From an optimization exercise on the open Yosys and OpenROAD flow, aimed at small area, a short achievable clock period and few clock cycles per item; shortcuts taken in it are not production practice.
At most, simulation tests tie the RTL to the original design; equivalence was not proved.
Some runs may be left out. An edit can pass the tests and still lose a function that they never use.
No functional check of the RTL was part of runs 2 to 4.
The clock cells of runs 3 and 4 come from the design's own scripts or RTL, not from TritonCTS.
The clock input has no modelled driver; a real chip could not lean on it and would need a root buffer or a full tree.

Figure 1. Routed clock nets over the placement (run 1).
(2 px per um)
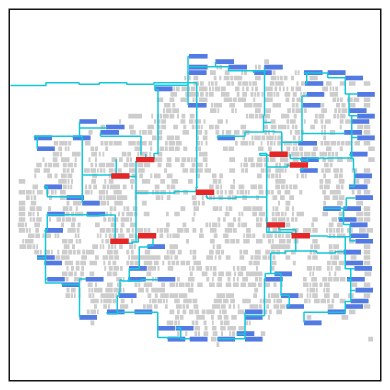
Figure 2. M1 wires (run 1).
(4 px per um) Supply wires on this layer in gray. Cells faint in the background.
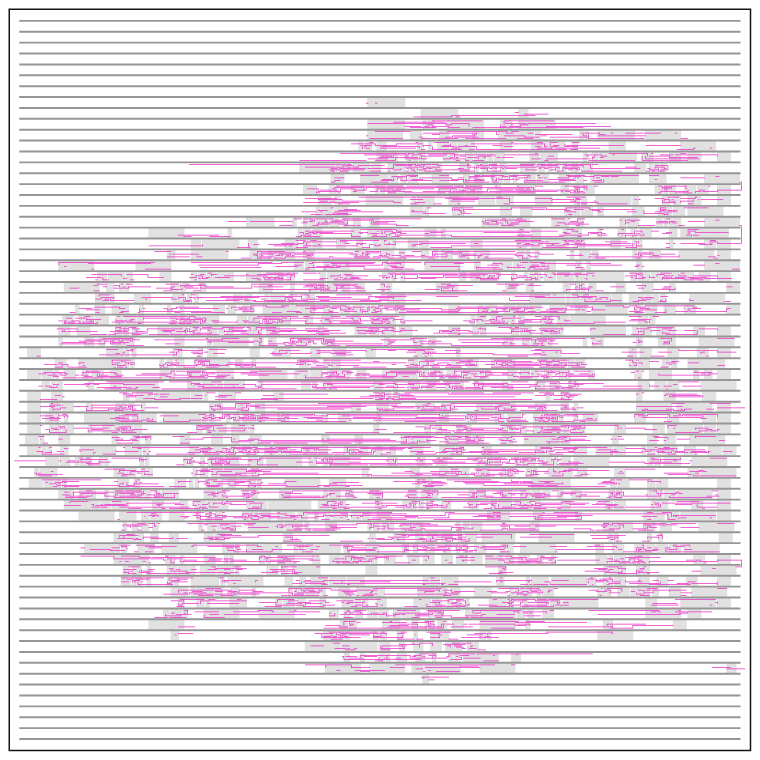
Figure 3. Clock nets (run 1).
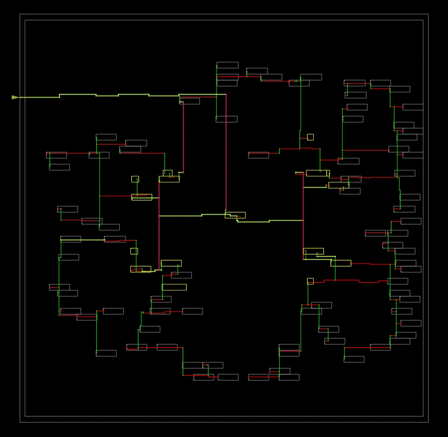
==> design.v <==
module cordic_sin_cos(
    input       wire        clk,
    input       wire        rst_n,
    input       wire        clk_vld,
    input       wire        soft_rst,
    input       wire        trig,
    output      reg         vld,
    input       wire  [9:0] a,
    output      reg  signed [12:0]  cosa3_latch,
    output      reg  signed [12:0]  sina3_latch
);
reg                     [3:0]               cnt;
reg                                         vld_pre;
reg                     [8:0]               a2;
reg         signed      [16:0]              tmp1;
reg         signed      [16:0]              tmp2;
reg         signed      [15:0]              ar;
reg                     [13:0]              tt; 
reg         signed      [16:0]              cosa;
reg         signed      [16:0]              sina;
wire        signed      [13:0]              cosa_tmp;
wire        signed      [13:0]              sina_tmp;
wire        signed      [12:0]              cosa2;
wire        signed      [12:0]              sina2;
reg         signed      [12:0]              cosa3;
reg         signed      [12:0]              sina3;
always @ (posedge clk or negedge rst_n)
begin
    if (!rst_n)
        cnt <= 4'd0;
    else if (soft_rst)
        cnt <= 4'd0;
    else if (clk_vld)
        begin
            if (trig)
                cnt <= 4'd1;
            else if ((cnt > 4'd0) & (cnt < 4'd14))
                cnt <= cnt + 4'd1;
            else 
                cnt <= 4'd0;
        end
end
always @ (posedge clk or negedge rst_n)
begin
   if (!rst_n)
        vld_pre <= 1'b0;
    else if (soft_rst)
        vld_pre <= 1'b0;
    else if (clk_vld)
        vld_pre <= (cnt == 4'd14);
end
always @ (posedge clk or negedge rst_n)
begin
    if (!rst_n)
        vld <= 1'b0;
    else if (soft_rst)
        vld <= 1'b0;
    else if (clk_vld)
        vld <= vld_pre;
end
always @ (posedge clk or negedge rst_n)
begin
    if (!rst_n)
    begin
        cosa3_latch <= {1'b0,1'b1,11'd0};
        sina3_latch <= 13'd0;
    end
    else if (soft_rst)
    begin
        cosa3_latch <= {1'b0,1'b1,11'd0};
        sina3_latch <= 13'd0;  
    end
    else if (clk_vld & vld_pre)
    begin
        cosa3_latch <= cosa3;
        sina3_latch <= sina3;
    end
end
always @ (*)
begin
    if (a < 10'd256)
        a2 = a;
    else if ((a >= 10'd256) & (a < 10'd512))
        a2 = 11'd512 - a;
    else if ((a >= 10'd512) & (a < 10'd768))
        a2 = a - 11'd512;
    else
        a2 = 11'd1024 - a;
end
always @ (*)
begin
    case (cnt)
            4'd1 : 
            begin
                tmp1 = sina;
                tmp2 = cosa;
            end
            4'd2 :
            begin
                tmp1 = sina >>> 1;
                tmp2 = cosa >>> 1;
            end
            4'd3 :
            begin
                tmp1 = sina >>> 2;
                tmp2 = cosa >>> 2;
            end
            4'd4 :
            begin
                tmp1 = sina >>> 3;
                tmp2 = cosa >>> 3;
            end
            4'd5 :
            begin
                tmp1 = sina >>> 4;
                tmp2 = cosa >>> 4;
            end
            4'd6 :
            begin
                tmp1 = sina >>> 5;
                tmp2 = cosa >>> 5;
            end
            4'd7 :
            begin
                tmp1 = sina >>> 6;
                tmp2 = cosa >>> 6;
            end
            4'd8 :
            begin
                tmp1 = sina >>> 7;
                tmp2 = cosa >>> 7;
            end
            4'd9 :
            begin
                tmp1 = sina >>> 8;
                tmp2 = cosa >>> 8;
            end
            4'd10 :
            begin
                tmp1 = sina >>> 9;
                tmp2 = cosa >>> 9;
            end
            4'd11 :
            begin
                tmp1 = sina >>> 10;
                tmp2 = cosa >>> 10;
            end
            4'd12 :
            begin
                tmp1 = sina >>> 11;
                tmp2 = cosa >>> 11;
            end
            4'd13 :
            begin
                tmp1 = sina >>> 12;
                tmp2 = cosa >>> 12;
            end
            4'd14 :
            begin
                tmp1 = sina >>> 13;
                tmp2 = cosa >>> 13;
            end
            default :
            begin
                tmp1 = 17'd0;
                tmp2 = 17'd0;
            end
    endcase
end
always @ (posedge clk or negedge rst_n)
begin
    if (!rst_n)
        begin
            cosa <= 17'd19898;
            sina <= 17'd0;
        end
    else if (soft_rst)
        begin
            cosa <= 17'd19898;
            sina <= 17'd0;
        end
    else if (clk_vld)
        begin
            if (cnt == 4'd0)
            begin
                cosa <= 17'd19898;
                sina <= 17'd0;
            end
            else 
            begin
                if (ar >= 0)
                begin
                    cosa <= cosa - tmp1;
                    sina <= sina + tmp2;
                end
                else 
                begin
                    cosa <= cosa + tmp1;
                    sina <= sina - tmp2;
                end
            end
        end
end
always @ (posedge clk or negedge rst_n)
begin
    if (!rst_n)
        ar <= 16'd0;
    else if (soft_rst)
        ar <= 16'd0;
    else if (clk_vld)
        begin
            if (cnt == 4'd0)
                ar <= {1'b0,a2,6'd0};
            else 
            begin
                if (ar >= 0)
                    ar <= ar - signed'({1'b0,tt});
                else 
                    ar <= ar + signed'({1'b0,tt});
            end
        end
end
always @ (*)
begin
    case (cnt)
            4'd0 : tt = 14'd0;
            4'd1 : tt = 14'd8192;
            4'd2 : tt = 14'd4836;
            4'd3 : tt = 14'd2555;
            4'd4 : tt = 14'd1297;
            4'd5 : tt = 14'd651;
            4'd6 : tt = 14'd326;
            4'd7 : tt = 14'd163;
            4'd8 : tt = 14'd81;
            4'd9 : tt = 14'd41;
            4'd10 : tt = 14'd20;
            4'd11 : tt = 14'd10;
            4'd12 : tt = 14'd5;
            4'd13 : tt = 14'd3;
            4'd14 : tt = 14'd1;
            default : tt = 14'd0;
    endcase
end 
assign cosa_tmp = (cosa >>> 3) + signed'(14'd1);
assign sina_tmp = (sina >>> 3) + signed'(14'd1);
assign cosa2 = cosa_tmp >>> 1;
assign sina2 = sina_tmp >>> 1;
always @ (*)
begin
    if (a < 10'd256)
        begin
            cosa3 = cosa2;
            sina3 = sina2;
        end
    else if ((a >= 10'd256) & (a < 10'd512))
        begin
            cosa3 = -cosa2;
            sina3 = sina2;
        end
    else if ((a >= 10'd512) & (a < 10'd768))
        begin
            cosa3 = -cosa2;
            sina3 = -sina2;
        end
    else 
        begin
            cosa3 = cosa2;
            sina3 = -sina2;
        end 
end
endmodule 
==> run.sh <==
#!/bin/bash
# synth_recipe.tcl (not shown) runs the flow's synth.tcl, then flattens the netlist and writes it again
# the make line also repeats each setting of config.mk as NAME=value (left out here)
make -C /OpenROAD-flow-scripts/flow DESIGN_CONFIG=/design/flow/config.mk WORK_HOME=/design/flow/orfs CLKGATE_MAP_FILE= SYNTH_SCRIPT=/design/flow/synth_recipe.tcl finish
==> config.mk <==
export PLATFORM = sky130hd
export DESIGN_NAME = cordic_sin_cos
export DESIGN_NICKNAME = cordic_sin_cos
export VERILOG_FILES = /design/flow/design.v
export SDC_FILE = /design/flow/constraint.sdc
export NUM_CORES = 4
export LEC_CHECK = 0
export CAP_MARGIN = 20
export CORE_MARGIN = 2
export CORE_UTILIZATION = 30
export SLEW_MARGIN = 20
==> constraint.sdc <==
create_clock -name core_clock -period 5.5 [get_ports {clk}]
set_input_delay 1.1000 -clock core_clock [delete_from_list [all_inputs] [get_ports {clk}]]
set_output_delay 1.1000 -clock core_clock [all_outputs]
set_load 0.01 [all_outputs]
==> impl_metrics.tcl, run 1 <==
set metrics [dict create \
    critical-path-max-stage-delay_ps 480 \
    die-width_um 185.0 \
    grt_max_degree 57 \
    synth-warning-count 1 \
    place_congestion 0.9566 \
    ys_flop_type "dfrtp_1" \
    setup.worst_path.start_class "register" \
    num_rows 66 \
    place.port_buffers 41 \
    cts_tree "yes" \
    report.final.setup_viol 0 \
    boundaryPins 42 \
    met2_wirelength_mm 14.98 \
    post-synth-top-area-fraction_pct 18.34 \
    drive_above_1_share_pct 9.984 \
    grt_antenna_before_repair 0 \
    hold_class "register to register" \
    outcome "no timing/DRC/antenna violations" \
    hp-start "vld$_DFFE_PN0P_" \
    synth.net_count 1344 \
    grtUsageMet2_pct 31.75 \
    layout.cells.most_common "nand2_1" \
    worstRegToRegCells 21 \
    synth_sequential_area_ratio_pct 21.01 \
    highest_layer "met4" \
    worst_hold_path.num_cells 1 \
    detailedRoute.firstIterationViolations 760 \
    postLayoutCoreUtil_pct 34.21 \
    report.final.slew_viol_count 0 \
    slew_headroom_pct 37.71 \
    clk_pin_slew_ps 70 \
    synth_top_cells_by_area "dfrtp_1 (18%), ha_1 (8.0%), xnor2_1 (6.0%)" \
    worstPathCellList "inv_1 -> ha_2 -> buf_4 -> buf_4 -> a22oi_1 -> nand3_1 -> a21oi_1 -> a21oi_1 -> inv_1 -> ha_1 -> mux2i_1 -> ha_1 -> nor2b_1 -> o21ai_0 -> a21boi_0 -> nor4_2 -> o2111ai_1 -> nand3_1 -> a41oi_1 -> or3_1 -> a32o_1" \
    req_time_crit_path_ps 5740 \
    timing_hold_violations_final 0 \
    layout_common_cells "nand2_1 (132), a21oi_1 (84), nor2_1 (83), o21ai_0 (83), dfrtp_1 (69)" \
    postSynthRegisterBits 82 \
    worst-path-max-fanout 21 \
    area_growth_pct 12.71 \
    synth_enable_flop_cells 0 \
    grt_pass1_vias 9477 \
    synth_area_leader_cell "dfrtp_1" \
    aggregate_global_route_resource_usage_pct 19.51 \
    syn-mean-instance-area_um2 7.779 \
    endpoint_kind "register" \
    hold_endpoint "vld$_DFFE_PN0P_" \
    min_period_over_period_pct 91.62 \
    worst_case_register_to_register_setup_slack_ps 460 \
    cpMaxStageDelayCell "dfrtp_2" \
    critPathLaunch "cnt[1]$_DFFE_PN0P_" \
    initial_core_util_pct 30.35 \
    nNetsFinal 1348 \
    totalNegativeSetupSlack_ps 0 \
    cts-htree-levels 3 \
    mappedNetlistArea_mm2 0.009824 \
    cts.path.max_buffers 2 \
    maxCapViolations 0 \
    die_area_mm2 0.03421 \
    synth.distinct_cells 84 \
    rsz0062_at_grt "false" \
    drt_drc_violations_left 0 \
    filler_cell_count 3450 \
    worst-slew-pin-transition_ps 932.1 \
    global_route_wire_length_before_repair_mm 52.42 \
    met3_usage_pct 3.755 \
    place_hpwl_mm 24.10 \
    grt_overflow 0 \
    wl_met1_mm 14.55 \
    total_area_of_multi_input_combinational_cells_mm2 0.007161 \
    grt-busiest-layer "met2" \
    n_antenna_cell 0 \
    synth_async_sr_flop_share_pct 100.0 \
    clockRootBuffer "clkbuf_16" \
    synth_cells 1263 \
    routed_met3_length_mm 2.445 \
    timing.rr.start "cnt[1]$_DFFE_PN0P_" \
    endpoint_of_the_most_critical_setup_path "cosa[15]$_DFFE_PN0P_" \
    timing_worst_setup_path_type "register to register" \
    viasPerCell 5.720 \
    post-route-min-period_ps 5039 \
    sequential_cell_area_mm2 0.002068 \
    antenna_violating_nets_left 0 \
    core_area_mm2 0.03237 \
    dr.pass1.iters 7 \
    timing.rr.end "cosa[15]$_DFFE_PN0P_" \
    die_y_um 185.0 \
    clock.fmax_mhz 198.4 \
    critPathArrivalTime_ps 5280 \
    wire_per_inst_um 19.45 \
]
Testbench counts for the RTL of run 1, summed over its fixed seeds: cycles 51,200, items 3,200.
Back to the opening pictures, Figure 1:
red -> clock drivers  # count 9
cyan -> clock wires  # length 1540 um
blue -> flip-flops  # count 82
flops lie = widely spread
clock skew after layout: 12.03 ps
Skew-Pair Late Insertion Delay: 360 ps

Back to the opening pictures, Figure 2:
main direction = horizontal
longest straight run = 54.7 um
met1 Use GR: 25.20%
total number of vias: 9804
wire length reported by the detailed router: 33.34 mm

Back to the opening pictures, Figure 3:
Clock Sink Count: 82
number of flip-flops and latches: 82
clock buffer count in the final layout: 10
number of buffers created by CTS: 9

-- run 1: cells by family (layout without fill, tap and decap cells) --
logic type	Yosys count	in the layout	synth area share, %
AO/OA/AOI/OAI	412	412	28.58
AND/OR/NAND/NOR	405	405	20.33
buffers and inverters	140	149	6.673
XOR/XNOR	125	125	11.30
flip-flops	82	82	21.01
adder cells (fa/ha/maj)	66	66	8.635
multiplexers	33	33	3.477
-- run 1: area by class of cell --
| cell class | instances | share of cell area [%] |
|---|---|---|
| clock buffer | 10 | 2.068 |
| clock inverter | 6 | 0.6667 |
| inverter | 36 | 1.220 |
| multi-input combinational | 1041 | 64.67 |
| sequential | 82 | 18.68 |
| tap | 442 | 4.994 |
| timing repair buffer | 97 | 7.706 |
-- run 1: timing repair --
action,in CTS,in global routing
hold endpoints to repair,0,0
setup buffers,0,1
setup endpoints to repair,0,6
gates resized for setup,0,8
hold buffers,0,0
-- run 1: registers in the layout, indices dropped and copies added (netlist names) --
register     count
ar              16
cnt              4
cosa            17
cosa3_latch     13
sina            17
sina3_latch     13
vld              1
vld_pre          1
-- run 1: cells in the mapped netlist, types with 13 or more instances --
library cell / count
ha_1: 63
a31oi_1: 17
or3_1: 18
clkbuf_1: 72
nor2b_1: 20
xnor2_1: 67
inv_1: 33
o22ai_1: 18
nor3_1: 18
a22oi_1: 39
and3_1: 15
a21oi_1: 85
nand3_1: 41
dfrtp_1: 72
nor2_1: 85
nand2b_1: 19
mux2i_1: 24
a22o_1: 32
o31ai_1: 13
nand2_1: 132
xor2_1: 57
o21ai_0: 84
-- run 1: critical path: cells and delay by family, from the launching register on --
family / cells / cell delay [ps]
DFF: 1 / 480
muxes: 1 / 210
buffers and inverters: 4 / 780
and+or+nand+nor: 5 / 980
adders and majority gates: 3 / 890
AOI/OAI and AO/OA: 8 / 1550
-- run 1: per-stage QoR --
stage	std cells	setup slack [ps]	hold slack, ps	instance area [um2]
global placement	1697	393.3	470.0	10720
CTS	1713	283.8	494.2	11030
finish	1714	460.9	487.8	11070
detailed placement	1697	317.6	478.2	10730
floorplan	1263	343.2	455.1	9824
global route	1714	59.87	509.2	11070
--- run 2 (changed files replaced; the others as in run 1) ---
removed: run.sh
==> design.v <==
module cordic_sin_cos(
    input       wire        clk,
    input       wire        rst_n,
    input       wire        clk_vld,
    input       wire        soft_rst,
    input       wire        trig,
    output      reg         vld,
    input       wire  [9:0] a,
    output      reg  signed [12:0]  cosa3_latch,
    output      reg  signed [12:0]  sina3_latch
);
wire [8:0] a2 = a[8] ? (9'd256 - {1'b0, a[7:0]}) : {1'b0, a[7:0]};
reg  [7:0] lo;
reg        hi, negc, negs;
always @(posedge clk or negedge rst_n)
begin
    if (!rst_n) begin
        lo <= 8'd0; hi <= 1'b0; negc <= 1'b0; negs <= 1'b0;
        vld <= 1'b0;
    end else if (soft_rst) begin
        lo <= 8'd0; hi <= 1'b0; negc <= 1'b0; negs <= 1'b0;
        vld <= 1'b0;
    end else if (clk_vld) begin
        vld <= trig;
        if (trig) begin
            lo   <= a2[7:0];
            hi   <= a2[8];
            negc <= a[9] ^ a[8];
            negs <= a[9];
        end
    end
end
wire [11:0] c2, s2;
reg  [15:0] crom, srom;
always @(*) begin
    case (lo)
        8'd0: begin crom = 16'h800; srom = 16'h0; end
        8'd1: begin crom = 16'h800; srom = 16'hf00d; end
        8'd2: begin crom = 16'h800; srom = 16'hf019; end
        8'd3: begin crom = 16'h800; srom = 16'hf026; end
        8'd4: begin crom = 16'hf7ff; srom = 16'hf032; end
        8'd5: begin crom = 16'hf7ff; srom = 16'hf03f; end
        8'd6: begin crom = 16'hf7ff; srom = 16'hf04c; end
        8'd7: begin crom = 16'hf7fe; srom = 16'hf058; end
        8'd8: begin crom = 16'hf7fe; srom = 16'hf065; end
        8'd9: begin crom = 16'hf7fd; srom = 16'hf071; end
        8'd10: begin crom = 16'hf7fc; srom = 16'hf07d; end
        8'd11: begin crom = 16'hf7fb; srom = 16'hf08b; end
        8'd12: begin crom = 16'hf7fb; srom = 16'hf097; end
        8'd13: begin crom = 16'hf7f9; srom = 16'hf0a3; end
        8'd14: begin crom = 16'hf7f8; srom = 16'hf0b0; end
        8'd15: begin crom = 16'hf7f7; srom = 16'hf0bd; end
        8'd16: begin crom = 16'hf7f6; srom = 16'hf0c9; end
        8'd17: begin crom = 16'hf7f5; srom = 16'hf0d5; end
        8'd18: begin crom = 16'hf7f3; srom = 16'hf0e2; end
        8'd19: begin crom = 16'hf7f2; srom = 16'hf0ee; end
        8'd20: begin crom = 16'hf7f1; srom = 16'hf0fb; end
        8'd21: begin crom = 16'hf7ef; srom = 16'hf108; end
        8'd22: begin crom = 16'hf7ed; srom = 16'hf114; end
        8'd23: begin crom = 16'hf7ec; srom = 16'hf120; end
        8'd24: begin crom = 16'hf7ea; srom = 16'hf12c; end
        8'd25: begin crom = 16'hf7e8; srom = 16'hf139; end
        8'd26: begin crom = 16'hf7e6; srom = 16'hf145; end
        8'd27: begin crom = 16'hf7e4; srom = 16'hf152; end
        8'd28: begin crom = 16'hf7e2; srom = 16'hf15e; end
        8'd29: begin crom = 16'hf7e0; srom = 16'hf16b; end
        8'd30: begin crom = 16'hf7de; srom = 16'hf177; end
        8'd31: begin crom = 16'hf7db; srom = 16'hf183; end
        8'd32: begin crom = 16'hf7d9; srom = 16'hf190; end
        8'd33: begin crom = 16'hf7d6; srom = 16'hf19c; end
        8'd34: begin crom = 16'hf7d4; srom = 16'hf1a8; end
        8'd35: begin crom = 16'hf7d1; srom = 16'hf1b5; end
        8'd36: begin crom = 16'hf7ce; srom = 16'hf1c1; end
        8'd37: begin crom = 16'hf7cb; srom = 16'hf1cd; end
        8'd38: begin crom = 16'hf7c8; srom = 16'hf1d9; end
        8'd39: begin crom = 16'hf7c6; srom = 16'hf1e6; end
        8'd40: begin crom = 16'hf7c3; srom = 16'hf1f1; end
        8'd41: begin crom = 16'hf7c0; srom = 16'hf1fe; end
        8'd42: begin crom = 16'hf7bc; srom = 16'hf20a; end
        8'd43: begin crom = 16'hf7b9; srom = 16'hf216; end
        8'd44: begin crom = 16'hf7b6; srom = 16'hf222; end
        8'd45: begin crom = 16'hf7b2; srom = 16'hf22e; end
        8'd46: begin crom = 16'hf7af; srom = 16'hf23b; end
        8'd47: begin crom = 16'hf7ab; srom = 16'hf246; end
        8'd48: begin crom = 16'hf7a8; srom = 16'hf253; end
        8'd49: begin crom = 16'hf7a4; srom = 16'hf25f; end
        8'd50: begin crom = 16'hf7a0; srom = 16'hf26b; end
        8'd51: begin crom = 16'hf79d; srom = 16'hf276; end
        8'd52: begin crom = 16'hf799; srom = 16'hf282; end
        8'd53: begin crom = 16'hf795; srom = 16'hf28e; end
        8'd54: begin crom = 16'hf790; srom = 16'hf29b; end
        8'd55: begin crom = 16'hf78c; srom = 16'hf2a6; end
        8'd56: begin crom = 16'hf788; srom = 16'hf2b2; end
        8'd57: begin crom = 16'hf784; srom = 16'hf2be; end
        8'd58: begin crom = 16'hf780; srom = 16'hf2ca; end
        8'd59: begin crom = 16'hf77b; srom = 16'hf2d5; end
        8'd60: begin crom = 16'hf776; srom = 16'hf2e2; end
        8'd61: begin crom = 16'hf772; srom = 16'hf2ed; end
        8'd62: begin crom = 16'hf76d; srom = 16'hf2f8; end
        8'd63: begin crom = 16'hf769; srom = 16'hf304; end
        8'd64: begin crom = 16'hf764; srom = 16'hf310; end
        8'd65: begin crom = 16'hf75f; srom = 16'hf31b; end
        8'd66: begin crom = 16'hf75a; srom = 16'hf327; end
        8'd67: begin crom = 16'hf756; srom = 16'hf332; end
        8'd68: begin crom = 16'hf750; srom = 16'hf33e; end
        8'd69: begin crom = 16'hf74b; srom = 16'hf349; end
        8'd70: begin crom = 16'hf746; srom = 16'hf355; end
        8'd71: begin crom = 16'hf741; srom = 16'hf360; end
        8'd72: begin crom = 16'hf73c; srom = 16'hf36b; end
        8'd73: begin crom = 16'hf736; srom = 16'hf377; end
        8'd74: begin crom = 16'hf730; srom = 16'hf383; end
        8'd75: begin crom = 16'hf72b; srom = 16'hf38e; end
        8'd76: begin crom = 16'hf725; srom = 16'hf399; end
        8'd77: begin crom = 16'hf71f; srom = 16'hf3a4; end
        8'd78: begin crom = 16'hf71a; srom = 16'hf3b0; end
        8'd79: begin crom = 16'hf714; srom = 16'hf3ba; end
        8'd80: begin crom = 16'hf70e; srom = 16'hf3c6; end
        8'd81: begin crom = 16'hf708; srom = 16'hf3d1; end
        8'd82: begin crom = 16'hf702; srom = 16'hf3db; end
        8'd83: begin crom = 16'hf6fc; srom = 16'hf3e7; end
        8'd84: begin crom = 16'hf6f6; srom = 16'hf3f1; end
        8'd85: begin crom = 16'hf6f0; srom = 16'hf3fd; end
        8'd86: begin crom = 16'hf6e9; srom = 16'hf407; end
        8'd87: begin crom = 16'hf6e3; srom = 16'hf412; end
        8'd88: begin crom = 16'hf6dd; srom = 16'hf41d; end
        8'd89: begin crom = 16'hf6d6; srom = 16'hf428; end
        8'd90: begin crom = 16'hf6cf; srom = 16'hf432; end
        8'd91: begin crom = 16'hf6c9; srom = 16'hf43d; end
        8'd92: begin crom = 16'hf6c2; srom = 16'hf448; end
        8'd93: begin crom = 16'hf6bb; srom = 16'hf452; end
        8'd94: begin crom = 16'hf6b4; srom = 16'hf45d; end
        8'd95: begin crom = 16'hf6ad; srom = 16'hf468; end
        8'd96: begin crom = 16'hf6a7; srom = 16'hf472; end
        8'd97: begin crom = 16'hf6a0; srom = 16'hf47c; end
        8'd98: begin crom = 16'hf698; srom = 16'hf487; end
        8'd99: begin crom = 16'hf691; srom = 16'hf491; end
        8'd100: begin crom = 16'hf68a; srom = 16'hf49b; end
        8'd101: begin crom = 16'hf683; srom = 16'hf4a6; end
        8'd102: begin crom = 16'hf67c; srom = 16'hf4b0; end
        8'd103: begin crom = 16'hf674; srom = 16'hf4ba; end
        8'd104: begin crom = 16'hf66d; srom = 16'hf4c4; end
        8'd105: begin crom = 16'hf665; srom = 16'hf4ce; end
        8'd106: begin crom = 16'hf65e; srom = 16'hf4d8; end
        8'd107: begin crom = 16'hf656; srom = 16'hf4e2; end
        8'd108: begin crom = 16'hf64f; srom = 16'hf4ec; end
        8'd109: begin crom = 16'hf647; srom = 16'hf4f6; end
        8'd110: begin crom = 16'hf63f; srom = 16'he500; end
        8'd111: begin crom = 16'hf637; srom = 16'hf50a; end
        8'd112: begin crom = 16'hf62f; srom = 16'hf513; end
        8'd113: begin crom = 16'hf627; srom = 16'hf51d; end
        8'd114: begin crom = 16'hf61f; srom = 16'hf527; end
        8'd115: begin crom = 16'hf617; srom = 16'hf530; end
        8'd116: begin crom = 16'hf60f; srom = 16'hf53a; end
        8'd117: begin crom = 16'hf607; srom = 16'hf543; end
        8'd118: begin crom = 16'hf5fe; srom = 16'hf54d; end
        8'd119: begin crom = 16'hf5f6; srom = 16'hf556; end
        8'd120: begin crom = 16'hf5ee; srom = 16'hf55f; end
        8'd121: begin crom = 16'hf5e5; srom = 16'hf569; end
        8'd122: begin crom = 16'hf5dc; srom = 16'hf572; end
        8'd123: begin crom = 16'hf5d4; srom = 16'hf57b; end
        8'd124: begin crom = 16'hf5cb; srom = 16'hf584; end
        8'd125: begin crom = 16'hf5c3; srom = 16'hf58d; end
        8'd126: begin crom = 16'hf5b9; srom = 16'hf597; end
        8'd127: begin crom = 16'hf5b1; srom = 16'hf59f; end
        8'd128: begin crom = 16'hf5a8; srom = 16'hf5a8; end
        8'd129: begin crom = 16'hf59f; srom = 16'hf5b1; end
        8'd130: begin crom = 16'hf596; srom = 16'hf5ba; end
        8'd131: begin crom = 16'hf58d; srom = 16'hf5c3; end
        8'd132: begin crom = 16'hf584; srom = 16'hf5cb; end
        8'd133: begin crom = 16'hf57b; srom = 16'hf5d4; end
        8'd134: begin crom = 16'hf572; srom = 16'hf5dd; end
        8'd135: begin crom = 16'hf569; srom = 16'hf5e5; end
        8'd136: begin crom = 16'hf55f; srom = 16'hf5ee; end
        8'd137: begin crom = 16'hf556; srom = 16'hf5f6; end
        8'd138: begin crom = 16'hf54c; srom = 16'hf5ff; end
        8'd139: begin crom = 16'hf543; srom = 16'hf607; end
        8'd140: begin crom = 16'hf53a; srom = 16'hf60f; end
        8'd141: begin crom = 16'hf530; srom = 16'hf617; end
        8'd142: begin crom = 16'hf527; srom = 16'hf61f; end
        8'd143: begin crom = 16'hf51d; srom = 16'hf627; end
        8'd144: begin crom = 16'hf513; srom = 16'hf62f; end
        8'd145: begin crom = 16'hf509; srom = 16'hf637; end
        8'd146: begin crom = 16'he500; srom = 16'hf63f; end
        8'd147: begin crom = 16'hf4f5; srom = 16'hf647; end
        8'd148: begin crom = 16'hf4ec; srom = 16'hf64f; end
        8'd149: begin crom = 16'hf4e2; srom = 16'hf656; end
        8'd150: begin crom = 16'hf4d8; srom = 16'hf65e; end
        8'd151: begin crom = 16'hf4ce; srom = 16'hf666; end
        8'd152: begin crom = 16'hf4c4; srom = 16'hf66d; end
        8'd153: begin crom = 16'hf4ba; srom = 16'hf674; end
        8'd154: begin crom = 16'hf4b0; srom = 16'hf67c; end
        8'd155: begin crom = 16'hf4a5; srom = 16'hf683; end
        8'd156: begin crom = 16'hf49b; srom = 16'hf68a; end
        8'd157: begin crom = 16'hf491; srom = 16'hf692; end
        8'd158: begin crom = 16'hf486; srom = 16'hf699; end
        8'd159: begin crom = 16'hf47c; srom = 16'hf6a0; end
        8'd160: begin crom = 16'hf472; srom = 16'hf6a7; end
        8'd161: begin crom = 16'hf467; srom = 16'hf6ae; end
        8'd162: begin crom = 16'hf45c; srom = 16'hf6b5; end
        8'd163: begin crom = 16'hf452; srom = 16'hf6bb; end
        8'd164: begin crom = 16'hf448; srom = 16'hf6c2; end
        8'd165: begin crom = 16'hf43d; srom = 16'hf6c9; end
        8'd166: begin crom = 16'hf432; srom = 16'hf6cf; end
        8'd167: begin crom = 16'hf427; srom = 16'hf6d6; end
        8'd168: begin crom = 16'hf41c; srom = 16'hf6dd; end
        8'd169: begin crom = 16'hf412; srom = 16'hf6e3; end
        8'd170: begin crom = 16'hf407; srom = 16'hf6e9; end
        8'd171: begin crom = 16'hf3fc; srom = 16'hf6f0; end
        8'd172: begin crom = 16'hf3f1; srom = 16'hf6f6; end
        8'd173: begin crom = 16'hf3e7; srom = 16'hf6fc; end
        8'd174: begin crom = 16'hf3db; srom = 16'hf702; end
        8'd175: begin crom = 16'hf3d1; srom = 16'hf708; end
        8'd176: begin crom = 16'hf3c5; srom = 16'hf70e; end
        8'd177: begin crom = 16'hf3ba; srom = 16'hf714; end
        8'd178: begin crom = 16'hf3af; srom = 16'hf71a; end
        8'd179: begin crom = 16'hf3a4; srom = 16'hf720; end
        8'd180: begin crom = 16'hf399; srom = 16'hf725; end
        8'd181: begin crom = 16'hf38e; srom = 16'hf72b; end
        8'd182: begin crom = 16'hf382; srom = 16'hf731; end
        8'd183: begin crom = 16'hf377; srom = 16'hf736; end
        8'd184: begin crom = 16'hf36b; srom = 16'hf73c; end
        8'd185: begin crom = 16'hf360; srom = 16'hf741; end
        8'd186: begin crom = 16'hf355; srom = 16'hf746; end
        8'd187: begin crom = 16'hf349; srom = 16'hf74b; end
        8'd188: begin crom = 16'hf33e; srom = 16'hf750; end
        8'd189: begin crom = 16'hf332; srom = 16'hf756; end
        8'd190: begin crom = 16'hf327; srom = 16'hf75a; end
        8'd191: begin crom = 16'hf31b; srom = 16'hf75f; end
        8'd192: begin crom = 16'hf30f; srom = 16'hf764; end
        8'd193: begin crom = 16'hf304; srom = 16'hf769; end
        8'd194: begin crom = 16'hf2f8; srom = 16'hf76d; end
        8'd195: begin crom = 16'hf2ed; srom = 16'hf772; end
        8'd196: begin crom = 16'hf2e1; srom = 16'hf777; end
        8'd197: begin crom = 16'hf2d5; srom = 16'hf77b; end
        8'd198: begin crom = 16'hf2ca; srom = 16'hf780; end
        8'd199: begin crom = 16'hf2bd; srom = 16'hf784; end
        8'd200: begin crom = 16'hf2b2; srom = 16'hf788; end
        8'd201: begin crom = 16'hf2a6; srom = 16'hf78c; end
        8'd202: begin crom = 16'hf29a; srom = 16'hf791; end
        8'd203: begin crom = 16'hf28e; srom = 16'hf795; end
        8'd204: begin crom = 16'hf282; srom = 16'hf799; end
        8'd205: begin crom = 16'hf276; srom = 16'hf79d; end
        8'd206: begin crom = 16'hf26a; srom = 16'hf7a0; end
        8'd207: begin crom = 16'hf25e; srom = 16'hf7a4; end
        8'd208: begin crom = 16'hf252; srom = 16'hf7a8; end
        8'd209: begin crom = 16'hf246; srom = 16'hf7ab; end
        8'd210: begin crom = 16'hf23a; srom = 16'hf7af; end
        8'd211: begin crom = 16'hf22e; srom = 16'hf7b2; end
        8'd212: begin crom = 16'hf222; srom = 16'hf7b6; end
        8'd213: begin crom = 16'hf216; srom = 16'hf7b9; end
        8'd214: begin crom = 16'hf20a; srom = 16'hf7bc; end
        8'd215: begin crom = 16'hf1fe; srom = 16'hf7c0; end
        8'd216: begin crom = 16'hf1f1; srom = 16'hf7c3; end
        8'd217: begin crom = 16'hf1e5; srom = 16'hf7c6; end
        8'd218: begin crom = 16'hf1d9; srom = 16'hf7c8; end
        8'd219: begin crom = 16'hf1cd; srom = 16'hf7cb; end
        8'd220: begin crom = 16'hf1c1; srom = 16'hf7ce; end
        8'd221: begin crom = 16'hf1b4; srom = 16'hf7d1; end
        8'd222: begin crom = 16'hf1a8; srom = 16'hf7d4; end
        8'd223: begin crom = 16'hf19c; srom = 16'hf7d6; end
        8'd224: begin crom = 16'hf18f; srom = 16'hf7d9; end
        8'd225: begin crom = 16'hf183; srom = 16'hf7db; end
        8'd226: begin crom = 16'hf177; srom = 16'hf7de; end
        8'd227: begin crom = 16'hf16b; srom = 16'hf7e0; end
        8'd228: begin crom = 16'hf15e; srom = 16'hf7e2; end
        8'd229: begin crom = 16'hf152; srom = 16'hf7e4; end
        8'd230: begin crom = 16'hf145; srom = 16'hf7e6; end
        8'd231: begin crom = 16'hf139; srom = 16'hf7e8; end
        8'd232: begin crom = 16'hf12c; srom = 16'hf7ea; end
        8'd233: begin crom = 16'hf120; srom = 16'hf7ec; end
        8'd234: begin crom = 16'hf114; srom = 16'hf7ed; end
        8'd235: begin crom = 16'hf107; srom = 16'hf7ef; end
        8'd236: begin crom = 16'hf0fb; srom = 16'hf7f1; end
        8'd237: begin crom = 16'hf0ee; srom = 16'hf7f2; end
        8'd238: begin crom = 16'hf0e1; srom = 16'hf7f4; end
        8'd239: begin crom = 16'hf0d5; srom = 16'hf7f5; end
        8'd240: begin crom = 16'hf0c9; srom = 16'hf7f6; end
        8'd241: begin crom = 16'hf0bc; srom = 16'hf7f7; end
        8'd242: begin crom = 16'hf0af; srom = 16'hf7f8; end
        8'd243: begin crom = 16'hf0a3; srom = 16'hf7f9; end
        8'd244: begin crom = 16'hf097; srom = 16'hf7fb; end
        8'd245: begin crom = 16'hf08a; srom = 16'hf7fb; end
        8'd246: begin crom = 16'hf07d; srom = 16'hf7fc; end
        8'd247: begin crom = 16'hf071; srom = 16'hf7fd; end
        8'd248: begin crom = 16'hf064; srom = 16'hf7fe; end
        8'd249: begin crom = 16'hf058; srom = 16'hf7fe; end
        8'd250: begin crom = 16'hf04c; srom = 16'hf7ff; end
        8'd251: begin crom = 16'hf03f; srom = 16'hf7ff; end
        8'd252: begin crom = 16'hf032; srom = 16'hf7ff; end
        8'd253: begin crom = 16'hf026; srom = 16'h800; end
        8'd254: begin crom = 16'hf019; srom = 16'h800; end
        8'd255: begin crom = 16'hf00d; srom = 16'h800; end
        default: begin crom = 16'h0; srom = 16'h0; end
    endcase
end
assign c2 = crom[11:0];
assign s2 = srom[11:0];
wire [12:1] cnz_t, snz_t;
assign cnz_t[1] = |c2[0:0];
assign snz_t[1] = |s2[0:0];
assign cnz_t[2] = |c2[1:0];
assign snz_t[2] = |s2[1:0];
assign cnz_t[3] = |c2[2:0];
assign snz_t[3] = |s2[2:0];
assign cnz_t[4] = |c2[3:0];
assign snz_t[4] = |s2[3:0];
assign cnz_t[5] = |c2[4:0];
assign snz_t[5] = |s2[4:0];
assign cnz_t[6] = |c2[5:0];
assign snz_t[6] = |s2[5:0];
assign cnz_t[7] = |c2[6:0];
assign snz_t[7] = |s2[6:0];
assign cnz_t[8] = crom[12];
assign snz_t[8] = srom[12];
assign cnz_t[9] = crom[13];
assign snz_t[9] = srom[13];
assign cnz_t[10] = crom[14];
assign snz_t[10] = srom[14];
assign cnz_t[11] = crom[15];
assign snz_t[11] = srom[15];
assign cnz_t[12] = ~hi;
assign snz_t[12] = hi | (|lo);
wire [11:0] cm = {c2[11] & ~hi, c2[10:0]};
wire [11:0] sm = {s2[11] | hi, s2[10:0]};
wire [12:0] cx = {1'b0, cm};
wire [12:0] sx = {1'b0, sm};
always @(*) begin
    cosa3_latch = cx ^ ({13{negc}} & {cnz_t, 1'b0});
    sina3_latch = sx ^ ({13{negs}} & {snz_t, 1'b0});
end
endmodule
==> flow/run.sh <==
#!/bin/bash
# The standard layout (standard.sh), with these changes:
# - synthesis: the same script, but ABC maps the logic with flow/abc.script,
#   and half/full adders are not extracted into adder cells;
# - the port buffers are sky130_fd_sc_hd__buf_2 cells.
set -euo pipefail
W=$(pwd)
rm -rf "$W/scripts_own"
cp -r "$FLOW_HOME/scripts" "$W/scripts_own"
cp "$W/flow/abc.script" "$W/scripts_own/abc_area.script"
PB="BUFFER_PORTS_ARGS='-buffer_cell sky130_fd_sc_hd__buf_2'"
sed "s#CLKGATE_MAP_FILE= #CLKGATE_MAP_FILE= SCRIPTS_DIR=$W/scripts_own ADDER_MAP_FILE= #" standard.sh > synth_own.sh
sed "s#CLKGATE_MAP_FILE= #CLKGATE_MAP_FILE= $PB #" standard.sh > layout_own.sh
grep -q "SCRIPTS_DIR=$W/scripts_own" synth_own.sh
grep -q "BUFFER_PORTS_ARGS" layout_own.sh
bash synth_own.sh synth > "$W/synth.log" 2>&1
bash layout_own.sh > "$W/layout.log" 2>&1
==> flow/abc.script <==
strash
dch
map -B 0.9
topo
stime -c
buffer -c
upsize -c
dnsize -c
==> standard.sh <==
#!/bin/bash
# synth_recipe.tcl (not shown) runs the flow's synth.tcl, then flattens the netlist and writes it again
# the make line also repeats each setting of config.mk as NAME=value (left out here)
make -C /OpenROAD-flow-scripts/flow DESIGN_CONFIG=/design/flow/config.mk WORK_HOME=/design/flow/orfs CLKGATE_MAP_FILE= SYNTH_SCRIPT=/design/flow/synth_recipe.tcl "${@:-finish}"
==> config.mk <==
export PLATFORM = sky130hd
export DESIGN_NAME = cordic_sin_cos
export DESIGN_NICKNAME = cordic_sin_cos
export VERILOG_FILES = /design/flow/design.v
export SDC_FILE = /design/flow/constraint.sdc
export NUM_CORES = 4
export LEC_CHECK = 0
export ABC_AREA = 1
export CAP_MARGIN = 20
export CORE_MARGIN = 2
export CORE_UTILIZATION = 30
export SETUP_SLACK_MARGIN = 1.0
export SLEW_MARGIN = 20
export SYNTH_MEMORY_MAX_BITS = 65536
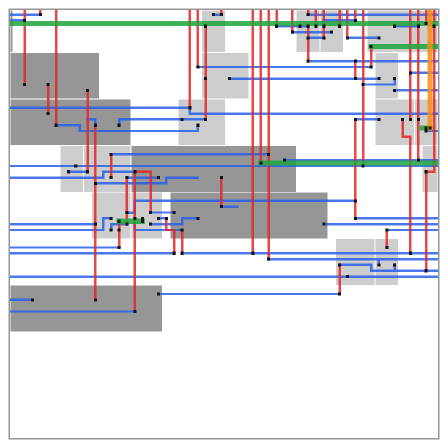
Figure 4: run 2, close-up of the layout.
Region (21, 21) to (46, 46) um. Cells in gray, sequential cells in the stronger gray; small squares are vias.
blue -> metal 1
green -> metal 3
orange -> metal 4
red -> metal 2
sequential cells in the window = 5
cells with their middle in the window = 20
most frequent = nand2_1 (4), dfrtp_2 (3), buf_4 (3)
netlist names of flops here include = lo (5)

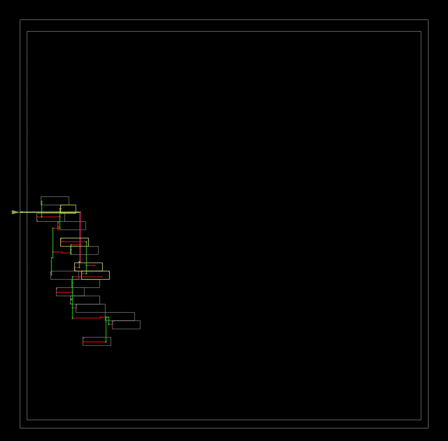
Figure 5: run 2, clock nets.
clock buffer count in the final layout: 4
Skew-Pair Late Insertion Delay: 240 ps
Clock Sink Count: 12

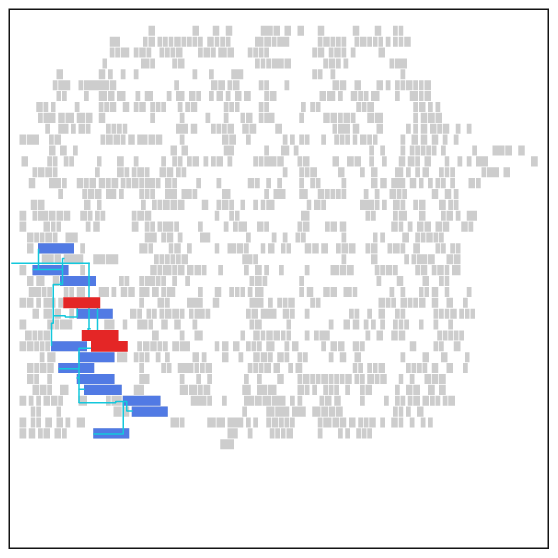
Figure 6: run 2, routed clock nets over the placement.
(4 px per um)
clock skew after layout: 0 ps

==> impl_metrics.tcl, run 2 <==
set metrics [dict create \
    outcome "no timing/DRC/antenna violations" \
    grt_pass1_vias 7007 \
    worst-slew-pin-transition_ps 831.0 \
    clockRootBuffer "clkbuf_16" \
    clock.fmax_mhz 231.0 \
    synth_async_sr_flop_share_pct 100.0 \
    cts-buffers-inserted 3 \
    aggregate_global_route_resource_usage_pct 30.13 \
    worstPathCellList "buf_4 -> nor2_2 -> nand2_1 -> nand2_1 -> o21ai_0 -> a31oi_1 -> nand3_1 -> nand2_1 -> nand2_1 -> nor2_2 -> nand2_1 -> nand3_1 -> nand2_1 -> buf_2" \
    report.final.setup_viol 0 \
    post-route-min-period_ps 4329 \
    max_reg_flops 8 \
    postLayoutSetupSlackWorst_ps 1171 \
    maxCapViolations 0 \
    wire_length_reported_by_the_detailed_router_mm 27.89 \
    rsz0062_at_grt "false" \
    cp_num_cells 14 \
    initial_core_util_pct 30.76 \
    area_growth_pct 6.475 \
    layout.cells.most_common "nand2_1" \
    worstRegToRegCells 3 \
    synth_area_leader_cell "nand2_1" \
    slew_headroom_pct 44.54 \
    boundaryPins 42 \
    timing_hold_violations_final 0 \
    placement.setup.worst_slack_ps 1415 \
    die_y_um 134.4 \
    yosys-top-cells-count "nand2_1 (423), nand3_1 (176), nor2_1 (83), inv_1 (71), a21oi_1 (56)" \
    critical-path-max-stage-delay_ps 540 \
    place_congestion 1.131 \
    cts_tree "yes" \
    syn-mean-instance-area_um2 4.872 \
    critPathMostFrequentCell "nand2_1" \
    cts_setup_buffers 0 \
    detailedRoute.firstIterationViolations 1507 \
    synth.net_count 1062 \
    cell_family_with_most_cp_delay "simple AND/OR/NAND/NOR gates" \
    die_area_mm2 0.01806 \
    setup.worst_path.start_class "register" \
    n_antenna_cell 0 \
    grt_overflow 0 \
    synth-warning-count 1 \
    worst-path-max-fanout 30 \
    viasPerCell 6.013 \
    synth.most_common_cell "nand2_1" \
    totalNegativeSetupSlack_ps 0 \
    total_number_of_vias 7649 \
    synth_sequential_area_ratio_pct 5.887 \
    synth_cells 1047 \
    ys_flop_type "dfrtp_1" \
    clk_pin_slew_ps 40 \
    synth_top_cells_by_area "nand2_1 (31%), nand3_1 (17%), nor2_1 (6.1%)" \
    synth_enable_flop_cells 0 \
    layout_common_cells "nand2_1 (423), nand3_1 (176), nor2_1 (83)" \
    grt_antenna_before_repair 1 \
    core_area_mm2 0.01658 \
    dr.pass1.iters 8 \
    antenna_violating_nets_left 0 \
    global_route_wire_length_before_repair_mm 41.98 \
    timing_worst_setup_path_type "register to primary output" \
    cts-htree-levels 1 \
    timing.critical_path.buf_inv 2 \
    hold_class "register to register" \
    place_hpwl_mm 20.82 \
    die-width_um 134.4 \
    cts.path.max_buffers 2 \
    wire_per_inst_um 21.92 \
    endpoint_kind "primary output" \
    critPathArrivalTime_ps 3230 \
    cpMaxStageDelayCell "nor2_2" \
    report.final.slew_viol_count 0 \
    grt_max_degree 45 \
    nNetsFinal 1068 \
    worst_hold_path.num_cells 2 \
    largest_register "lo" \
    post-synth-top-area-fraction_pct 31.13 \
    drive_above_1_share_pct 11.79 \
    synth.distinct_cells 42 \
    drt_drc_violations_left 0 \
    min_period_over_period_pct 78.72 \
    num_rows 47 \
    postSynthRegisterBits 12 \
    req_time_crit_path_ps 4400 \
    mappedNetlistArea_mm2 0.005101 \
    place.port_buffers 41 \
]
## run 2: worst paths after layout
kind,slack (ps),from,to
worst max-delay path,1170,lo[3]$_DFFE_PN0P_,cosa3_latch[5]
worst min-delay path,540,vld$_DFFE_PN0P_,vld$_DFFE_PN0P_
worst max register to register,3860,lo[7]$_DFFE_PN0P_,lo[7]$_DFFE_PN0P_
worst min register to register,540,vld$_DFFE_PN0P_,vld$_DFFE_PN0P_
max in group asynchronous,4540,rst_n,lo[2]$_DFFE_PN0P_
min in group asynchronous,730,rst_n,negc$_DFFE_PN0P_
## run 2: worst register-to-register path, stage by stage, from the launching register on
cell and delay (ps):
dfrtp_1 350, buf_4 250, inv_1 670, o22ai_1 210
## run 2: what timing repair did
| action | 4_1_cts | 5_1_grt |
|---|---|---|
| setup endpoints to repair | 0 | 7 |
| gates resized for setup | 0 | 1 |
| hold buffers | 0 | 0 |
| hold endpoints to repair | 0 | 0 |
## run 2: cell families (layout without fill, tap and decap cells)
family                    after synthesis  count (layout)  share of synthesized area (%)
xor gates and xnor gates               12              12                          2.060
DFF                                    12              12                          5.887
buffers and inverters                 141             146                          13.81
AOI/OAI and AO/OA                     146             146                          15.92
and+or+nand+nor                       736             736                          62.33
## run 2: cell type report
class                   count  area [um2]
inverters                  81       311.5
well taps                 220       275.3
multi-input cells         894        4096
fillers                  1949       11150
clock buffers               4       88.84
repair buffers             61       355.3
flip-flops and latches     12       304.0
## run 2: metrics by stage
step,util (%),cell area (um2),std cells,hold WS (ps)
floorplan,-,5101,1047,535.8
global placement,32.21,5341,1268,536.9
detailed placement,32.21,5341,1268,542.0
CTS,32.74,5430,1272,547.3
global route,32.75,5431,1272,555.8
finish,32.75,5431,1272,543.1
## run 2: routing by layer
metal	routed length, um	part of all wire (%)	track usage [%]
met2	11240	40	44.05
met4	1964	7.0	16.20
met1	10790	39	40.83
met3	3890	14	6.954
met5	0	0	0
--- run 3 (changed files replaced; the others as in run 2) ---
removed: flow/abc.script
==> design.v <==
module cordic_sin_cos(
    input       wire        clk,
    input       wire        rst_n,
    input       wire        clk_vld,
    input       wire        soft_rst,
    input       wire        trig,
    output      reg         vld,
    input       wire  [9:0] a,
    output      reg  signed [12:0]  cosa3_latch,
    output      reg  signed [12:0]  sina3_latch
);
wire [8:0] a2 = a[8] ? (9'd256 - {1'b0, a[7:0]}) : {1'b0, a[7:0]};
reg  [7:0] lo;
reg        hi, negc, negs;
always @(posedge clk or negedge rst_n)
begin
    if (!rst_n) begin
        lo <= 8'd0; hi <= 1'b0; negc <= 1'b0; negs <= 1'b0;
        vld <= 1'b0;
    end else if (soft_rst) begin
        lo <= 8'd0; hi <= 1'b0; negc <= 1'b0; negs <= 1'b0;
        vld <= 1'b0;
    end else if (clk_vld) begin
        vld <= trig;
        if (trig) begin
            lo   <= a2[7:0];
            hi   <= a2[8];
            negc <= a[9] ^ a[8];
            negs <= a[9];
        end
    end
end
wire [11:0] c2, s2;
reg  [18:0] crom, srom;
always @(*) begin
    case (lo)
        8'd0: begin crom = 19'h800; srom = 19'h0; end
        8'd1: begin crom = 19'h800; srom = 19'h7f00d; end
        8'd2: begin crom = 19'h800; srom = 19'h7f019; end
        8'd3: begin crom = 19'h800; srom = 19'h7f026; end
        8'd4: begin crom = 19'h7f7ff; srom = 19'h7f032; end
        8'd5: begin crom = 19'h7f7ff; srom = 19'h7f03f; end
        8'd6: begin crom = 19'h7f7ff; srom = 19'h7f04c; end
        8'd7: begin crom = 19'h7f7fe; srom = 19'h7f058; end
        8'd8: begin crom = 19'h7f7fe; srom = 19'h7f065; end
        8'd9: begin crom = 19'h7f7fd; srom = 19'h7f071; end
        8'd10: begin crom = 19'h7f7fc; srom = 19'h7f07d; end
        8'd11: begin crom = 19'h7f7fb; srom = 19'h7f08b; end
        8'd12: begin crom = 19'h7f7fb; srom = 19'h7f097; end
        8'd13: begin crom = 19'h7f7f9; srom = 19'h7f0a3; end
        8'd14: begin crom = 19'h7f7f8; srom = 19'h7f0b0; end
        8'd15: begin crom = 19'h7f7f7; srom = 19'h7f0bd; end
        8'd16: begin crom = 19'h7f7f6; srom = 19'h7f0c9; end
        8'd17: begin crom = 19'h7f7f5; srom = 19'h7f0d5; end
        8'd18: begin crom = 19'h7f7f3; srom = 19'h7f0e2; end
        8'd19: begin crom = 19'h7f7f2; srom = 19'h7f0ee; end
        8'd20: begin crom = 19'h7f7f1; srom = 19'h7f0fb; end
        8'd21: begin crom = 19'h7f7ef; srom = 19'h7f108; end
        8'd22: begin crom = 19'h7f7ed; srom = 19'h7f114; end
        8'd23: begin crom = 19'h7f7ec; srom = 19'h7e120; end
        8'd24: begin crom = 19'h7f7ea; srom = 19'h7f12c; end
        8'd25: begin crom = 19'h7f7e8; srom = 19'h7f139; end
        8'd26: begin crom = 19'h7f7e6; srom = 19'h7f145; end
        8'd27: begin crom = 19'h7f7e4; srom = 19'h7f152; end
        8'd28: begin crom = 19'h7f7e2; srom = 19'h7f15e; end
        8'd29: begin crom = 19'h7e7e0; srom = 19'h7f16b; end
        8'd30: begin crom = 19'h7f7de; srom = 19'h7f177; end
        8'd31: begin crom = 19'h7f7db; srom = 19'h7f183; end
        8'd32: begin crom = 19'h7f7d9; srom = 19'h7f190; end
        8'd33: begin crom = 19'h7f7d6; srom = 19'h7f19c; end
        8'd34: begin crom = 19'h7f7d4; srom = 19'h7f1a8; end
        8'd35: begin crom = 19'h7f7d1; srom = 19'h7f1b5; end
        8'd36: begin crom = 19'h7f7ce; srom = 19'h7f1c1; end
        8'd37: begin crom = 19'h7f7cb; srom = 19'h7f1cd; end
        8'd38: begin crom = 19'h7f7c8; srom = 19'h7f1d9; end
        8'd39: begin crom = 19'h7f7c6; srom = 19'h7f1e6; end
        8'd40: begin crom = 19'h7f7c3; srom = 19'h7f1f1; end
        8'd41: begin crom = 19'h7c7c0; srom = 19'h7f1fe; end
        8'd42: begin crom = 19'h7f7bc; srom = 19'h7f20a; end
        8'd43: begin crom = 19'h7f7b9; srom = 19'h7f216; end
        8'd44: begin crom = 19'h7f7b6; srom = 19'h7f222; end
        8'd45: begin crom = 19'h7f7b2; srom = 19'h7f22e; end
        8'd46: begin crom = 19'h7f7af; srom = 19'h7f23b; end
        8'd47: begin crom = 19'h7f7ab; srom = 19'h7f246; end
        8'd48: begin crom = 19'h7f7a8; srom = 19'h7f253; end
        8'd49: begin crom = 19'h7f7a4; srom = 19'h7f25f; end
        8'd50: begin crom = 19'h7e7a0; srom = 19'h7f26b; end
        8'd51: begin crom = 19'h7f79d; srom = 19'h7f276; end
        8'd52: begin crom = 19'h7f799; srom = 19'h7f282; end
        8'd53: begin crom = 19'h7f795; srom = 19'h7f28e; end
        8'd54: begin crom = 19'h7f790; srom = 19'h7f29b; end
        8'd55: begin crom = 19'h7f78c; srom = 19'h7f2a6; end
        8'd56: begin crom = 19'h7f788; srom = 19'h7f2b2; end
        8'd57: begin crom = 19'h7f784; srom = 19'h7f2be; end
        8'd58: begin crom = 19'h78780; srom = 19'h7f2ca; end
        8'd59: begin crom = 19'h7f77b; srom = 19'h7f2d5; end
        8'd60: begin crom = 19'h7f776; srom = 19'h7f2e2; end
        8'd61: begin crom = 19'h7f772; srom = 19'h7f2ed; end
        8'd62: begin crom = 19'h7f76d; srom = 19'h7f2f8; end
        8'd63: begin crom = 19'h7f769; srom = 19'h7f304; end
        8'd64: begin crom = 19'h7f764; srom = 19'h7f310; end
        8'd65: begin crom = 19'h7f75f; srom = 19'h7f31b; end
        8'd66: begin crom = 19'h7f75a; srom = 19'h7f327; end
        8'd67: begin crom = 19'h7f756; srom = 19'h7f332; end
        8'd68: begin crom = 19'h7f750; srom = 19'h7f33e; end
        8'd69: begin crom = 19'h7f74b; srom = 19'h7f349; end
        8'd70: begin crom = 19'h7f746; srom = 19'h7f355; end
        8'd71: begin crom = 19'h7f741; srom = 19'h7e360; end
        8'd72: begin crom = 19'h7f73c; srom = 19'h7f36b; end
        8'd73: begin crom = 19'h7f736; srom = 19'h7f377; end
        8'd74: begin crom = 19'h7f730; srom = 19'h7f383; end
        8'd75: begin crom = 19'h7f72b; srom = 19'h7f38e; end
        8'd76: begin crom = 19'h7f725; srom = 19'h7f399; end
        8'd77: begin crom = 19'h7f71f; srom = 19'h7f3a4; end
        8'd78: begin crom = 19'h7f71a; srom = 19'h7f3b0; end
        8'd79: begin crom = 19'h7f714; srom = 19'h7f3ba; end
        8'd80: begin crom = 19'h7f70e; srom = 19'h7f3c6; end
        8'd81: begin crom = 19'h7f708; srom = 19'h7f3d1; end
        8'd82: begin crom = 19'h7f702; srom = 19'h7f3db; end
        8'd83: begin crom = 19'h7f6fc; srom = 19'h7f3e7; end
        8'd84: begin crom = 19'h7f6f6; srom = 19'h7f3f1; end
        8'd85: begin crom = 19'h7f6f0; srom = 19'h7f3fd; end
        8'd86: begin crom = 19'h7f6e9; srom = 19'h7f407; end
        8'd87: begin crom = 19'h7f6e3; srom = 19'h7f412; end
        8'd88: begin crom = 19'h7f6dd; srom = 19'h7f41d; end
        8'd89: begin crom = 19'h7f6d6; srom = 19'h7f428; end
        8'd90: begin crom = 19'h7f6cf; srom = 19'h7f432; end
        8'd91: begin crom = 19'h7f6c9; srom = 19'h7f43d; end
        8'd92: begin crom = 19'h7f6c2; srom = 19'h7f448; end
        8'd93: begin crom = 19'h7f6bb; srom = 19'h7f452; end
        8'd94: begin crom = 19'h7f6b4; srom = 19'h7f45d; end
        8'd95: begin crom = 19'h7f6ad; srom = 19'h7f468; end
        8'd96: begin crom = 19'h7f6a7; srom = 19'h7f472; end
        8'd97: begin crom = 19'h7e6a0; srom = 19'h7f47c; end
        8'd98: begin crom = 19'h7f698; srom = 19'h7f487; end
        8'd99: begin crom = 19'h7f691; srom = 19'h7f491; end
        8'd100: begin crom = 19'h7f68a; srom = 19'h7f49b; end
        8'd101: begin crom = 19'h7f683; srom = 19'h7f4a6; end
        8'd102: begin crom = 19'h7f67c; srom = 19'h7f4b0; end
        8'd103: begin crom = 19'h7f674; srom = 19'h7f4ba; end
        8'd104: begin crom = 19'h7f66d; srom = 19'h7f4c4; end
        8'd105: begin crom = 19'h7f665; srom = 19'h7f4ce; end
        8'd106: begin crom = 19'h7f65e; srom = 19'h7f4d8; end
        8'd107: begin crom = 19'h7f656; srom = 19'h7f4e2; end
        8'd108: begin crom = 19'h7f64f; srom = 19'h7f4ec; end
        8'd109: begin crom = 19'h7f647; srom = 19'h7f4f6; end
        8'd110: begin crom = 19'h7f63f; srom = 19'h70500; end
        8'd111: begin crom = 19'h7f637; srom = 19'h7f50a; end
        8'd112: begin crom = 19'h7f62f; srom = 19'h7f513; end
        8'd113: begin crom = 19'h7f627; srom = 19'h7f51d; end
        8'd114: begin crom = 19'h7f61f; srom = 19'h7f527; end
        8'd115: begin crom = 19'h7f617; srom = 19'h7f530; end
        8'd116: begin crom = 19'h7f60f; srom = 19'h7f53a; end
        8'd117: begin crom = 19'h7f607; srom = 19'h7f543; end
        8'd118: begin crom = 19'h7f5fe; srom = 19'h7f54d; end
        8'd119: begin crom = 19'h7f5f6; srom = 19'h7f556; end
        8'd120: begin crom = 19'h7f5ee; srom = 19'h7f55f; end
        8'd121: begin crom = 19'h7f5e5; srom = 19'h7f569; end
        8'd122: begin crom = 19'h7f5dc; srom = 19'h7f572; end
        8'd123: begin crom = 19'h7f5d4; srom = 19'h7f57b; end
        8'd124: begin crom = 19'h7f5cb; srom = 19'h7f584; end
        8'd125: begin crom = 19'h7f5c3; srom = 19'h7f58d; end
        8'd126: begin crom = 19'h7f5b9; srom = 19'h7f597; end
        8'd127: begin crom = 19'h7f5b1; srom = 19'h7f59f; end
        8'd128: begin crom = 19'h7f5a8; srom = 19'h7f5a8; end
        8'd129: begin crom = 19'h7f59f; srom = 19'h7f5b1; end
        8'd130: begin crom = 19'h7f596; srom = 19'h7f5ba; end
        8'd131: begin crom = 19'h7f58d; srom = 19'h7f5c3; end
        8'd132: begin crom = 19'h7f584; srom = 19'h7f5cb; end
        8'd133: begin crom = 19'h7f57b; srom = 19'h7f5d4; end
        8'd134: begin crom = 19'h7f572; srom = 19'h7f5dd; end
        8'd135: begin crom = 19'h7f569; srom = 19'h7f5e5; end
        8'd136: begin crom = 19'h7f55f; srom = 19'h7f5ee; end
        8'd137: begin crom = 19'h7f556; srom = 19'h7f5f6; end
        8'd138: begin crom = 19'h7f54c; srom = 19'h7f5ff; end
        8'd139: begin crom = 19'h7f543; srom = 19'h7f607; end
        8'd140: begin crom = 19'h7f53a; srom = 19'h7f60f; end
        8'd141: begin crom = 19'h7f530; srom = 19'h7f617; end
        8'd142: begin crom = 19'h7f527; srom = 19'h7f61f; end
        8'd143: begin crom = 19'h7f51d; srom = 19'h7f627; end
        8'd144: begin crom = 19'h7f513; srom = 19'h7f62f; end
        8'd145: begin crom = 19'h7f509; srom = 19'h7f637; end
        8'd146: begin crom = 19'h70500; srom = 19'h7f63f; end
        8'd147: begin crom = 19'h7f4f5; srom = 19'h7f647; end
        8'd148: begin crom = 19'h7f4ec; srom = 19'h7f64f; end
        8'd149: begin crom = 19'h7f4e2; srom = 19'h7f656; end
        8'd150: begin crom = 19'h7f4d8; srom = 19'h7f65e; end
        8'd151: begin crom = 19'h7f4ce; srom = 19'h7f666; end
        8'd152: begin crom = 19'h7f4c4; srom = 19'h7f66d; end
        8'd153: begin crom = 19'h7f4ba; srom = 19'h7f674; end
        8'd154: begin crom = 19'h7f4b0; srom = 19'h7f67c; end
        8'd155: begin crom = 19'h7f4a5; srom = 19'h7f683; end
        8'd156: begin crom = 19'h7f49b; srom = 19'h7f68a; end
        8'd157: begin crom = 19'h7f491; srom = 19'h7f692; end
        8'd158: begin crom = 19'h7f486; srom = 19'h7f699; end
        8'd159: begin crom = 19'h7f47c; srom = 19'h7e6a0; end
        8'd160: begin crom = 19'h7f472; srom = 19'h7f6a7; end
        8'd161: begin crom = 19'h7f467; srom = 19'h7f6ae; end
        8'd162: begin crom = 19'h7f45c; srom = 19'h7f6b5; end
        8'd163: begin crom = 19'h7f452; srom = 19'h7f6bb; end
        8'd164: begin crom = 19'h7f448; srom = 19'h7f6c2; end
        8'd165: begin crom = 19'h7f43d; srom = 19'h7f6c9; end
        8'd166: begin crom = 19'h7f432; srom = 19'h7f6cf; end
        8'd167: begin crom = 19'h7f427; srom = 19'h7f6d6; end
        8'd168: begin crom = 19'h7f41c; srom = 19'h7f6dd; end
        8'd169: begin crom = 19'h7f412; srom = 19'h7f6e3; end
        8'd170: begin crom = 19'h7f407; srom = 19'h7f6e9; end
        8'd171: begin crom = 19'h7f3fc; srom = 19'h7f6f0; end
        8'd172: begin crom = 19'h7f3f1; srom = 19'h7f6f6; end
        8'd173: begin crom = 19'h7f3e7; srom = 19'h7f6fc; end
        8'd174: begin crom = 19'h7f3db; srom = 19'h7f702; end
        8'd175: begin crom = 19'h7f3d1; srom = 19'h7f708; end
        8'd176: begin crom = 19'h7f3c5; srom = 19'h7f70e; end
        8'd177: begin crom = 19'h7f3ba; srom = 19'h7f714; end
        8'd178: begin crom = 19'h7f3af; srom = 19'h7f71a; end
        8'd179: begin crom = 19'h7f3a4; srom = 19'h7e720; end
        8'd180: begin crom = 19'h7f399; srom = 19'h7f725; end
        8'd181: begin crom = 19'h7f38e; srom = 19'h7f72b; end
        8'd182: begin crom = 19'h7f382; srom = 19'h7f731; end
        8'd183: begin crom = 19'h7f377; srom = 19'h7f736; end
        8'd184: begin crom = 19'h7f36b; srom = 19'h7f73c; end
        8'd185: begin crom = 19'h7e360; srom = 19'h7f741; end
        8'd186: begin crom = 19'h7f355; srom = 19'h7f746; end
        8'd187: begin crom = 19'h7f349; srom = 19'h7f74b; end
        8'd188: begin crom = 19'h7f33e; srom = 19'h7f750; end
        8'd189: begin crom = 19'h7f332; srom = 19'h7f756; end
        8'd190: begin crom = 19'h7f327; srom = 19'h7f75a; end
        8'd191: begin crom = 19'h7f31b; srom = 19'h7f75f; end
        8'd192: begin crom = 19'h7f30f; srom = 19'h7f764; end
        8'd193: begin crom = 19'h7f304; srom = 19'h7f769; end
        8'd194: begin crom = 19'h7f2f8; srom = 19'h7f76d; end
        8'd195: begin crom = 19'h7f2ed; srom = 19'h7f772; end
        8'd196: begin crom = 19'h7f2e1; srom = 19'h7f777; end
        8'd197: begin crom = 19'h7f2d5; srom = 19'h7f77b; end
        8'd198: begin crom = 19'h7f2ca; srom = 19'h78780; end
        8'd199: begin crom = 19'h7f2bd; srom = 19'h7f784; end
        8'd200: begin crom = 19'h7f2b2; srom = 19'h7f788; end
        8'd201: begin crom = 19'h7f2a6; srom = 19'h7f78c; end
        8'd202: begin crom = 19'h7f29a; srom = 19'h7f791; end
        8'd203: begin crom = 19'h7f28e; srom = 19'h7f795; end
        8'd204: begin crom = 19'h7f282; srom = 19'h7f799; end
        8'd205: begin crom = 19'h7f276; srom = 19'h7f79d; end
        8'd206: begin crom = 19'h7f26a; srom = 19'h7e7a0; end
        8'd207: begin crom = 19'h7f25e; srom = 19'h7f7a4; end
        8'd208: begin crom = 19'h7f252; srom = 19'h7f7a8; end
        8'd209: begin crom = 19'h7f246; srom = 19'h7f7ab; end
        8'd210: begin crom = 19'h7f23a; srom = 19'h7f7af; end
        8'd211: begin crom = 19'h7f22e; srom = 19'h7f7b2; end
        8'd212: begin crom = 19'h7f222; srom = 19'h7f7b6; end
        8'd213: begin crom = 19'h7f216; srom = 19'h7f7b9; end
        8'd214: begin crom = 19'h7f20a; srom = 19'h7f7bc; end
        8'd215: begin crom = 19'h7f1fe; srom = 19'h7c7c0; end
        8'd216: begin crom = 19'h7f1f1; srom = 19'h7f7c3; end
        8'd217: begin crom = 19'h7f1e5; srom = 19'h7f7c6; end
        8'd218: begin crom = 19'h7f1d9; srom = 19'h7f7c8; end
        8'd219: begin crom = 19'h7f1cd; srom = 19'h7f7cb; end
        8'd220: begin crom = 19'h7f1c1; srom = 19'h7f7ce; end
        8'd221: begin crom = 19'h7f1b4; srom = 19'h7f7d1; end
        8'd222: begin crom = 19'h7f1a8; srom = 19'h7f7d4; end
        8'd223: begin crom = 19'h7f19c; srom = 19'h7f7d6; end
        8'd224: begin crom = 19'h7f18f; srom = 19'h7f7d9; end
        8'd225: begin crom = 19'h7f183; srom = 19'h7f7db; end
        8'd226: begin crom = 19'h7f177; srom = 19'h7f7de; end
        8'd227: begin crom = 19'h7f16b; srom = 19'h7e7e0; end
        8'd228: begin crom = 19'h7f15e; srom = 19'h7f7e2; end
        8'd229: begin crom = 19'h7f152; srom = 19'h7f7e4; end
        8'd230: begin crom = 19'h7f145; srom = 19'h7f7e6; end
        8'd231: begin crom = 19'h7f139; srom = 19'h7f7e8; end
        8'd232: begin crom = 19'h7f12c; srom = 19'h7f7ea; end
        8'd233: begin crom = 19'h7e120; srom = 19'h7f7ec; end
        8'd234: begin crom = 19'h7f114; srom = 19'h7f7ed; end
        8'd235: begin crom = 19'h7f107; srom = 19'h7f7ef; end
        8'd236: begin crom = 19'h7f0fb; srom = 19'h7f7f1; end
        8'd237: begin crom = 19'h7f0ee; srom = 19'h7f7f2; end
        8'd238: begin crom = 19'h7f0e1; srom = 19'h7f7f4; end
        8'd239: begin crom = 19'h7f0d5; srom = 19'h7f7f5; end
        8'd240: begin crom = 19'h7f0c9; srom = 19'h7f7f6; end
        8'd241: begin crom = 19'h7f0bc; srom = 19'h7f7f7; end
        8'd242: begin crom = 19'h7f0af; srom = 19'h7f7f8; end
        8'd243: begin crom = 19'h7f0a3; srom = 19'h7f7f9; end
        8'd244: begin crom = 19'h7f097; srom = 19'h7f7fb; end
        8'd245: begin crom = 19'h7f08a; srom = 19'h7f7fb; end
        8'd246: begin crom = 19'h7f07d; srom = 19'h7f7fc; end
        8'd247: begin crom = 19'h7f071; srom = 19'h7f7fd; end
        8'd248: begin crom = 19'h7f064; srom = 19'h7f7fe; end
        8'd249: begin crom = 19'h7f058; srom = 19'h7f7fe; end
        8'd250: begin crom = 19'h7f04c; srom = 19'h7f7ff; end
        8'd251: begin crom = 19'h7f03f; srom = 19'h7f7ff; end
        8'd252: begin crom = 19'h7f032; srom = 19'h7f7ff; end
        8'd253: begin crom = 19'h7f026; srom = 19'h800; end
        8'd254: begin crom = 19'h7f019; srom = 19'h800; end
        8'd255: begin crom = 19'h7f00d; srom = 19'h800; end
        default: begin crom = 19'h0; srom = 19'h0; end
    endcase
end
assign c2 = crom[11:0];
assign s2 = srom[11:0];
wire [12:1] cnz_t, snz_t;
assign cnz_t[1] = |c2[0:0];
assign snz_t[1] = |s2[0:0];
assign cnz_t[2] = |c2[1:0];
assign snz_t[2] = |s2[1:0];
assign cnz_t[3] = |c2[2:0];
assign snz_t[3] = |s2[2:0];
assign cnz_t[4] = |c2[3:0];
assign snz_t[4] = |s2[3:0];
assign cnz_t[5] = crom[12];
assign snz_t[5] = srom[12];
assign cnz_t[6] = crom[13];
assign snz_t[6] = srom[13];
assign cnz_t[7] = crom[14];
assign snz_t[7] = srom[14];
assign cnz_t[8] = crom[15];
assign snz_t[8] = srom[15];
assign cnz_t[9] = crom[16];
assign snz_t[9] = srom[16];
assign cnz_t[10] = crom[17];
assign snz_t[10] = srom[17];
assign cnz_t[11] = crom[18];
assign snz_t[11] = srom[18];
assign cnz_t[12] = ~hi;
assign snz_t[12] = hi | (|lo);
wire [11:0] cm = {c2[11] & ~hi, c2[10:0]};
wire [11:0] sm = {s2[11] | hi, s2[10:0]};
wire [12:0] cx = {1'b0, cm};
wire [12:0] sx = {1'b0, sm};
always @(*) begin
    cosa3_latch = cx ^ ({13{negc}} & {cnz_t, 1'b0});
    sina3_latch = sx ^ ({13{negs}} & {snz_t, 1'b0});
end
endmodule
==> flow/run.sh <==
#!/bin/bash
# The standard layout (standard.sh) run with a copy of the ORFS scripts
# and these changes:
# - synthesis does not extract half/full adders into adder cells
#   (ADDER_MAP_FILE empty); ABC maps all the logic;
# - the port buffers are sky130_fd_sc_hd__buf_2 cells;
# - clock distribution: instead of an H-tree (two levels of clkbuf_16 for
#   12 registers), flow/clock_buffer.tcl inserts one clkbuf_8 at the
#   centroid of the registers, driving all their clock pins.
# make's output goes to make.log here; ORFS writes each step's log under
# orfs/logs/.
set -euo pipefail
W=$(pwd)
S="$W/scripts_own"
rm -rf "$S"
cp -r "$FLOW_HOME/scripts" "$S"
cp "$W/flow/clock_buffer.tcl" "$S/clock_buffer.tcl"
sed -i 's%^log_cmd clock_tree_synthesis {\*}$cts_args%source $::env(SCRIPTS_DIR)/clock_buffer.tcl%' "$S/cts.tcl"
grep -q "clock_buffer.tcl" "$S/cts.tcl"
EXTRA="SCRIPTS_DIR=$S ADDER_MAP_FILE= BUFFER_PORTS_ARGS='-buffer_cell sky130_fd_sc_hd__buf_2' CLOCK_BUFFER_CELL=sky130_fd_sc_hd__clkbuf_8 CLOCK_PORT=clk"
sed "s#CLKGATE_MAP_FILE= #CLKGATE_MAP_FILE= $EXTRA #" standard.sh > standard_own.sh
grep -q "SCRIPTS_DIR=$S" standard_own.sh
bash standard_own.sh > "$W/make.log" 2>&1
==> flow/clock_buffer.tcl <==
# Clock distribution for a design with few registers: one clock buffer,
# placed at the centroid of the registers, drives every clock pin.
set block [ord::get_db_block]
set sx 0
set sy 0
set n 0
foreach inst [$block getInsts] {
  if { [[$inst getMaster] isSequential] } {
    set loc [$inst getLocation]
    set sx [expr { $sx + [lindex $loc 0] }]
    set sy [expr { $sy + [lindex $loc 1] }]
    incr n
  }
}
set dbu [$block getDbUnitsPerMicron]
set cx [expr { $sx / $n / double($dbu) }]
set cy [expr { $sy / $n / double($dbu) }]
puts "clock buffer at ($cx, $cy), driving $n registers"
log_cmd insert_buffer -buffer_cell $::env(CLOCK_BUFFER_CELL) -net $::env(CLOCK_PORT) \
  -location [list $cx $cy] -buffer_name clkbuf_root -net_name clknet_root
set_propagated_clock [all_clocks]
==> config.mk <==
export PLATFORM = sky130hd
export DESIGN_NAME = cordic_sin_cos
export DESIGN_NICKNAME = cordic_sin_cos
export VERILOG_FILES = /design/flow/design.v
export SDC_FILE = /design/flow/constraint.sdc
export NUM_CORES = 4
export LEC_CHECK = 0
export ABC_AREA = 1
export CAP_MARGIN = 20
export CORE_MARGIN = 2
export CORE_UTILIZATION = 30
export SETUP_SLACK_MARGIN = 1.5
export SLEW_MARGIN = 20
export SYNTH_MEMORY_MAX_BITS = 65536
==> impl_metrics.tcl, run 3 <==
set metrics [dict create \
    maxCapViolations 0 \
    synth-compound-area-share_pct 21.21 \
    dominant_combinational_cell_family_by_area_after_synthesis "simple AND/OR/NAND/NOR gates" \
    max_reg_flops 8 \
    min_period_over_period_pct 71.48 \
    critPathArrivalTime_ps 2830 \
    stdcell_count 1231 \
    num_rows 46 \
    grt_antenna_before_repair 2 \
    place_hpwl_mm 23.99 \
    worst-slew-pin-transition_ps 772.8 \
    worst-path-max-fanout 23 \
    mappedNetlistArea_mm2 0.004897 \
    dr.pass1.iters 7 \
    die_area_mm2 0.01736 \
    cts-hold-fix-buffers 0 \
    synth_async_sr_flop_share_pct 100.0 \
    rsz0062_at_grt "false" \
    syn-mean-instance-area_um2 4.932 \
    layout.cells.most_common "nand2_1" \
    antenna_violating_nets_left 0 \
    post_synthesis_share_of_cell_area_spent_on_xor_and_xnor_gates_pct 2.504 \
    clock.fmax_mhz 254.3 \
    endpoint_kind "primary output" \
    met2_wirelength_mm 13.12 \
    whs_ps 549.3 \
    dpl_cell_area_mm2 0.005306 \
    placement.setup.worst_slack_ps 1402 \
    initial_core_util_pct 30.72 \
    report.final.setup_viol 0 \
    finish.instance_area_mm2 0.005485 \
    totalNegativeSetupSlack_ps 0 \
    nNetsFinal 1032 \
    post-synth-top-area-fraction_pct 27.44 \
    postLayoutSetupSlackWorst_ps 1568 \
    synth.most_common_cell "nand2_1" \
    outcome "no timing/DRC/antenna violations" \
    synth_sequential_area_ratio_pct 6.132 \
    detailedRoute.firstIterationViolations 1505 \
    synth_cells 993 \
    report.final.slew_viol_count 0 \
    drive_above_1_share_pct 13.40 \
    clk_pin_slew_ps 90 \
    sequential_cell_area_um2 311.5 \
    synth_top_cells_by_area "nand2_1 (27%), nand3_1 (15%), nor2_1 (6.6%)" \
    area_growth_pct 12.01 \
    drt_drc_violations_left 0 \
    highest_layer "met4" \
    global_route_wire_length_before_repair_mm 47.81 \
    wire_per_inst_um 26.28 \
    ys_flop_type "dfrtp_1" \
    grt_pass1_vias 7392 \
    place_congestion 1.132 \
    slew_headroom_pct 48.43 \
    fin_worst_skew_ps 0 \
    synth-adder-area-share_pct 0 \
    placed_cells_incl_taps 1225 \
    die-width_um 131.8 \
    n_antenna_cell 0 \
    wl_met1_mm 11.52 \
    largest_register "lo" \
    viasPerCell 6.327 \
    synth-warning-count 1 \
    grt_overflow 0 \
    timing_worst_setup_path_type "register to primary output" \
    synth.net_count 1008 \
    core_area_mm2 0.01594 \
    total_number_of_vias 7788 \
    setup.worst_path.start_class "register" \
    wire_length_reported_by_the_detailed_router_mm 32.35 \
    synth.distinct_cells 44 \
    req_time_crit_path_ps 4400 \
    postLayoutCoreUtil_pct 34.41 \
    yosys-top-cells-count "nand2_1 (358), nand3_1 (149), nor2_1 (86), inv_1 (80), o21ai_0 (62)" \
    total_area_of_multi_input_combinational_cells_mm2 0.004044 \
    synth_area_leader_cell "nand2_1" \
    synth_enable_flop_cells 0 \
    post_synth_simple_gate_area_pct 57.61 \
    timing_hold_violations_final 0 \
    postSynthRegisterBits 12 \
    post-route-min-period_ps 3932 \
    aggregate_global_route_resource_usage_pct 35.95 \
    die_y_um 131.8 \
    muxShareOfSynthArea_pct 0 \
    hold_class "register to register" \
    filler_cell_count 1920 \
    layout_common_cells "nand2_1 (351), nand3_1 (145), nor2_1 (83)" \
    grt_max_degree 56 \
    routed_met3_length_mm 4.508 \
]
-- run 3: path summary, 6_finish.rpt --
path | from | end | slack, ps | cells past startpoint
min in group asynchronous | rst_n | negc$_DFFE_PN0P_ | 820 | 1
hold reg to reg | vld$_DFFE_PN0P_ | vld$_DFFE_PN0P_ | 550 | 2
max in group asynchronous | rst_n | lo[0]$_DFFE_PN0P_ | 4410 | 1
setup reg to reg | lo[4]$_DFFE_PN0P_ | lo[4]$_DFFE_PN0P_ | 4070 | 3
setup / recovery | lo[5]$_DFFE_PN0P_ | cosa3_latch[2] | 1570 | 13
hold / removal | vld$_DFFE_PN0P_ | vld$_DFFE_PN0P_ | 550 | 2
-- run 3: kinds of logic after synthesis --
logic type | after synthesis
and+or+nand+nor | 649
buffers and inverters | 138
xor gates and xnor gates | 14
DFF | 12
AOI/OAI and AO/OA | 180
-- run 3: layer usage --
metal / vias to the layer above / GRT usage [%]
met5: - / 0
met4: 0 / 27.11
met3: 212 / 7.689
met2: 718 / 53.29
met1: 3503 / 45.63
li1: 3355 / -
-- run 3: repair_timing --
item	CTS	global route
hold endpoints to repair	0	0
resized for setup	7	27
setup endpoints to repair	11	13
cloned	0	1
buffers inserted	0	4
-- run 3: worst max-delay path, cell delays in order (launching register included) --
cell	delay (ps)
dfrtp_1	380
buf_4	340
nand2_1	330
inv_2	420
nand2_1	100
o21ai_1	140
nor2_1	50
nand3_1	90
nand3_1	140
nand3_1	180
nand2_1	120
nand2_1	100
xor2_1	130
buf_2	140
-- run 3: final cells by class, clock buffers not listed --
class | instances | area share, %
sequential | 12 | 5.680
inverter | 88 | 6.273
tap | 216 | 4.927
multi-input combinational | 843 | 73.72
timing repair buffer | 71 | 9.147
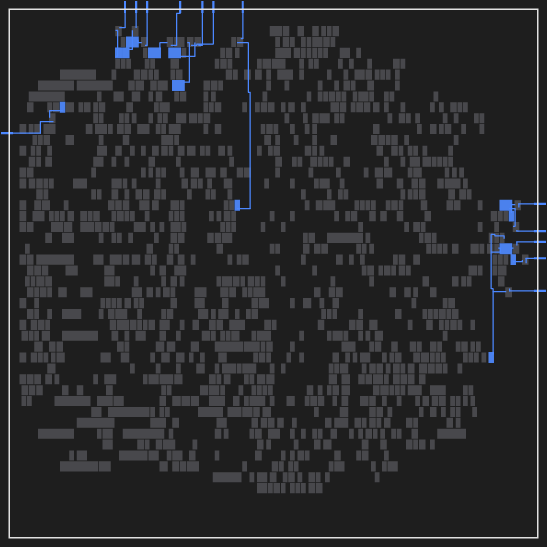
Figure 7: run 3, port wiring.
(4 px per um)
blue -> cosa3_latch  # bits 13, direction output, edge 7 top, 5 right, 1 left, end cells 13, buffers 13, wire 243 um
count of input and output buffers: 41
I/O pin count: 42

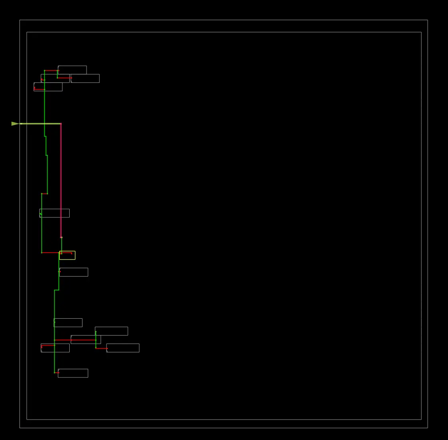
Figure 8: run 3, clock nets.
number of flip-flops and latches: 12
Skew-Pair Late Insertion Delay: 150 ps

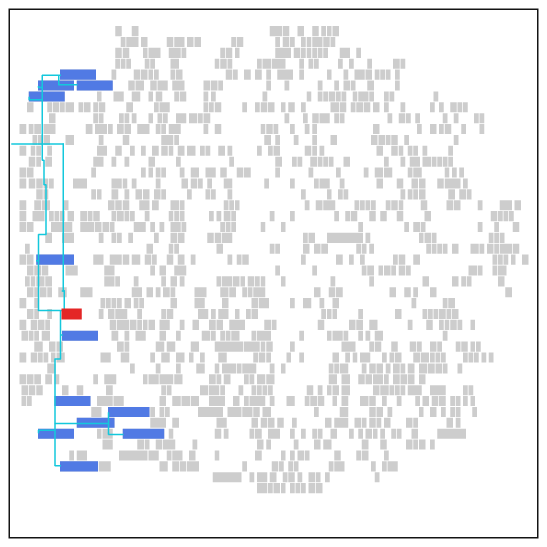
Figure 9: run 3, routed clock nets over the placement.
(4 px per um)

Figure 10. M1 wires (run 3).
(6 px per um) Supply wires on this layer in gray. Cells faint in the background.
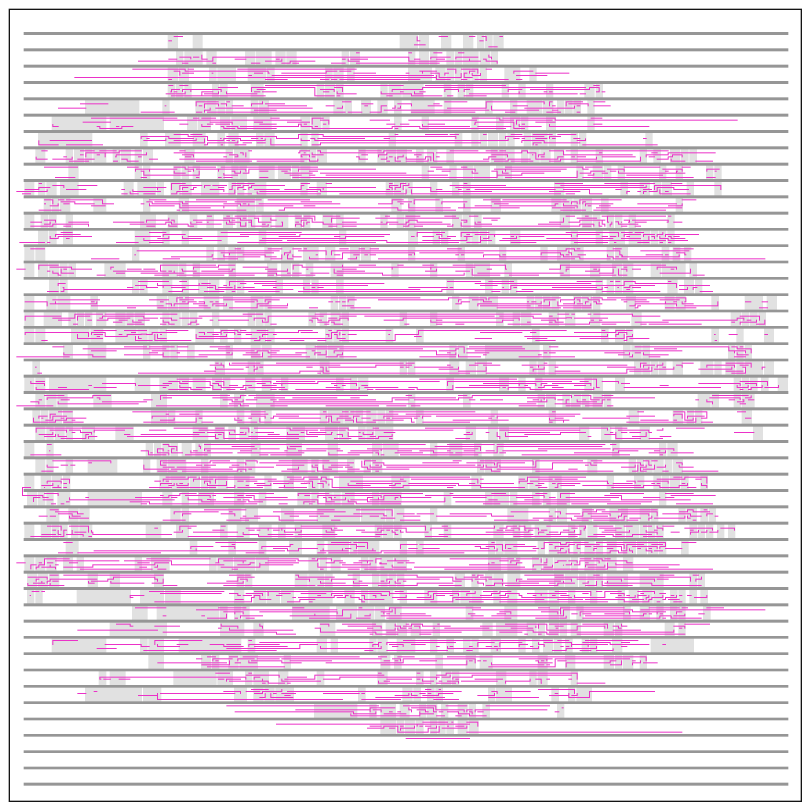

--- run 4 (changed files replaced; the others as in run 3) ---
==> design.v <==
module cordic_sin_cos(
    input       wire        clk,
    input       wire        rst_n,
    input       wire        clk_vld,
    input       wire        soft_rst,
    input       wire        trig,
    output      reg         vld,
    input       wire  [9:0] a,
    output      reg  signed [12:0]  cosa3_latch,
    output      reg  signed [12:0]  sina3_latch
);
wire [8:0] a2 = a[8] ? (9'd256 - {1'b0, a[7:0]}) : {1'b0, a[7:0]};
reg  [7:0] lo;
reg        hi, negc, negs;
always @(posedge clk or negedge rst_n)
begin
    if (!rst_n) begin
        lo <= 8'd0; hi <= 1'b0; negc <= 1'b0; negs <= 1'b0;
        vld <= 1'b0;
    end else if (soft_rst) begin
        lo <= 8'd0; hi <= 1'b0; negc <= 1'b0; negs <= 1'b0;
        vld <= 1'b0;
    end else if (clk_vld) begin
        vld <= trig;
        if (trig) begin
            lo   <= a2[7:0];
            hi   <= a2[8];
            negc <= a[9] ^ a[8];
            negs <= a[9];
        end
    end
end
wire [11:0] c2, s2;
reg  [16:0] crom, srom;
always @(*) begin
    case (lo)
        8'd0: begin crom = 17'h800; srom = 17'h0; end
        8'd1: begin crom = 17'h800; srom = 17'h1f00d; end
        8'd2: begin crom = 17'h800; srom = 17'h1f019; end
        8'd3: begin crom = 17'h800; srom = 17'h1f026; end
        8'd4: begin crom = 17'h1f7ff; srom = 17'h1f032; end
        8'd5: begin crom = 17'h1f7ff; srom = 17'h1f03f; end
        8'd6: begin crom = 17'h1f7ff; srom = 17'h1f04c; end
        8'd7: begin crom = 17'h1f7fe; srom = 17'h1f058; end
        8'd8: begin crom = 17'h1f7fe; srom = 17'h1f065; end
        8'd9: begin crom = 17'h1f7fd; srom = 17'h1f071; end
        8'd10: begin crom = 17'h1f7fc; srom = 17'h1f07d; end
        8'd11: begin crom = 17'h1f7fb; srom = 17'h1f08b; end
        8'd12: begin crom = 17'h1f7fb; srom = 17'h1f097; end
        8'd13: begin crom = 17'h1f7f9; srom = 17'h1f0a3; end
        8'd14: begin crom = 17'h1f7f8; srom = 17'h1f0b0; end
        8'd15: begin crom = 17'h1f7f7; srom = 17'h1f0bd; end
        8'd16: begin crom = 17'h1f7f6; srom = 17'h1f0c9; end
        8'd17: begin crom = 17'h1f7f5; srom = 17'h1f0d5; end
        8'd18: begin crom = 17'h1f7f3; srom = 17'h1f0e2; end
        8'd19: begin crom = 17'h1f7f2; srom = 17'h1f0ee; end
        8'd20: begin crom = 17'h1f7f1; srom = 17'h1f0fb; end
        8'd21: begin crom = 17'h1f7ef; srom = 17'h1f108; end
        8'd22: begin crom = 17'h1f7ed; srom = 17'h1f114; end
        8'd23: begin crom = 17'h1f7ec; srom = 17'h1f120; end
        8'd24: begin crom = 17'h1f7ea; srom = 17'h1f12c; end
        8'd25: begin crom = 17'h1f7e8; srom = 17'h1f139; end
        8'd26: begin crom = 17'h1f7e6; srom = 17'h1f145; end
        8'd27: begin crom = 17'h1f7e4; srom = 17'h1f152; end
        8'd28: begin crom = 17'h1f7e2; srom = 17'h1f15e; end
        8'd29: begin crom = 17'h1f7e0; srom = 17'h1f16b; end
        8'd30: begin crom = 17'h1f7de; srom = 17'h1f177; end
        8'd31: begin crom = 17'h1f7db; srom = 17'h1f183; end
        8'd32: begin crom = 17'h1f7d9; srom = 17'h1f190; end
        8'd33: begin crom = 17'h1f7d6; srom = 17'h1f19c; end
        8'd34: begin crom = 17'h1f7d4; srom = 17'h1f1a8; end
        8'd35: begin crom = 17'h1f7d1; srom = 17'h1f1b5; end
        8'd36: begin crom = 17'h1f7ce; srom = 17'h1f1c1; end
        8'd37: begin crom = 17'h1f7cb; srom = 17'h1f1cd; end
        8'd38: begin crom = 17'h1f7c8; srom = 17'h1f1d9; end
        8'd39: begin crom = 17'h1f7c6; srom = 17'h1f1e6; end
        8'd40: begin crom = 17'h1f7c3; srom = 17'h1f1f1; end
        8'd41: begin crom = 17'h1f7c0; srom = 17'h1f1fe; end
        8'd42: begin crom = 17'h1f7bc; srom = 17'h1f20a; end
        8'd43: begin crom = 17'h1f7b9; srom = 17'h1f216; end
        8'd44: begin crom = 17'h1f7b6; srom = 17'h1f222; end
        8'd45: begin crom = 17'h1f7b2; srom = 17'h1f22e; end
        8'd46: begin crom = 17'h1f7af; srom = 17'h1f23b; end
        8'd47: begin crom = 17'h1f7ab; srom = 17'h1f246; end
        8'd48: begin crom = 17'h1f7a8; srom = 17'h1f253; end
        8'd49: begin crom = 17'h1f7a4; srom = 17'h1f25f; end
        8'd50: begin crom = 17'h1f7a0; srom = 17'h1f26b; end
        8'd51: begin crom = 17'h1f79d; srom = 17'h1f276; end
        8'd52: begin crom = 17'h1f799; srom = 17'h1f282; end
        8'd53: begin crom = 17'h1f795; srom = 17'h1f28e; end
        8'd54: begin crom = 17'h1f790; srom = 17'h1f29b; end
        8'd55: begin crom = 17'h1f78c; srom = 17'h1f2a6; end
        8'd56: begin crom = 17'h1f788; srom = 17'h1f2b2; end
        8'd57: begin crom = 17'h1f784; srom = 17'h1f2be; end
        8'd58: begin crom = 17'h1e780; srom = 17'h1f2ca; end
        8'd59: begin crom = 17'h1f77b; srom = 17'h1f2d5; end
        8'd60: begin crom = 17'h1f776; srom = 17'h1f2e2; end
        8'd61: begin crom = 17'h1f772; srom = 17'h1f2ed; end
        8'd62: begin crom = 17'h1f76d; srom = 17'h1f2f8; end
        8'd63: begin crom = 17'h1f769; srom = 17'h1f304; end
        8'd64: begin crom = 17'h1f764; srom = 17'h1f310; end
        8'd65: begin crom = 17'h1f75f; srom = 17'h1f31b; end
        8'd66: begin crom = 17'h1f75a; srom = 17'h1f327; end
        8'd67: begin crom = 17'h1f756; srom = 17'h1f332; end
        8'd68: begin crom = 17'h1f750; srom = 17'h1f33e; end
        8'd69: begin crom = 17'h1f74b; srom = 17'h1f349; end
        8'd70: begin crom = 17'h1f746; srom = 17'h1f355; end
        8'd71: begin crom = 17'h1f741; srom = 17'h1f360; end
        8'd72: begin crom = 17'h1f73c; srom = 17'h1f36b; end
        8'd73: begin crom = 17'h1f736; srom = 17'h1f377; end
        8'd74: begin crom = 17'h1f730; srom = 17'h1f383; end
        8'd75: begin crom = 17'h1f72b; srom = 17'h1f38e; end
        8'd76: begin crom = 17'h1f725; srom = 17'h1f399; end
        8'd77: begin crom = 17'h1f71f; srom = 17'h1f3a4; end
        8'd78: begin crom = 17'h1f71a; srom = 17'h1f3b0; end
        8'd79: begin crom = 17'h1f714; srom = 17'h1f3ba; end
        8'd80: begin crom = 17'h1f70e; srom = 17'h1f3c6; end
        8'd81: begin crom = 17'h1f708; srom = 17'h1f3d1; end
        8'd82: begin crom = 17'h1f702; srom = 17'h1f3db; end
        8'd83: begin crom = 17'h1f6fc; srom = 17'h1f3e7; end
        8'd84: begin crom = 17'h1f6f6; srom = 17'h1f3f1; end
        8'd85: begin crom = 17'h1f6f0; srom = 17'h1f3fd; end
        8'd86: begin crom = 17'h1f6e9; srom = 17'h1f407; end
        8'd87: begin crom = 17'h1f6e3; srom = 17'h1f412; end
        8'd88: begin crom = 17'h1f6dd; srom = 17'h1f41d; end
        8'd89: begin crom = 17'h1f6d6; srom = 17'h1f428; end
        8'd90: begin crom = 17'h1f6cf; srom = 17'h1f432; end
        8'd91: begin crom = 17'h1f6c9; srom = 17'h1f43d; end
        8'd92: begin crom = 17'h1f6c2; srom = 17'h1f448; end
        8'd93: begin crom = 17'h1f6bb; srom = 17'h1f452; end
        8'd94: begin crom = 17'h1f6b4; srom = 17'h1f45d; end
        8'd95: begin crom = 17'h1f6ad; srom = 17'h1f468; end
        8'd96: begin crom = 17'h1f6a7; srom = 17'h1f472; end
        8'd97: begin crom = 17'h1f6a0; srom = 17'h1f47c; end
        8'd98: begin crom = 17'h1f698; srom = 17'h1f487; end
        8'd99: begin crom = 17'h1f691; srom = 17'h1f491; end
        8'd100: begin crom = 17'h1f68a; srom = 17'h1f49b; end
        8'd101: begin crom = 17'h1f683; srom = 17'h1f4a6; end
        8'd102: begin crom = 17'h1f67c; srom = 17'h1f4b0; end
        8'd103: begin crom = 17'h1f674; srom = 17'h1f4ba; end
        8'd104: begin crom = 17'h1f66d; srom = 17'h1f4c4; end
        8'd105: begin crom = 17'h1f665; srom = 17'h1f4ce; end
        8'd106: begin crom = 17'h1f65e; srom = 17'h1f4d8; end
        8'd107: begin crom = 17'h1f656; srom = 17'h1f4e2; end
        8'd108: begin crom = 17'h1f64f; srom = 17'h1f4ec; end
        8'd109: begin crom = 17'h1f647; srom = 17'h1f4f6; end
        8'd110: begin crom = 17'h1f63f; srom = 17'h1c500; end
        8'd111: begin crom = 17'h1f637; srom = 17'h1f50a; end
        8'd112: begin crom = 17'h1f62f; srom = 17'h1f513; end
        8'd113: begin crom = 17'h1f627; srom = 17'h1f51d; end
        8'd114: begin crom = 17'h1f61f; srom = 17'h1f527; end
        8'd115: begin crom = 17'h1f617; srom = 17'h1f530; end
        8'd116: begin crom = 17'h1f60f; srom = 17'h1f53a; end
        8'd117: begin crom = 17'h1f607; srom = 17'h1f543; end
        8'd118: begin crom = 17'h1f5fe; srom = 17'h1f54d; end
        8'd119: begin crom = 17'h1f5f6; srom = 17'h1f556; end
        8'd120: begin crom = 17'h1f5ee; srom = 17'h1f55f; end
        8'd121: begin crom = 17'h1f5e5; srom = 17'h1f569; end
        8'd122: begin crom = 17'h1f5dc; srom = 17'h1f572; end
        8'd123: begin crom = 17'h1f5d4; srom = 17'h1f57b; end
        8'd124: begin crom = 17'h1f5cb; srom = 17'h1f584; end
        8'd125: begin crom = 17'h1f5c3; srom = 17'h1f58d; end
        8'd126: begin crom = 17'h1f5b9; srom = 17'h1f597; end
        8'd127: begin crom = 17'h1f5b1; srom = 17'h1f59f; end
        8'd128: begin crom = 17'h1f5a8; srom = 17'h1f5a8; end
        8'd129: begin crom = 17'h1f59f; srom = 17'h1f5b1; end
        8'd130: begin crom = 17'h1f596; srom = 17'h1f5ba; end
        8'd131: begin crom = 17'h1f58d; srom = 17'h1f5c3; end
        8'd132: begin crom = 17'h1f584; srom = 17'h1f5cb; end
        8'd133: begin crom = 17'h1f57b; srom = 17'h1f5d4; end
        8'd134: begin crom = 17'h1f572; srom = 17'h1f5dd; end
        8'd135: begin crom = 17'h1f569; srom = 17'h1f5e5; end
        8'd136: begin crom = 17'h1f55f; srom = 17'h1f5ee; end
        8'd137: begin crom = 17'h1f556; srom = 17'h1f5f6; end
        8'd138: begin crom = 17'h1f54c; srom = 17'h1f5ff; end
        8'd139: begin crom = 17'h1f543; srom = 17'h1f607; end
        8'd140: begin crom = 17'h1f53a; srom = 17'h1f60f; end
        8'd141: begin crom = 17'h1f530; srom = 17'h1f617; end
        8'd142: begin crom = 17'h1f527; srom = 17'h1f61f; end
        8'd143: begin crom = 17'h1f51d; srom = 17'h1f627; end
        8'd144: begin crom = 17'h1f513; srom = 17'h1f62f; end
        8'd145: begin crom = 17'h1f509; srom = 17'h1f637; end
        8'd146: begin crom = 17'h1c500; srom = 17'h1f63f; end
        8'd147: begin crom = 17'h1f4f5; srom = 17'h1f647; end
        8'd148: begin crom = 17'h1f4ec; srom = 17'h1f64f; end
        8'd149: begin crom = 17'h1f4e2; srom = 17'h1f656; end
        8'd150: begin crom = 17'h1f4d8; srom = 17'h1f65e; end
        8'd151: begin crom = 17'h1f4ce; srom = 17'h1f666; end
        8'd152: begin crom = 17'h1f4c4; srom = 17'h1f66d; end
        8'd153: begin crom = 17'h1f4ba; srom = 17'h1f674; end
        8'd154: begin crom = 17'h1f4b0; srom = 17'h1f67c; end
        8'd155: begin crom = 17'h1f4a5; srom = 17'h1f683; end
        8'd156: begin crom = 17'h1f49b; srom = 17'h1f68a; end
        8'd157: begin crom = 17'h1f491; srom = 17'h1f692; end
        8'd158: begin crom = 17'h1f486; srom = 17'h1f699; end
        8'd159: begin crom = 17'h1f47c; srom = 17'h1f6a0; end
        8'd160: begin crom = 17'h1f472; srom = 17'h1f6a7; end
        8'd161: begin crom = 17'h1f467; srom = 17'h1f6ae; end
        8'd162: begin crom = 17'h1f45c; srom = 17'h1f6b5; end
        8'd163: begin crom = 17'h1f452; srom = 17'h1f6bb; end
        8'd164: begin crom = 17'h1f448; srom = 17'h1f6c2; end
        8'd165: begin crom = 17'h1f43d; srom = 17'h1f6c9; end
        8'd166: begin crom = 17'h1f432; srom = 17'h1f6cf; end
        8'd167: begin crom = 17'h1f427; srom = 17'h1f6d6; end
        8'd168: begin crom = 17'h1f41c; srom = 17'h1f6dd; end
        8'd169: begin crom = 17'h1f412; srom = 17'h1f6e3; end
        8'd170: begin crom = 17'h1f407; srom = 17'h1f6e9; end
        8'd171: begin crom = 17'h1f3fc; srom = 17'h1f6f0; end
        8'd172: begin crom = 17'h1f3f1; srom = 17'h1f6f6; end
        8'd173: begin crom = 17'h1f3e7; srom = 17'h1f6fc; end
        8'd174: begin crom = 17'h1f3db; srom = 17'h1f702; end
        8'd175: begin crom = 17'h1f3d1; srom = 17'h1f708; end
        8'd176: begin crom = 17'h1f3c5; srom = 17'h1f70e; end
        8'd177: begin crom = 17'h1f3ba; srom = 17'h1f714; end
        8'd178: begin crom = 17'h1f3af; srom = 17'h1f71a; end
        8'd179: begin crom = 17'h1f3a4; srom = 17'h1f720; end
        8'd180: begin crom = 17'h1f399; srom = 17'h1f725; end
        8'd181: begin crom = 17'h1f38e; srom = 17'h1f72b; end
        8'd182: begin crom = 17'h1f382; srom = 17'h1f731; end
        8'd183: begin crom = 17'h1f377; srom = 17'h1f736; end
        8'd184: begin crom = 17'h1f36b; srom = 17'h1f73c; end
        8'd185: begin crom = 17'h1f360; srom = 17'h1f741; end
        8'd186: begin crom = 17'h1f355; srom = 17'h1f746; end
        8'd187: begin crom = 17'h1f349; srom = 17'h1f74b; end
        8'd188: begin crom = 17'h1f33e; srom = 17'h1f750; end
        8'd189: begin crom = 17'h1f332; srom = 17'h1f756; end
        8'd190: begin crom = 17'h1f327; srom = 17'h1f75a; end
        8'd191: begin crom = 17'h1f31b; srom = 17'h1f75f; end
        8'd192: begin crom = 17'h1f30f; srom = 17'h1f764; end
        8'd193: begin crom = 17'h1f304; srom = 17'h1f769; end
        8'd194: begin crom = 17'h1f2f8; srom = 17'h1f76d; end
        8'd195: begin crom = 17'h1f2ed; srom = 17'h1f772; end
        8'd196: begin crom = 17'h1f2e1; srom = 17'h1f777; end
        8'd197: begin crom = 17'h1f2d5; srom = 17'h1f77b; end
        8'd198: begin crom = 17'h1f2ca; srom = 17'h1e780; end
        8'd199: begin crom = 17'h1f2bd; srom = 17'h1f784; end
        8'd200: begin crom = 17'h1f2b2; srom = 17'h1f788; end
        8'd201: begin crom = 17'h1f2a6; srom = 17'h1f78c; end
        8'd202: begin crom = 17'h1f29a; srom = 17'h1f791; end
        8'd203: begin crom = 17'h1f28e; srom = 17'h1f795; end
        8'd204: begin crom = 17'h1f282; srom = 17'h1f799; end
        8'd205: begin crom = 17'h1f276; srom = 17'h1f79d; end
        8'd206: begin crom = 17'h1f26a; srom = 17'h1f7a0; end
        8'd207: begin crom = 17'h1f25e; srom = 17'h1f7a4; end
        8'd208: begin crom = 17'h1f252; srom = 17'h1f7a8; end
        8'd209: begin crom = 17'h1f246; srom = 17'h1f7ab; end
        8'd210: begin crom = 17'h1f23a; srom = 17'h1f7af; end
        8'd211: begin crom = 17'h1f22e; srom = 17'h1f7b2; end
        8'd212: begin crom = 17'h1f222; srom = 17'h1f7b6; end
        8'd213: begin crom = 17'h1f216; srom = 17'h1f7b9; end
        8'd214: begin crom = 17'h1f20a; srom = 17'h1f7bc; end
        8'd215: begin crom = 17'h1f1fe; srom = 17'h1f7c0; end
        8'd216: begin crom = 17'h1f1f1; srom = 17'h1f7c3; end
        8'd217: begin crom = 17'h1f1e5; srom = 17'h1f7c6; end
        8'd218: begin crom = 17'h1f1d9; srom = 17'h1f7c8; end
        8'd219: begin crom = 17'h1f1cd; srom = 17'h1f7cb; end
        8'd220: begin crom = 17'h1f1c1; srom = 17'h1f7ce; end
        8'd221: begin crom = 17'h1f1b4; srom = 17'h1f7d1; end
        8'd222: begin crom = 17'h1f1a8; srom = 17'h1f7d4; end
        8'd223: begin crom = 17'h1f19c; srom = 17'h1f7d6; end
        8'd224: begin crom = 17'h1f18f; srom = 17'h1f7d9; end
        8'd225: begin crom = 17'h1f183; srom = 17'h1f7db; end
        8'd226: begin crom = 17'h1f177; srom = 17'h1f7de; end
        8'd227: begin crom = 17'h1f16b; srom = 17'h1f7e0; end
        8'd228: begin crom = 17'h1f15e; srom = 17'h1f7e2; end
        8'd229: begin crom = 17'h1f152; srom = 17'h1f7e4; end
        8'd230: begin crom = 17'h1f145; srom = 17'h1f7e6; end
        8'd231: begin crom = 17'h1f139; srom = 17'h1f7e8; end
        8'd232: begin crom = 17'h1f12c; srom = 17'h1f7ea; end
        8'd233: begin crom = 17'h1f120; srom = 17'h1f7ec; end
        8'd234: begin crom = 17'h1f114; srom = 17'h1f7ed; end
        8'd235: begin crom = 17'h1f107; srom = 17'h1f7ef; end
        8'd236: begin crom = 17'h1f0fb; srom = 17'h1f7f1; end
        8'd237: begin crom = 17'h1f0ee; srom = 17'h1f7f2; end
        8'd238: begin crom = 17'h1f0e1; srom = 17'h1f7f4; end
        8'd239: begin crom = 17'h1f0d5; srom = 17'h1f7f5; end
        8'd240: begin crom = 17'h1f0c9; srom = 17'h1f7f6; end
        8'd241: begin crom = 17'h1f0bc; srom = 17'h1f7f7; end
        8'd242: begin crom = 17'h1f0af; srom = 17'h1f7f8; end
        8'd243: begin crom = 17'h1f0a3; srom = 17'h1f7f9; end
        8'd244: begin crom = 17'h1f097; srom = 17'h1f7fb; end
        8'd245: begin crom = 17'h1f08a; srom = 17'h1f7fb; end
        8'd246: begin crom = 17'h1f07d; srom = 17'h1f7fc; end
        8'd247: begin crom = 17'h1f071; srom = 17'h1f7fd; end
        8'd248: begin crom = 17'h1f064; srom = 17'h1f7fe; end
        8'd249: begin crom = 17'h1f058; srom = 17'h1f7fe; end
        8'd250: begin crom = 17'h1f04c; srom = 17'h1f7ff; end
        8'd251: begin crom = 17'h1f03f; srom = 17'h1f7ff; end
        8'd252: begin crom = 17'h1f032; srom = 17'h1f7ff; end
        8'd253: begin crom = 17'h1f026; srom = 17'h800; end
        8'd254: begin crom = 17'h1f019; srom = 17'h800; end
        8'd255: begin crom = 17'h1f00d; srom = 17'h800; end
        default: begin crom = 17'h0; srom = 17'h0; end
    endcase
end
assign c2 = crom[11:0];
assign s2 = srom[11:0];
wire [12:1] cnz_t, snz_t;
assign cnz_t[1] = |c2[0:0];
assign snz_t[1] = |s2[0:0];
assign cnz_t[2] = |c2[1:0];
assign snz_t[2] = |s2[1:0];
assign cnz_t[3] = |c2[2:0];
assign snz_t[3] = |s2[2:0];
assign cnz_t[4] = |c2[3:0];
assign snz_t[4] = |s2[3:0];
assign cnz_t[5] = |c2[4:0];
assign snz_t[5] = |s2[4:0];
assign cnz_t[6] = |c2[5:0];
assign snz_t[6] = |s2[5:0];
assign cnz_t[7] = crom[12];
assign snz_t[7] = srom[12];
assign cnz_t[8] = crom[13];
assign snz_t[8] = srom[13];
assign cnz_t[9] = crom[14];
assign snz_t[9] = srom[14];
assign cnz_t[10] = crom[15];
assign snz_t[10] = srom[15];
assign cnz_t[11] = crom[16];
assign snz_t[11] = srom[16];
assign cnz_t[12] = ~hi;
assign snz_t[12] = hi | (|lo);
wire [11:0] cm = {c2[11] & ~hi, c2[10:0]};
wire [11:0] sm = {s2[11] | hi, s2[10:0]};
wire [12:0] cx = {1'b0, cm};
wire [12:0] sx = {1'b0, sm};
always @(*) begin
    cosa3_latch = cx ^ ({13{negc}} & {cnz_t, 1'b0});
    sina3_latch = sx ^ ({13{negs}} & {snz_t, 1'b0});
end
endmodule
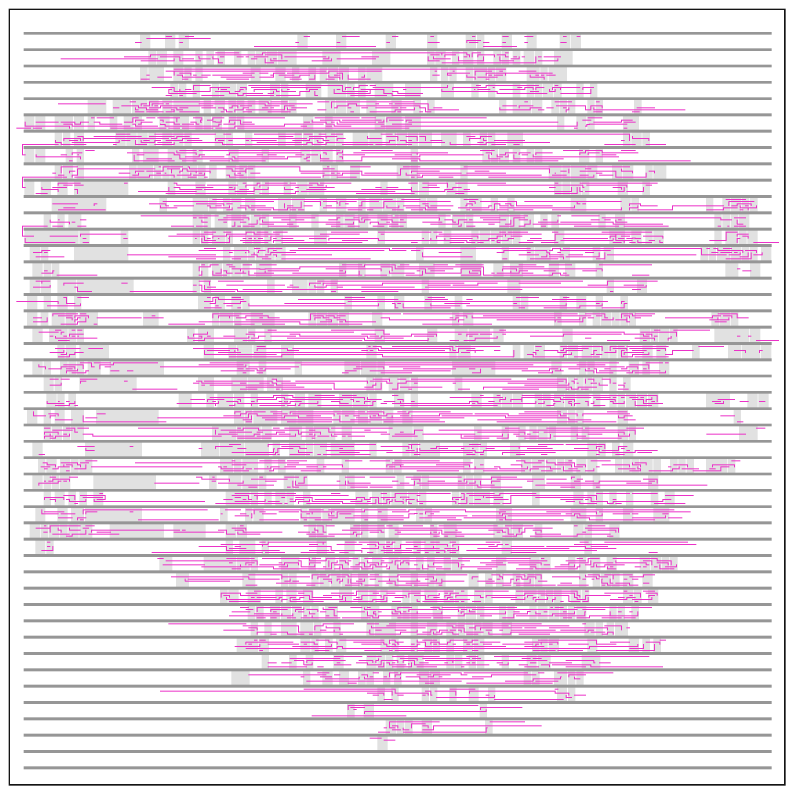
Figure 11: run 4, M1 wires.
(6 px per um) Supply wires on this layer in gray. Cells faint in the background.
longest straight run = 68.1 um
main direction = horizontal
wire length on this layer = 10400 um
met1 Use GR: 42.43%
wire length reported by the detailed router: 28.43 mm
total number of vias: 7466

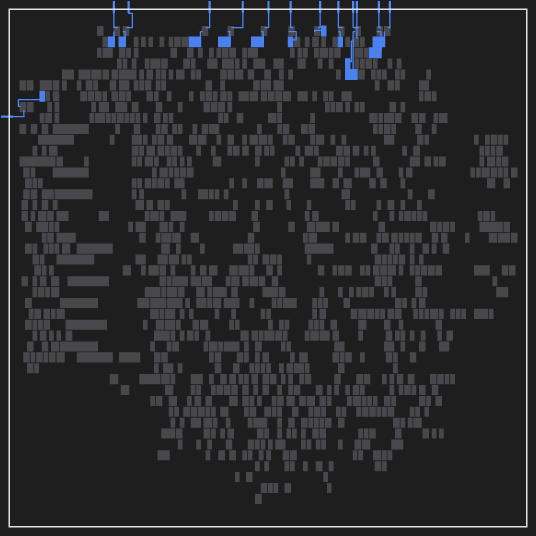
Figure 12: run 4, port wiring.
(4 px per um)

==> impl_metrics.tcl, run 4 <==
set metrics [dict create \
    dpl_cell_area_mm2 0.005035 \
    worst-slew-pin-transition_ps 776.6 \
    timing_worst_setup_path_type "register to primary output" \
    grt_max_degree 36 \
    layout_common_cells "nand2_1 (334), nand3_1 (148), nor2_1 (83)" \
    critical-path-max-stage-delay_ps 430 \
    synth_enable_flop_cells 0 \
    grt_overflow 0 \
    num_rows 45 \
    endpoint_of_the_most_critical_setup_path "sina3_latch[3]" \
    min_period_over_period_pct 71.43 \
    synth.net_count 978 \
    mappedNetlistArea_mm2 0.004688 \
    yosys-top-cells-count "nand2_1 (341), nand3_1 (152), nor2_1 (90), inv_1 (71), o21ai_0 (58)" \
    synth_top_cells_by_area "nand2_1 (27%), nand3_1 (16%), nor2_1 (7.2%)" \
    aggregate_global_route_resource_usage_pct 33.20 \
    finish.instance_area_mm2 0.005303 \
    worst-path-max-fanout 19 \
    report.final.setup_viol 0 \
    synth.most_common_cell "nand2_1" \
    nNetsFinal 1004 \
    grt_pass1_vias 6555 \
    die_area_mm2 0.01664 \
    cp_num_cells 14 \
    timing_hold_violations_final 0 \
    postLayoutSetupSlackWorst_ps 1571 \
    synth_area_leader_cell "nand2_1" \
    largest_register "lo" \
    synth.distinct_cells 38 \
    clock.fmax_mhz 254.5 \
    postSynthRegisterBits 12 \
    viasPerCell 6.232 \
    max_reg_flops 8 \
    n_antenna_cell 0 \
    critPathArrivalTime_ps 2830 \
    syn-mean-instance-area_um2 4.868 \
    critPathLaunch "lo[2]$_DFFE_PN0P_" \
    wire_per_inst_um 23.73 \
    rsz0062_at_grt "false" \
    placement.setup.worst_slack_ps 1135 \
    worst_case_register_to_register_setup_slack_ps 4190 \
    postLayoutCoreUtil_pct 34.75 \
    worst_hold_path.num_cells 2 \
    totalNegativeSetupSlack_ps 0 \
    core_area_mm2 0.01526 \
    die_y_um 129.0 \
    cts-hold-fix-buffers 0 \
    dr.pass1.iters 8 \
    grt_antenna_before_repair 0 \
    outcome "no timing/DRC/antenna violations" \
    initial_core_util_pct 30.73 \
    drive_above_1_share_pct 14.99 \
    boundaryPins 42 \
    timing.rr.start "lo[6]$_DFFE_PN0P_" \
    req_time_crit_path_ps 4400 \
    endpoint_kind "primary output" \
    place_congestion 1.106 \
    highest_layer "met4" \
    layout.cells.most_common "nand2_1" \
    worstRegToRegCells 3 \
    synth_sequential_area_ratio_pct 6.405 \
    cell_family_with_most_cp_delay "simple AND/OR/NAND/NOR gates" \
    timing.critical_path.buf_inv 2 \
    clk_pin_slew_ps 80 \
    place.port_buffers 41 \
    antenna_violating_nets_left 0 \
    place_hpwl_mm 21.59 \
    timing.rr.end "lo[6]$_DFFE_PN0P_" \
    global_route_wire_length_before_repair_mm 41.32 \
    routed_met3_length_mm 3.964 \
    synth-warning-count 1 \
    met2_wirelength_mm 11.52 \
    maxCapViolations 0 \
    post-synth-top-area-fraction_pct 27.30 \
    critPathMostFrequentCell "nor2_1" \
    hold_class "register to register" \
    slew_headroom_pct 47.75 \
    fin_worst_skew_ps 0 \
    synth_cells 963 \
    wl_met1_mm 10.44 \
    setup.worst_path.start_class "register" \
    detailedRoute.firstIterationViolations 1345 \
    ys_flop_type "dfrtp_1" \
    drt_drc_violations_left 0 \
    post-route-min-period_ps 3929 \
    worstPathCellList "buf_8 -> nand2_2 -> nand2_4 -> nor2_1 -> nor2_1 -> nor2_1 -> nor2_1 -> nor2_1 -> nand2_1 -> nand3_2 -> nand2_4 -> nand2_2 -> xnor2_2 -> buf_2" \
    area_growth_pct 13.10 \
    report.final.slew_viol_count 0 \
    synth_async_sr_flop_share_pct 100.0 \
    die-width_um 129.0 \
    cpMaxStageDelayCell "dfrtp_1" \
]
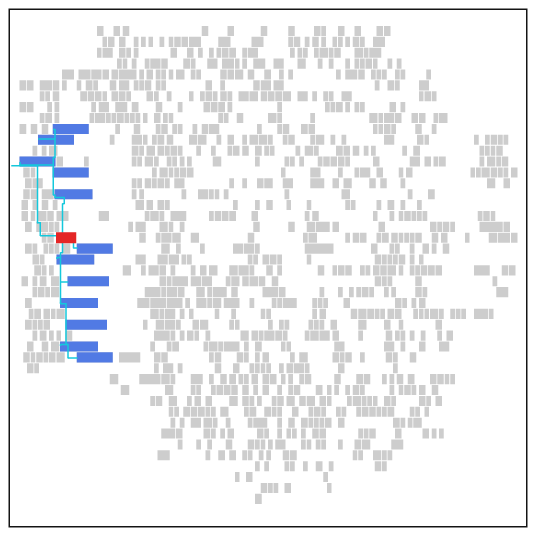
Figure 13: run 4, routed clock nets over the placement.
(4 px per um)
Skew-Pair Late Insertion Delay: 140 ps

## run 4: changes by cell type after synthesis, moves of 7 or more
cell     delta
nand2_1    -17
nand4_1    +10
a21oi_1     -9
nor3_1      +7
inv_1       -9
## run 4: metrics by stage
stage | instances | hold slack [ps]
2_1_floorplan | 963 | 514.9
3_3_place_gp | 1183 | 468.4
3_5_place_dp | 1183 | 473.3
4_1_cts | 1184 | 496.3
5_1_grt | 1198 | 523.4
6_report | 1198 | 491.4
## run 4: repair_timing
action | 4_1_cts | 5_1_grt
setup endpoints to repair | 15 | 15
pin swaps | 0 | 1
hold endpoints to repair | 0 | 0
gates resized for setup | 11 | 36
setup buffers | 0 | 14
## run 4: cells by family after synthesis
logic type	after synthesis	synth area share [%]
simple gates	648	59.89
compound gates	157	18.63
xor+xnor	13	2.589
flops	12	6.405
buf+inv	133	12.49
## run 4: worst min path at each step
| stage | start | to |
|---|---|---|
| floorplan | vld$_DFFE_PN0P_ | vld$_DFFE_PN0P_ |
| global placement | vld$_DFFE_PN0P_ | vld$_DFFE_PN0P_ |
| detailed placement | vld$_DFFE_PN0P_ | vld$_DFFE_PN0P_ |
| CTS | vld$_DFFE_PN0P_ | vld$_DFFE_PN0P_ |
| global route | vld$_DFFE_PN0P_ | vld$_DFFE_PN0P_ |
| finish | vld$_DFFE_PN0P_ | vld$_DFFE_PN0P_ |
## run 4: worst reg2reg max path, stage by stage, from the launching register on
cell      delay, ps
dfrtp_2         530
inv_1           120
buf_4           340
o221ai_1        190
## run 4: layer usage
metal	up-vias	global-route usage, %
met5	-	0
met4	0	19.63
met3	204	7.638
met2	684	51.14
met1	3324	42.43
li1	3254	-
## run 4: area by class of cell, clock buffers not listed
class	count	area, um2
timing repair buffer	75	483.0
sequential	12	312.8
tap	211	264.0
inverter	81	336.6
fill	1803	9956
multi-input combinational	818	3892
Figure 14. Close-up of the layout (run 4).
Region (20, 20) to (45, 45) um. Cells in gray, sequential cells in the stronger gray; small squares are vias.
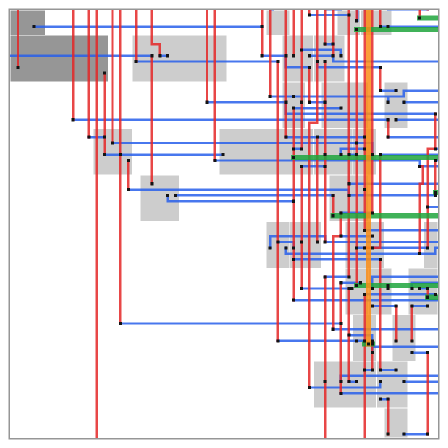

==> run 5: too many edits to list; what changed since run 4 <==
design.v: 331 -> 292 lines; modules unchanged: 0
  cordic_sin_cos: edited, 331 -> 292 lines
==> run.sh (new file) <==
#!/bin/bash
# synth_recipe.tcl (not shown) runs the flow's synth.tcl, then flattens the netlist and writes it again
# the make line also repeats each setting of config.mk as NAME=value (left out here)
make -C /OpenROAD-flow-scripts/flow DESIGN_CONFIG=/design/flow/config.mk WORK_HOME=/design/flow/orfs CLKGATE_MAP_FILE= SYNTH_SCRIPT=/design/flow/synth_recipe.tcl finish
--- a/config.mk
+++ b/config.mk
@@ -10,5 +10,4 @@
 export CORE_MARGIN = 2
 export CORE_UTILIZATION = 30
-export SETUP_SLACK_MARGIN = 1.5
 export SLEW_MARGIN = 20
 export SYNTH_MEMORY_MAX_BITS = 65536
removed: flow/run.sh
removed: flow/clock_buffer.tcl
removed: standard.sh
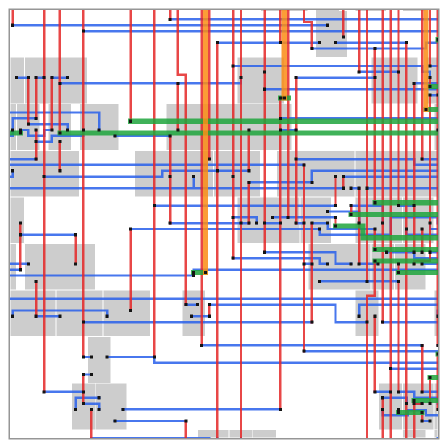
Figure 15: run 5, close-up of the layout.
Region (24, 24) to (49, 49) um. Cells in gray, sequential cells in the stronger gray; small squares are vias.
orange -> metal 4
blue -> metal 1
red -> metal 2
green -> metal 3
sequential cells in the window = 0
most frequent = nand2_1 (6), buf_4 (6), nand3_1 (4)
cells with their middle in the window = 33

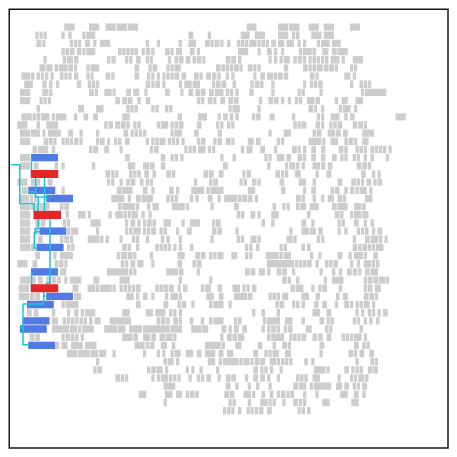
Figure 16: run 5, routed clock nets over the placement.
(3 px per um)
red -> clock drivers  # count 3
cyan -> clock wires  # length 164 um
blue -> flip-flops  # count 11
routed clock nets = 4
Skew-Pair Late Insertion Delay: 240 ps

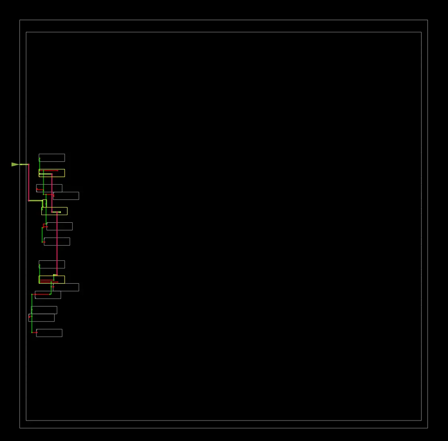
Figure 17: run 5, clock nets.
Clock Sink Count: 11
number of buffers created by CTS: 3
number of flip-flops and latches: 11

==> impl_metrics.tcl, run 5 <==
set metrics [dict create \
    setup.worst_path.start_class "register" \
    cp_num_cells 20 \
    cell_family_with_most_cp_delay "simple AND/OR/NAND/NOR gates" \
    die_area_mm2 0.02125 \
    totalNegativeSetupSlack_ps 0 \
    report.final.slew_viol_count 0 \
    min_period_over_period_pct 96.32 \
    critical-path-max-stage-delay_ps 550 \
    die-width_um 145.8 \
    clock.fmax_mhz 188.8 \
    num_rows 51 \
    drt_drc_violations_left 0 \
    synth.distinct_cells 39 \
    cts.path.max_buffers 2 \
    req_time_crit_path_ps 4400 \
    place_congestion 1.050 \
    ys_flop_type "dfrtp_1" \
    timing.critical_path.buf_inv 3 \
    core_area_mm2 0.01959 \
    endpoint_kind "primary output" \
    dpl_cell_area_mm2 0.006770 \
    cts-htree-levels 1 \
    maxCapViolations 0 \
    grt_overflow 0 \
    worst-slew-pin-transition_ps 717.6 \
    synth_async_sr_flop_share_pct 100.0 \
    synth-warning-count 1 \
    clk_pin_slew_ps 40 \
    synth.most_common_cell "nand2_1" \
    post-synth-top-area-fraction_pct 33.80 \
    viasPerCell 5.958 \
    post_synthesis_share_of_cell_area_spent_on_xor_and_xnor_gates_pct 1.888 \
    nNetsFinal 1288 \
    aggregate_global_route_resource_usage_pct 32.07 \
    clockRootBuffer "clkbuf_16" \
    grt_antenna_before_repair 0 \
    dominant_combinational_cell_family_by_area_after_synthesis "simple AND/OR/NAND/NOR gates" \
    area_growth_pct 15.64 \
    muxShareOfSynthArea_pct 0 \
    synth_sequential_area_ratio_pct 4.564 \
    place_hpwl_mm 26.77 \
    largest_register "a_r" \
    synth_enable_flop_cells 0 \
    syn-mean-instance-area_um2 4.947 \
    synth.net_count 1253 \
    report.final.setup_viol 0 \
    synth_area_leader_cell "nand2_1" \
    boundaryPins 42 \
    synth_top_cells_by_area "nand2_1 (34%), nand3_1 (16%), inv_1 (4.9%)" \
    synth-compound-area-share_pct 12.80 \
    total_number_of_vias 9044 \
    post-route-min-period_ps 5298 \
    timing_worst_setup_path_type "register to primary output" \
    placement.setup.worst_slack_ps 323.7 \
    grt_pass1_vias 8461 \
    reg.largest.list "a_r (10), vld (1)" \
    synth-adder-area-share_pct 3.942 \
    place.port_buffers 41 \
    layout_common_cells "nand2_1 (535), nand3_1 (183), inv_1 (77)" \
    slew_headroom_pct 52.11 \
    synth_cells 1219 \
    antenna_violating_nets_left 0 \
    timing_hold_violations_final 0 \
    yosys-top-cells-count "nand2_1 (543), nand3_1 (188), inv_1 (79), nor2_1 (64)" \
    worst_hold_path.num_cells 2 \
    fin_worst_skew_ps 0 \
    critPathArrivalTime_ps 4200 \
    outcome "no timing/DRC/antenna violations" \
    worst-path-max-fanout 10 \
    dr.pass1.iters 6 \
    max_reg_flops 10 \
    worstPathCellList "buf_4 -> nand2_1 -> o21ai_4 -> ha_2 -> nand3_2 -> nand2_2 -> inv_2 -> nor2_1 -> nand2_1 -> o21ai_0 -> nand2_1 -> nand4_1 -> nand2_1 -> nand2_1 -> nand2_1 -> nor2_2 -> nand2_1 -> nand2_1 -> xor2_1 -> clkdlybuf4s50_1" \
    postLayoutSetupSlackWorst_ps 202.2 \
    cts_tree "yes" \
    mappedNetlistArea_mm2 0.006031 \
    worst_case_register_to_register_setup_slack_ps 4440 \
    wire_per_inst_um 23.32 \
    layout.cells.most_common "nand2_1" \
    worstRegToRegCells 2 \
    hold_class "register to register" \
    initial_core_util_pct 30.78 \
    cpMaxStageDelayCell "dfrtp_1" \
    drive_above_1_share_pct 11.33 \
    postSynthRegisterBits 11 \
    wire_length_reported_by_the_detailed_router_mm 35.40 \
    post_synth_simple_gate_area_pct 63.86 \
    postLayoutCoreUtil_pct 35.60 \
    finish.instance_area_mm2 0.006974 \
    global_route_wire_length_before_repair_mm 52.54 \
    die_y_um 145.8 \
    n_antenna_cell 0 \
    grt_max_degree 30 \
    critPathMostFrequentCell "nand2_1" \
    filler_cell_count 2270 \
    detailedRoute.firstIterationViolations 1540 \
]
Testbench counts for the RTL of run 5, summed over its fixed seeds: cycles 3,200, items 3,200.
-- run 5: cell count changes in the layout (fill, tap and decap cells not counted), sizes merged, moves of 6 or more --
cell,before,now
a31oi,9,2
buf,75,55
clkdlybuf4s50,0,41
ha,0,19
inv,76,91
nand2,357,564
nand3,154,199
nand4,19,27
nor2,101,76
nor3,12,3
o22ai,8,2
-- run 5: worst paths after layout --
kind | startpoint | end
max in group asynchronous | rst_n | a_r[0]$_DFFE_PN0P_
min in group asynchronous | rst_n | a_r[9]$_DFFE_PN0P_
worst min register to register | vld$_DFFE_PN0P_ | vld$_DFFE_PN0P_
worst max register to register | a_r[9]$_DFFE_PN0P_ | a_r[9]$_DFFE_PN0P_
worst max-delay path | a_r[8]$_DFFE_PN0P_ | sina3_latch[8]
worst min-delay path | vld$_DFFE_PN0P_ | vld$_DFFE_PN0P_
-- run 5: cells by family after synthesis --
| kind of cell | Yosys count |
|---|---|
| xor gates and xnor gates | 13 |
| DFF | 11 |
| and+or+nand+nor | 877 |
| buffers and inverters | 158 |
| adders and majority gates | 19 |
| AOI/OAI and AO/OA | 141 |
-- run 5: area by class of cell --
type / count / area (um2) / share of cell area [%]
Multi-Input combinational cell: 1050 / 5091 / 73.00
Clock buffer: 4 / 78.83 / 1.130
Sequential cell: 11 / 275.3 / 3.947
Tap cell: 265 / 331.6 / 4.754
Inverter: 92 / 350.3 / 5.023
Timing Repair Buffer: 96 / 847.1 / 12.15
-- run 5: what timing repair did --
item | 4_1_cts | 5_1_grt
endpoints found under the setup margin | 0 | 22
setup buffers | 0 | 0
hold buffers | 0 | 0
gates resized for setup | 0 | 32
-- run 5: metal layers --
metal,GRT usage [%],vias to the layer above,part of all wire [%]
li1,-,4035,-
met1,41.81,4047,39
met2,48.25,785,41
met3,7.806,177,13
met4,17.99,0,6.4
met5,0,-,0
-- run 5: through the flow --
stage / hold slack [ps] / instances
6_report: 544.4 / 1518
5_1_grt: 591.3 / 1518
4_1_cts: 543.4 / 1518
3_5_place_dp: 532.0 / 1514
3_3_place_gp: 533.6 / 1514
2_1_floorplan: 561.8 / 1219
==> run 6: changes to the inputs <==
--- a/config.mk
+++ b/config.mk
@@ -5,9 +5,7 @@
 export SDC_FILE = /design/flow/constraint.sdc
 export NUM_CORES = 4
 export LEC_CHECK = 0
-export ABC_AREA = 1
 export CAP_MARGIN = 20
 export CORE_MARGIN = 2
 export CORE_UTILIZATION = 30
 export SLEW_MARGIN = 20
-export SYNTH_MEMORY_MAX_BITS = 65536
==> impl_metrics.tcl, run 6 <==
set metrics [dict create \
    synth-warning-count 1 \
    error_message "ERROR: TCL interpreter returned an error: Source files actually used in the design:" \
    fail_step "1_2_yosys" \
    outcome "did not finish" \
]
## Run 7: large edit since run 6, in outline
design.v: 292 -> 301 lines; modules unchanged: 0
  cordic_sin_cos: edited, 292 -> 301 lines
--- a/config.mk
+++ b/config.mk
@@ -6,6 +6,8 @@
 export NUM_CORES = 4
 export LEC_CHECK = 0
+export ABC_AREA = 1
 export CAP_MARGIN = 20
 export CORE_MARGIN = 2
-export CORE_UTILIZATION = 30
+export CORE_UTILIZATION = 50
 export SLEW_MARGIN = 20
+export SYNTH_MEMORY_MAX_BITS = 65536
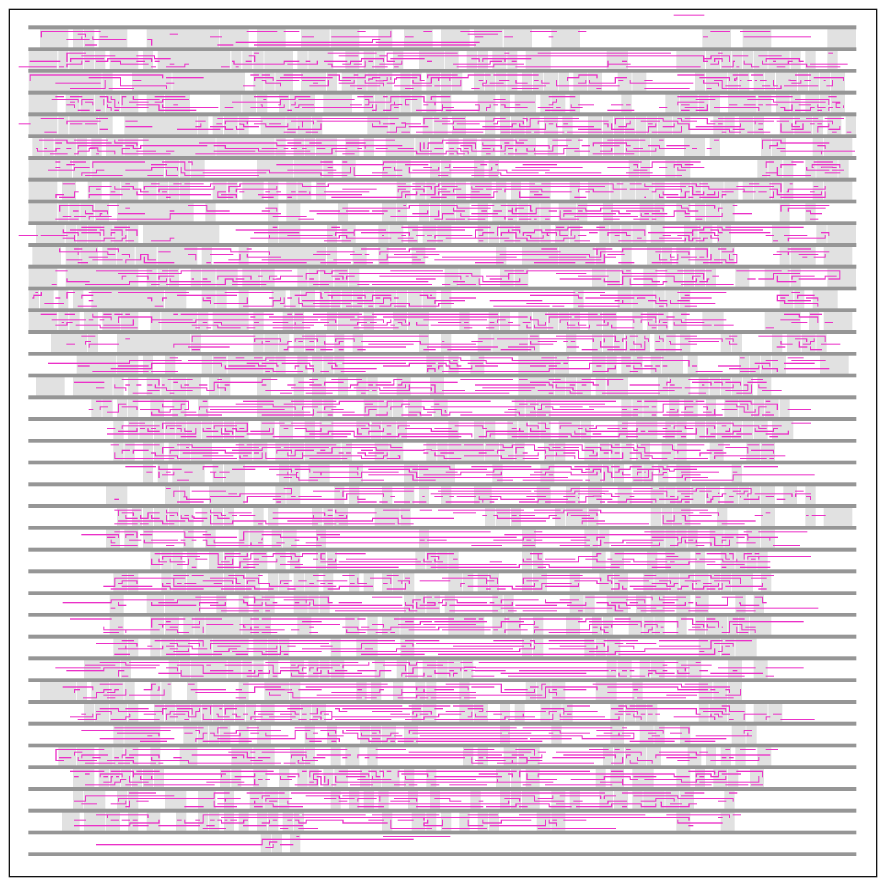
Figure 18: run 7, M1 wires.
(8 px per um) Supply wires on this layer in gray. Cells faint in the background.
share of all routed wire = 36%
wire length on this layer = 10000 um
longest straight run = 58.4 um
nets with wire on the layer = 1082
main direction = horizontal
total number of vias: 8499
met1 Use GR: 60.63%

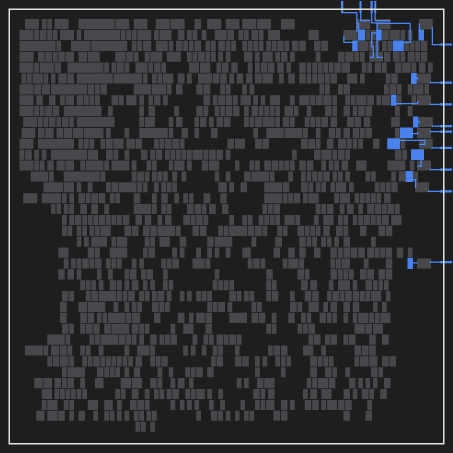
Figure 19: run 7, port wiring.
(4 px per um)

==> impl_metrics.tcl, run 7 <==
set metrics [dict create \
    die-width_um 108.3 \
    timing.rr.start "lo[5]$_DFFE_PN0P_" \
    synth_area_leader_cell "nand2_1" \
    worst-slew-pin-transition_ps 961.7 \
    dr.pass1.iters 9 \
    critPathLaunch "lo[0]$_DFFE_PN0P_" \
    core_area_mm2 0.01070 \
    cts.path.max_buffers 2 \
    wire_length_reported_by_the_detailed_router_mm 28.24 \
    min_period_over_period_pct 93.34 \
    cts_setup_buffers 0 \
    clockRootBuffer "clkbuf_8" \
    fin_worst_skew_ps 0 \
    synth-warning-count 1 \
    rsz0062_at_grt "false" \
    synth.most_common_cell "nand2_1" \
    timing.rr.end "lo[5]$_DFFE_PN0P_" \
    ys_flop_type "dfrtp_1" \
    worstRegToRegCells 3 \
    report.final.slew_viol_count 0 \
    totalNegativeSetupSlack_ps 0 \
    cts-resized-gates 0 \
    worstPathCellList "inv_1 -> ha_1 -> inv_1 -> nand2_1 -> nand2_1 -> nand2_1 -> nand2_1 -> nor2_1 -> nor2_1 -> nand2_1 -> nand2_1 -> nand2_1 -> nand3_1 -> ha_1 -> inv_1 -> nor2_1 -> nand3_1 -> nand2_1 -> nand3_1 -> nand2_1 -> clkdlybuf4s50_1" \
    synth_cells 1120 \
    clk_pin_slew_ps 50 \
    filler_cell_count 1154 \
    place_congestion 1.138 \
    cts-buffers-inserted 3 \
    n_antenna_cell 0 \
    outcome "no timing/DRC/antenna violations" \
    area_growth_pct 10.87 \
    endpoint_of_the_most_critical_setup_path "sina3_latch[6]" \
    initial_core_util_pct 50.80 \
    clock_latency_ps 250 \
    antenna_violating_nets_left 0 \
    drive_above_1_share_pct 4.237 \
    worst_case_register_to_register_setup_slack_ps 3960 \
    maxCapViolations 0 \
    critPathArrivalTime_ps 4030 \
    wire_per_inst_um 22.18 \
    clock.fmax_mhz 194.8 \
    cts-htree-levels 1 \
    synth.net_count 1160 \
    grt_pass1_vias 7558 \
    critical-path-max-stage-delay_ps 570 \
    timing.critical_path.buf_inv 4 \
    grt_antenna_before_repair 0 \
    detailedRoute.firstIterationViolations 1583 \
    report.final.setup_viol 0 \
    cp_num_cells 21 \
    place.port_buffers 41 \
    global_route_wire_length_before_repair_mm 42.86 \
    die_y_um 108.3 \
    yosys-top-cells-count "nand2_1 (443), nand3_1 (178), nor2_1 (93), inv_1 (77), o21ai_0 (64)" \
    layout_common_cells "nand2_1 (442), nand3_1 (178), nor2_1 (93)" \
    syn-mean-instance-area_um2 4.852 \
    placement.setup.worst_slack_ps 663.1 \
    timing_hold_violations_final 0 \
    synth_top_cells_by_area "nand2_1 (31%), nand3_1 (16%), nor2_1 (6.4%)" \
    cts_tree "yes" \
    synth_enable_flop_cells 0 \
    setup.worst_path.start_class "register" \
    synth_async_sr_flop_share_pct 100.0 \
    slew_headroom_pct 35.81 \
    boundaryPins 42 \
    timing_worst_setup_path_type "register to primary output" \
    largest_register "lo" \
    place_hpwl_mm 20.66 \
]
Testbench counts for the RTL of run 7, summed over its fixed seeds: cycles 3,200, items 3,200.
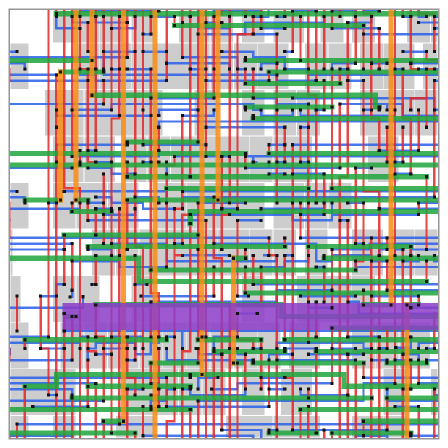
Figure 20: run 7, close-up of the layout.
Region (15, 15) to (40, 40) um. Cells in gray, sequential cells in the stronger gray; small squares are vias.
blue -> metal 1
purple -> metal 5
green -> metal 3
orange -> metal 4
red -> metal 2
sequential cells in the window = 0
most frequent = nand2_1 (39), nor2_1 (14), nand3_1 (11)
cells with their middle in the window = 87

-- run 7: cells by family (layout without fill, tap and decap cells) --
family / Yosys count / in the layout / share of synthesized area (%)
XOR/XNOR: 9 / 9 / 1.451
AND/OR/NAND/NOR: 753 / 753 / 57.93
flip-flops: 12 / 12 / 5.526
AO/OA/AOI/OAI: 177 / 177 / 18.05
buffers and inverters: 144 / 157 / 11.28
adder cells (fa/ha/maj): 25 / 25 / 5.756
-- run 7: final cells by class --
type | instances | area (um2) | area share, %
clock buffers | 4 | 55.05 | 0.9138
well taps | 140 | 175.2 | 2.908
multi-input cells | 964 | 4523 | 75.08
inverters | 82 | 307.8 | 5.109
flip-flops and latches | 12 | 302.8 | 5.026
repair buffers | 71 | 660.6 | 10.97
-- run 7: metrics by stage --
step | cell area (um2) | hold WS, ps | cells | util [%]
final | 6025 | 493.2 | 1273 | 56.32
after global placement | 5967 | 471.7 | 1269 | 55.78
after detailed placement | 5967 | 481.1 | 1269 | 55.78
after floorplan | 5434 | 514.9 | 1120 | -
after CTS | 6022 | 500.1 | 1273 | 56.29
after global routing | 6025 | 518.9 | 1273 | 56.32
-- run 7: per-layer routing --
metal  wire, um  part of all wire (%)  vias up  track usage (%)
met2      11110                    39      869            66.62
met1      10040                    36     3719            60.63
met4       1690                   6.0        4            23.44
met5         92                  0.33        -            4.464
li1           -                     -     3730                -
met3       5310                    19      177            23.63
-- run 7: how the worst min path moves through the flow --
stage | startpoint | endpoint | slack (ps) | cells after the start
2_1_floorplan | vld$_DFFE_PN0P_ | vld$_DFFE_PN0P_ | 510 | 2
3_3_place_gp | vld$_DFFE_PN0P_ | vld$_DFFE_PN0P_ | 470 | 2
3_5_place_dp | vld$_DFFE_PN0P_ | vld$_DFFE_PN0P_ | 480 | 2
4_1_cts | vld$_DFFE_PN0P_ | vld$_DFFE_PN0P_ | 500 | 2
5_1_grt | vld$_DFFE_PN0P_ | vld$_DFFE_PN0P_ | 520 | 2
6_report | vld$_DFFE_PN0P_ | vld$_DFFE_PN0P_ | 490 | 2
-- run 7: worst min-delay path, stage by stage (launching register included) --
cell     delay [ps]
dfrtp_1         340
nand2_1          60
nand2_1          60

## re-timing with driven ports
No port has a modelled driver above. Below, the same layouts with a new extraction and two added sets of constraints. Step 1 (the two cells are an assumption about what drives the block):
set clk [get_ports {clk}]
set_driving_cell -lib_cell sky130_fd_sc_hd__clkbuf_16 $clk
set_driving_cell -lib_cell sky130_fd_sc_hd__buf_2 [delete_from_list [all_inputs] $clk]
Step 2 moves the port delays by t, midway between the first and last clock arrival at a register: inputs arrive t later, outputs are due t later. That takes back most of the time a late clock gives input paths. Slacks: no drivers / after step 1 / after step 2; pairs: no drivers / after step 1.
run | t (ns) | slack for setup (ns) | hold slack, ns | slew at the worst register clock pin (ns) | worst slew at a driven data input, ns
run 1 | 0.399 | 0.461 / 0.461 / 0.461 | 0.488 / 0.488 / 0.488 | 0.08 / 0.08 | 0.03
run 2 | 0.263 | 1.171 / 1.143 / 1.405 | 0.543 / 0.543 / 0.543 | 0.04 / 0.04 | 0.03
run 3 | 0.175 | 1.568 / 1.541 / 1.716 | 0.549 / 0.549 / 0.549 | 0.09 / 0.09 | 0.03
run 4 | 0.158 | 1.571 / 1.549 / 1.707 | 0.491 / 0.491 / 0.491 | 0.08 / 0.08 | 0.03
run 5 | 0.263 | 0.202 / 0.177 / 0.440 | 0.544 / 0.544 / 0.544 | 0.04 / 0.04 | 0.03
run 7 | 0.273 | 0.366 / 0.343 / 0.616 | 0.493 / 0.493 / 0.493 | 0.05 / 0.05 | 0.04
After both steps every run listed still meets setup and hold.
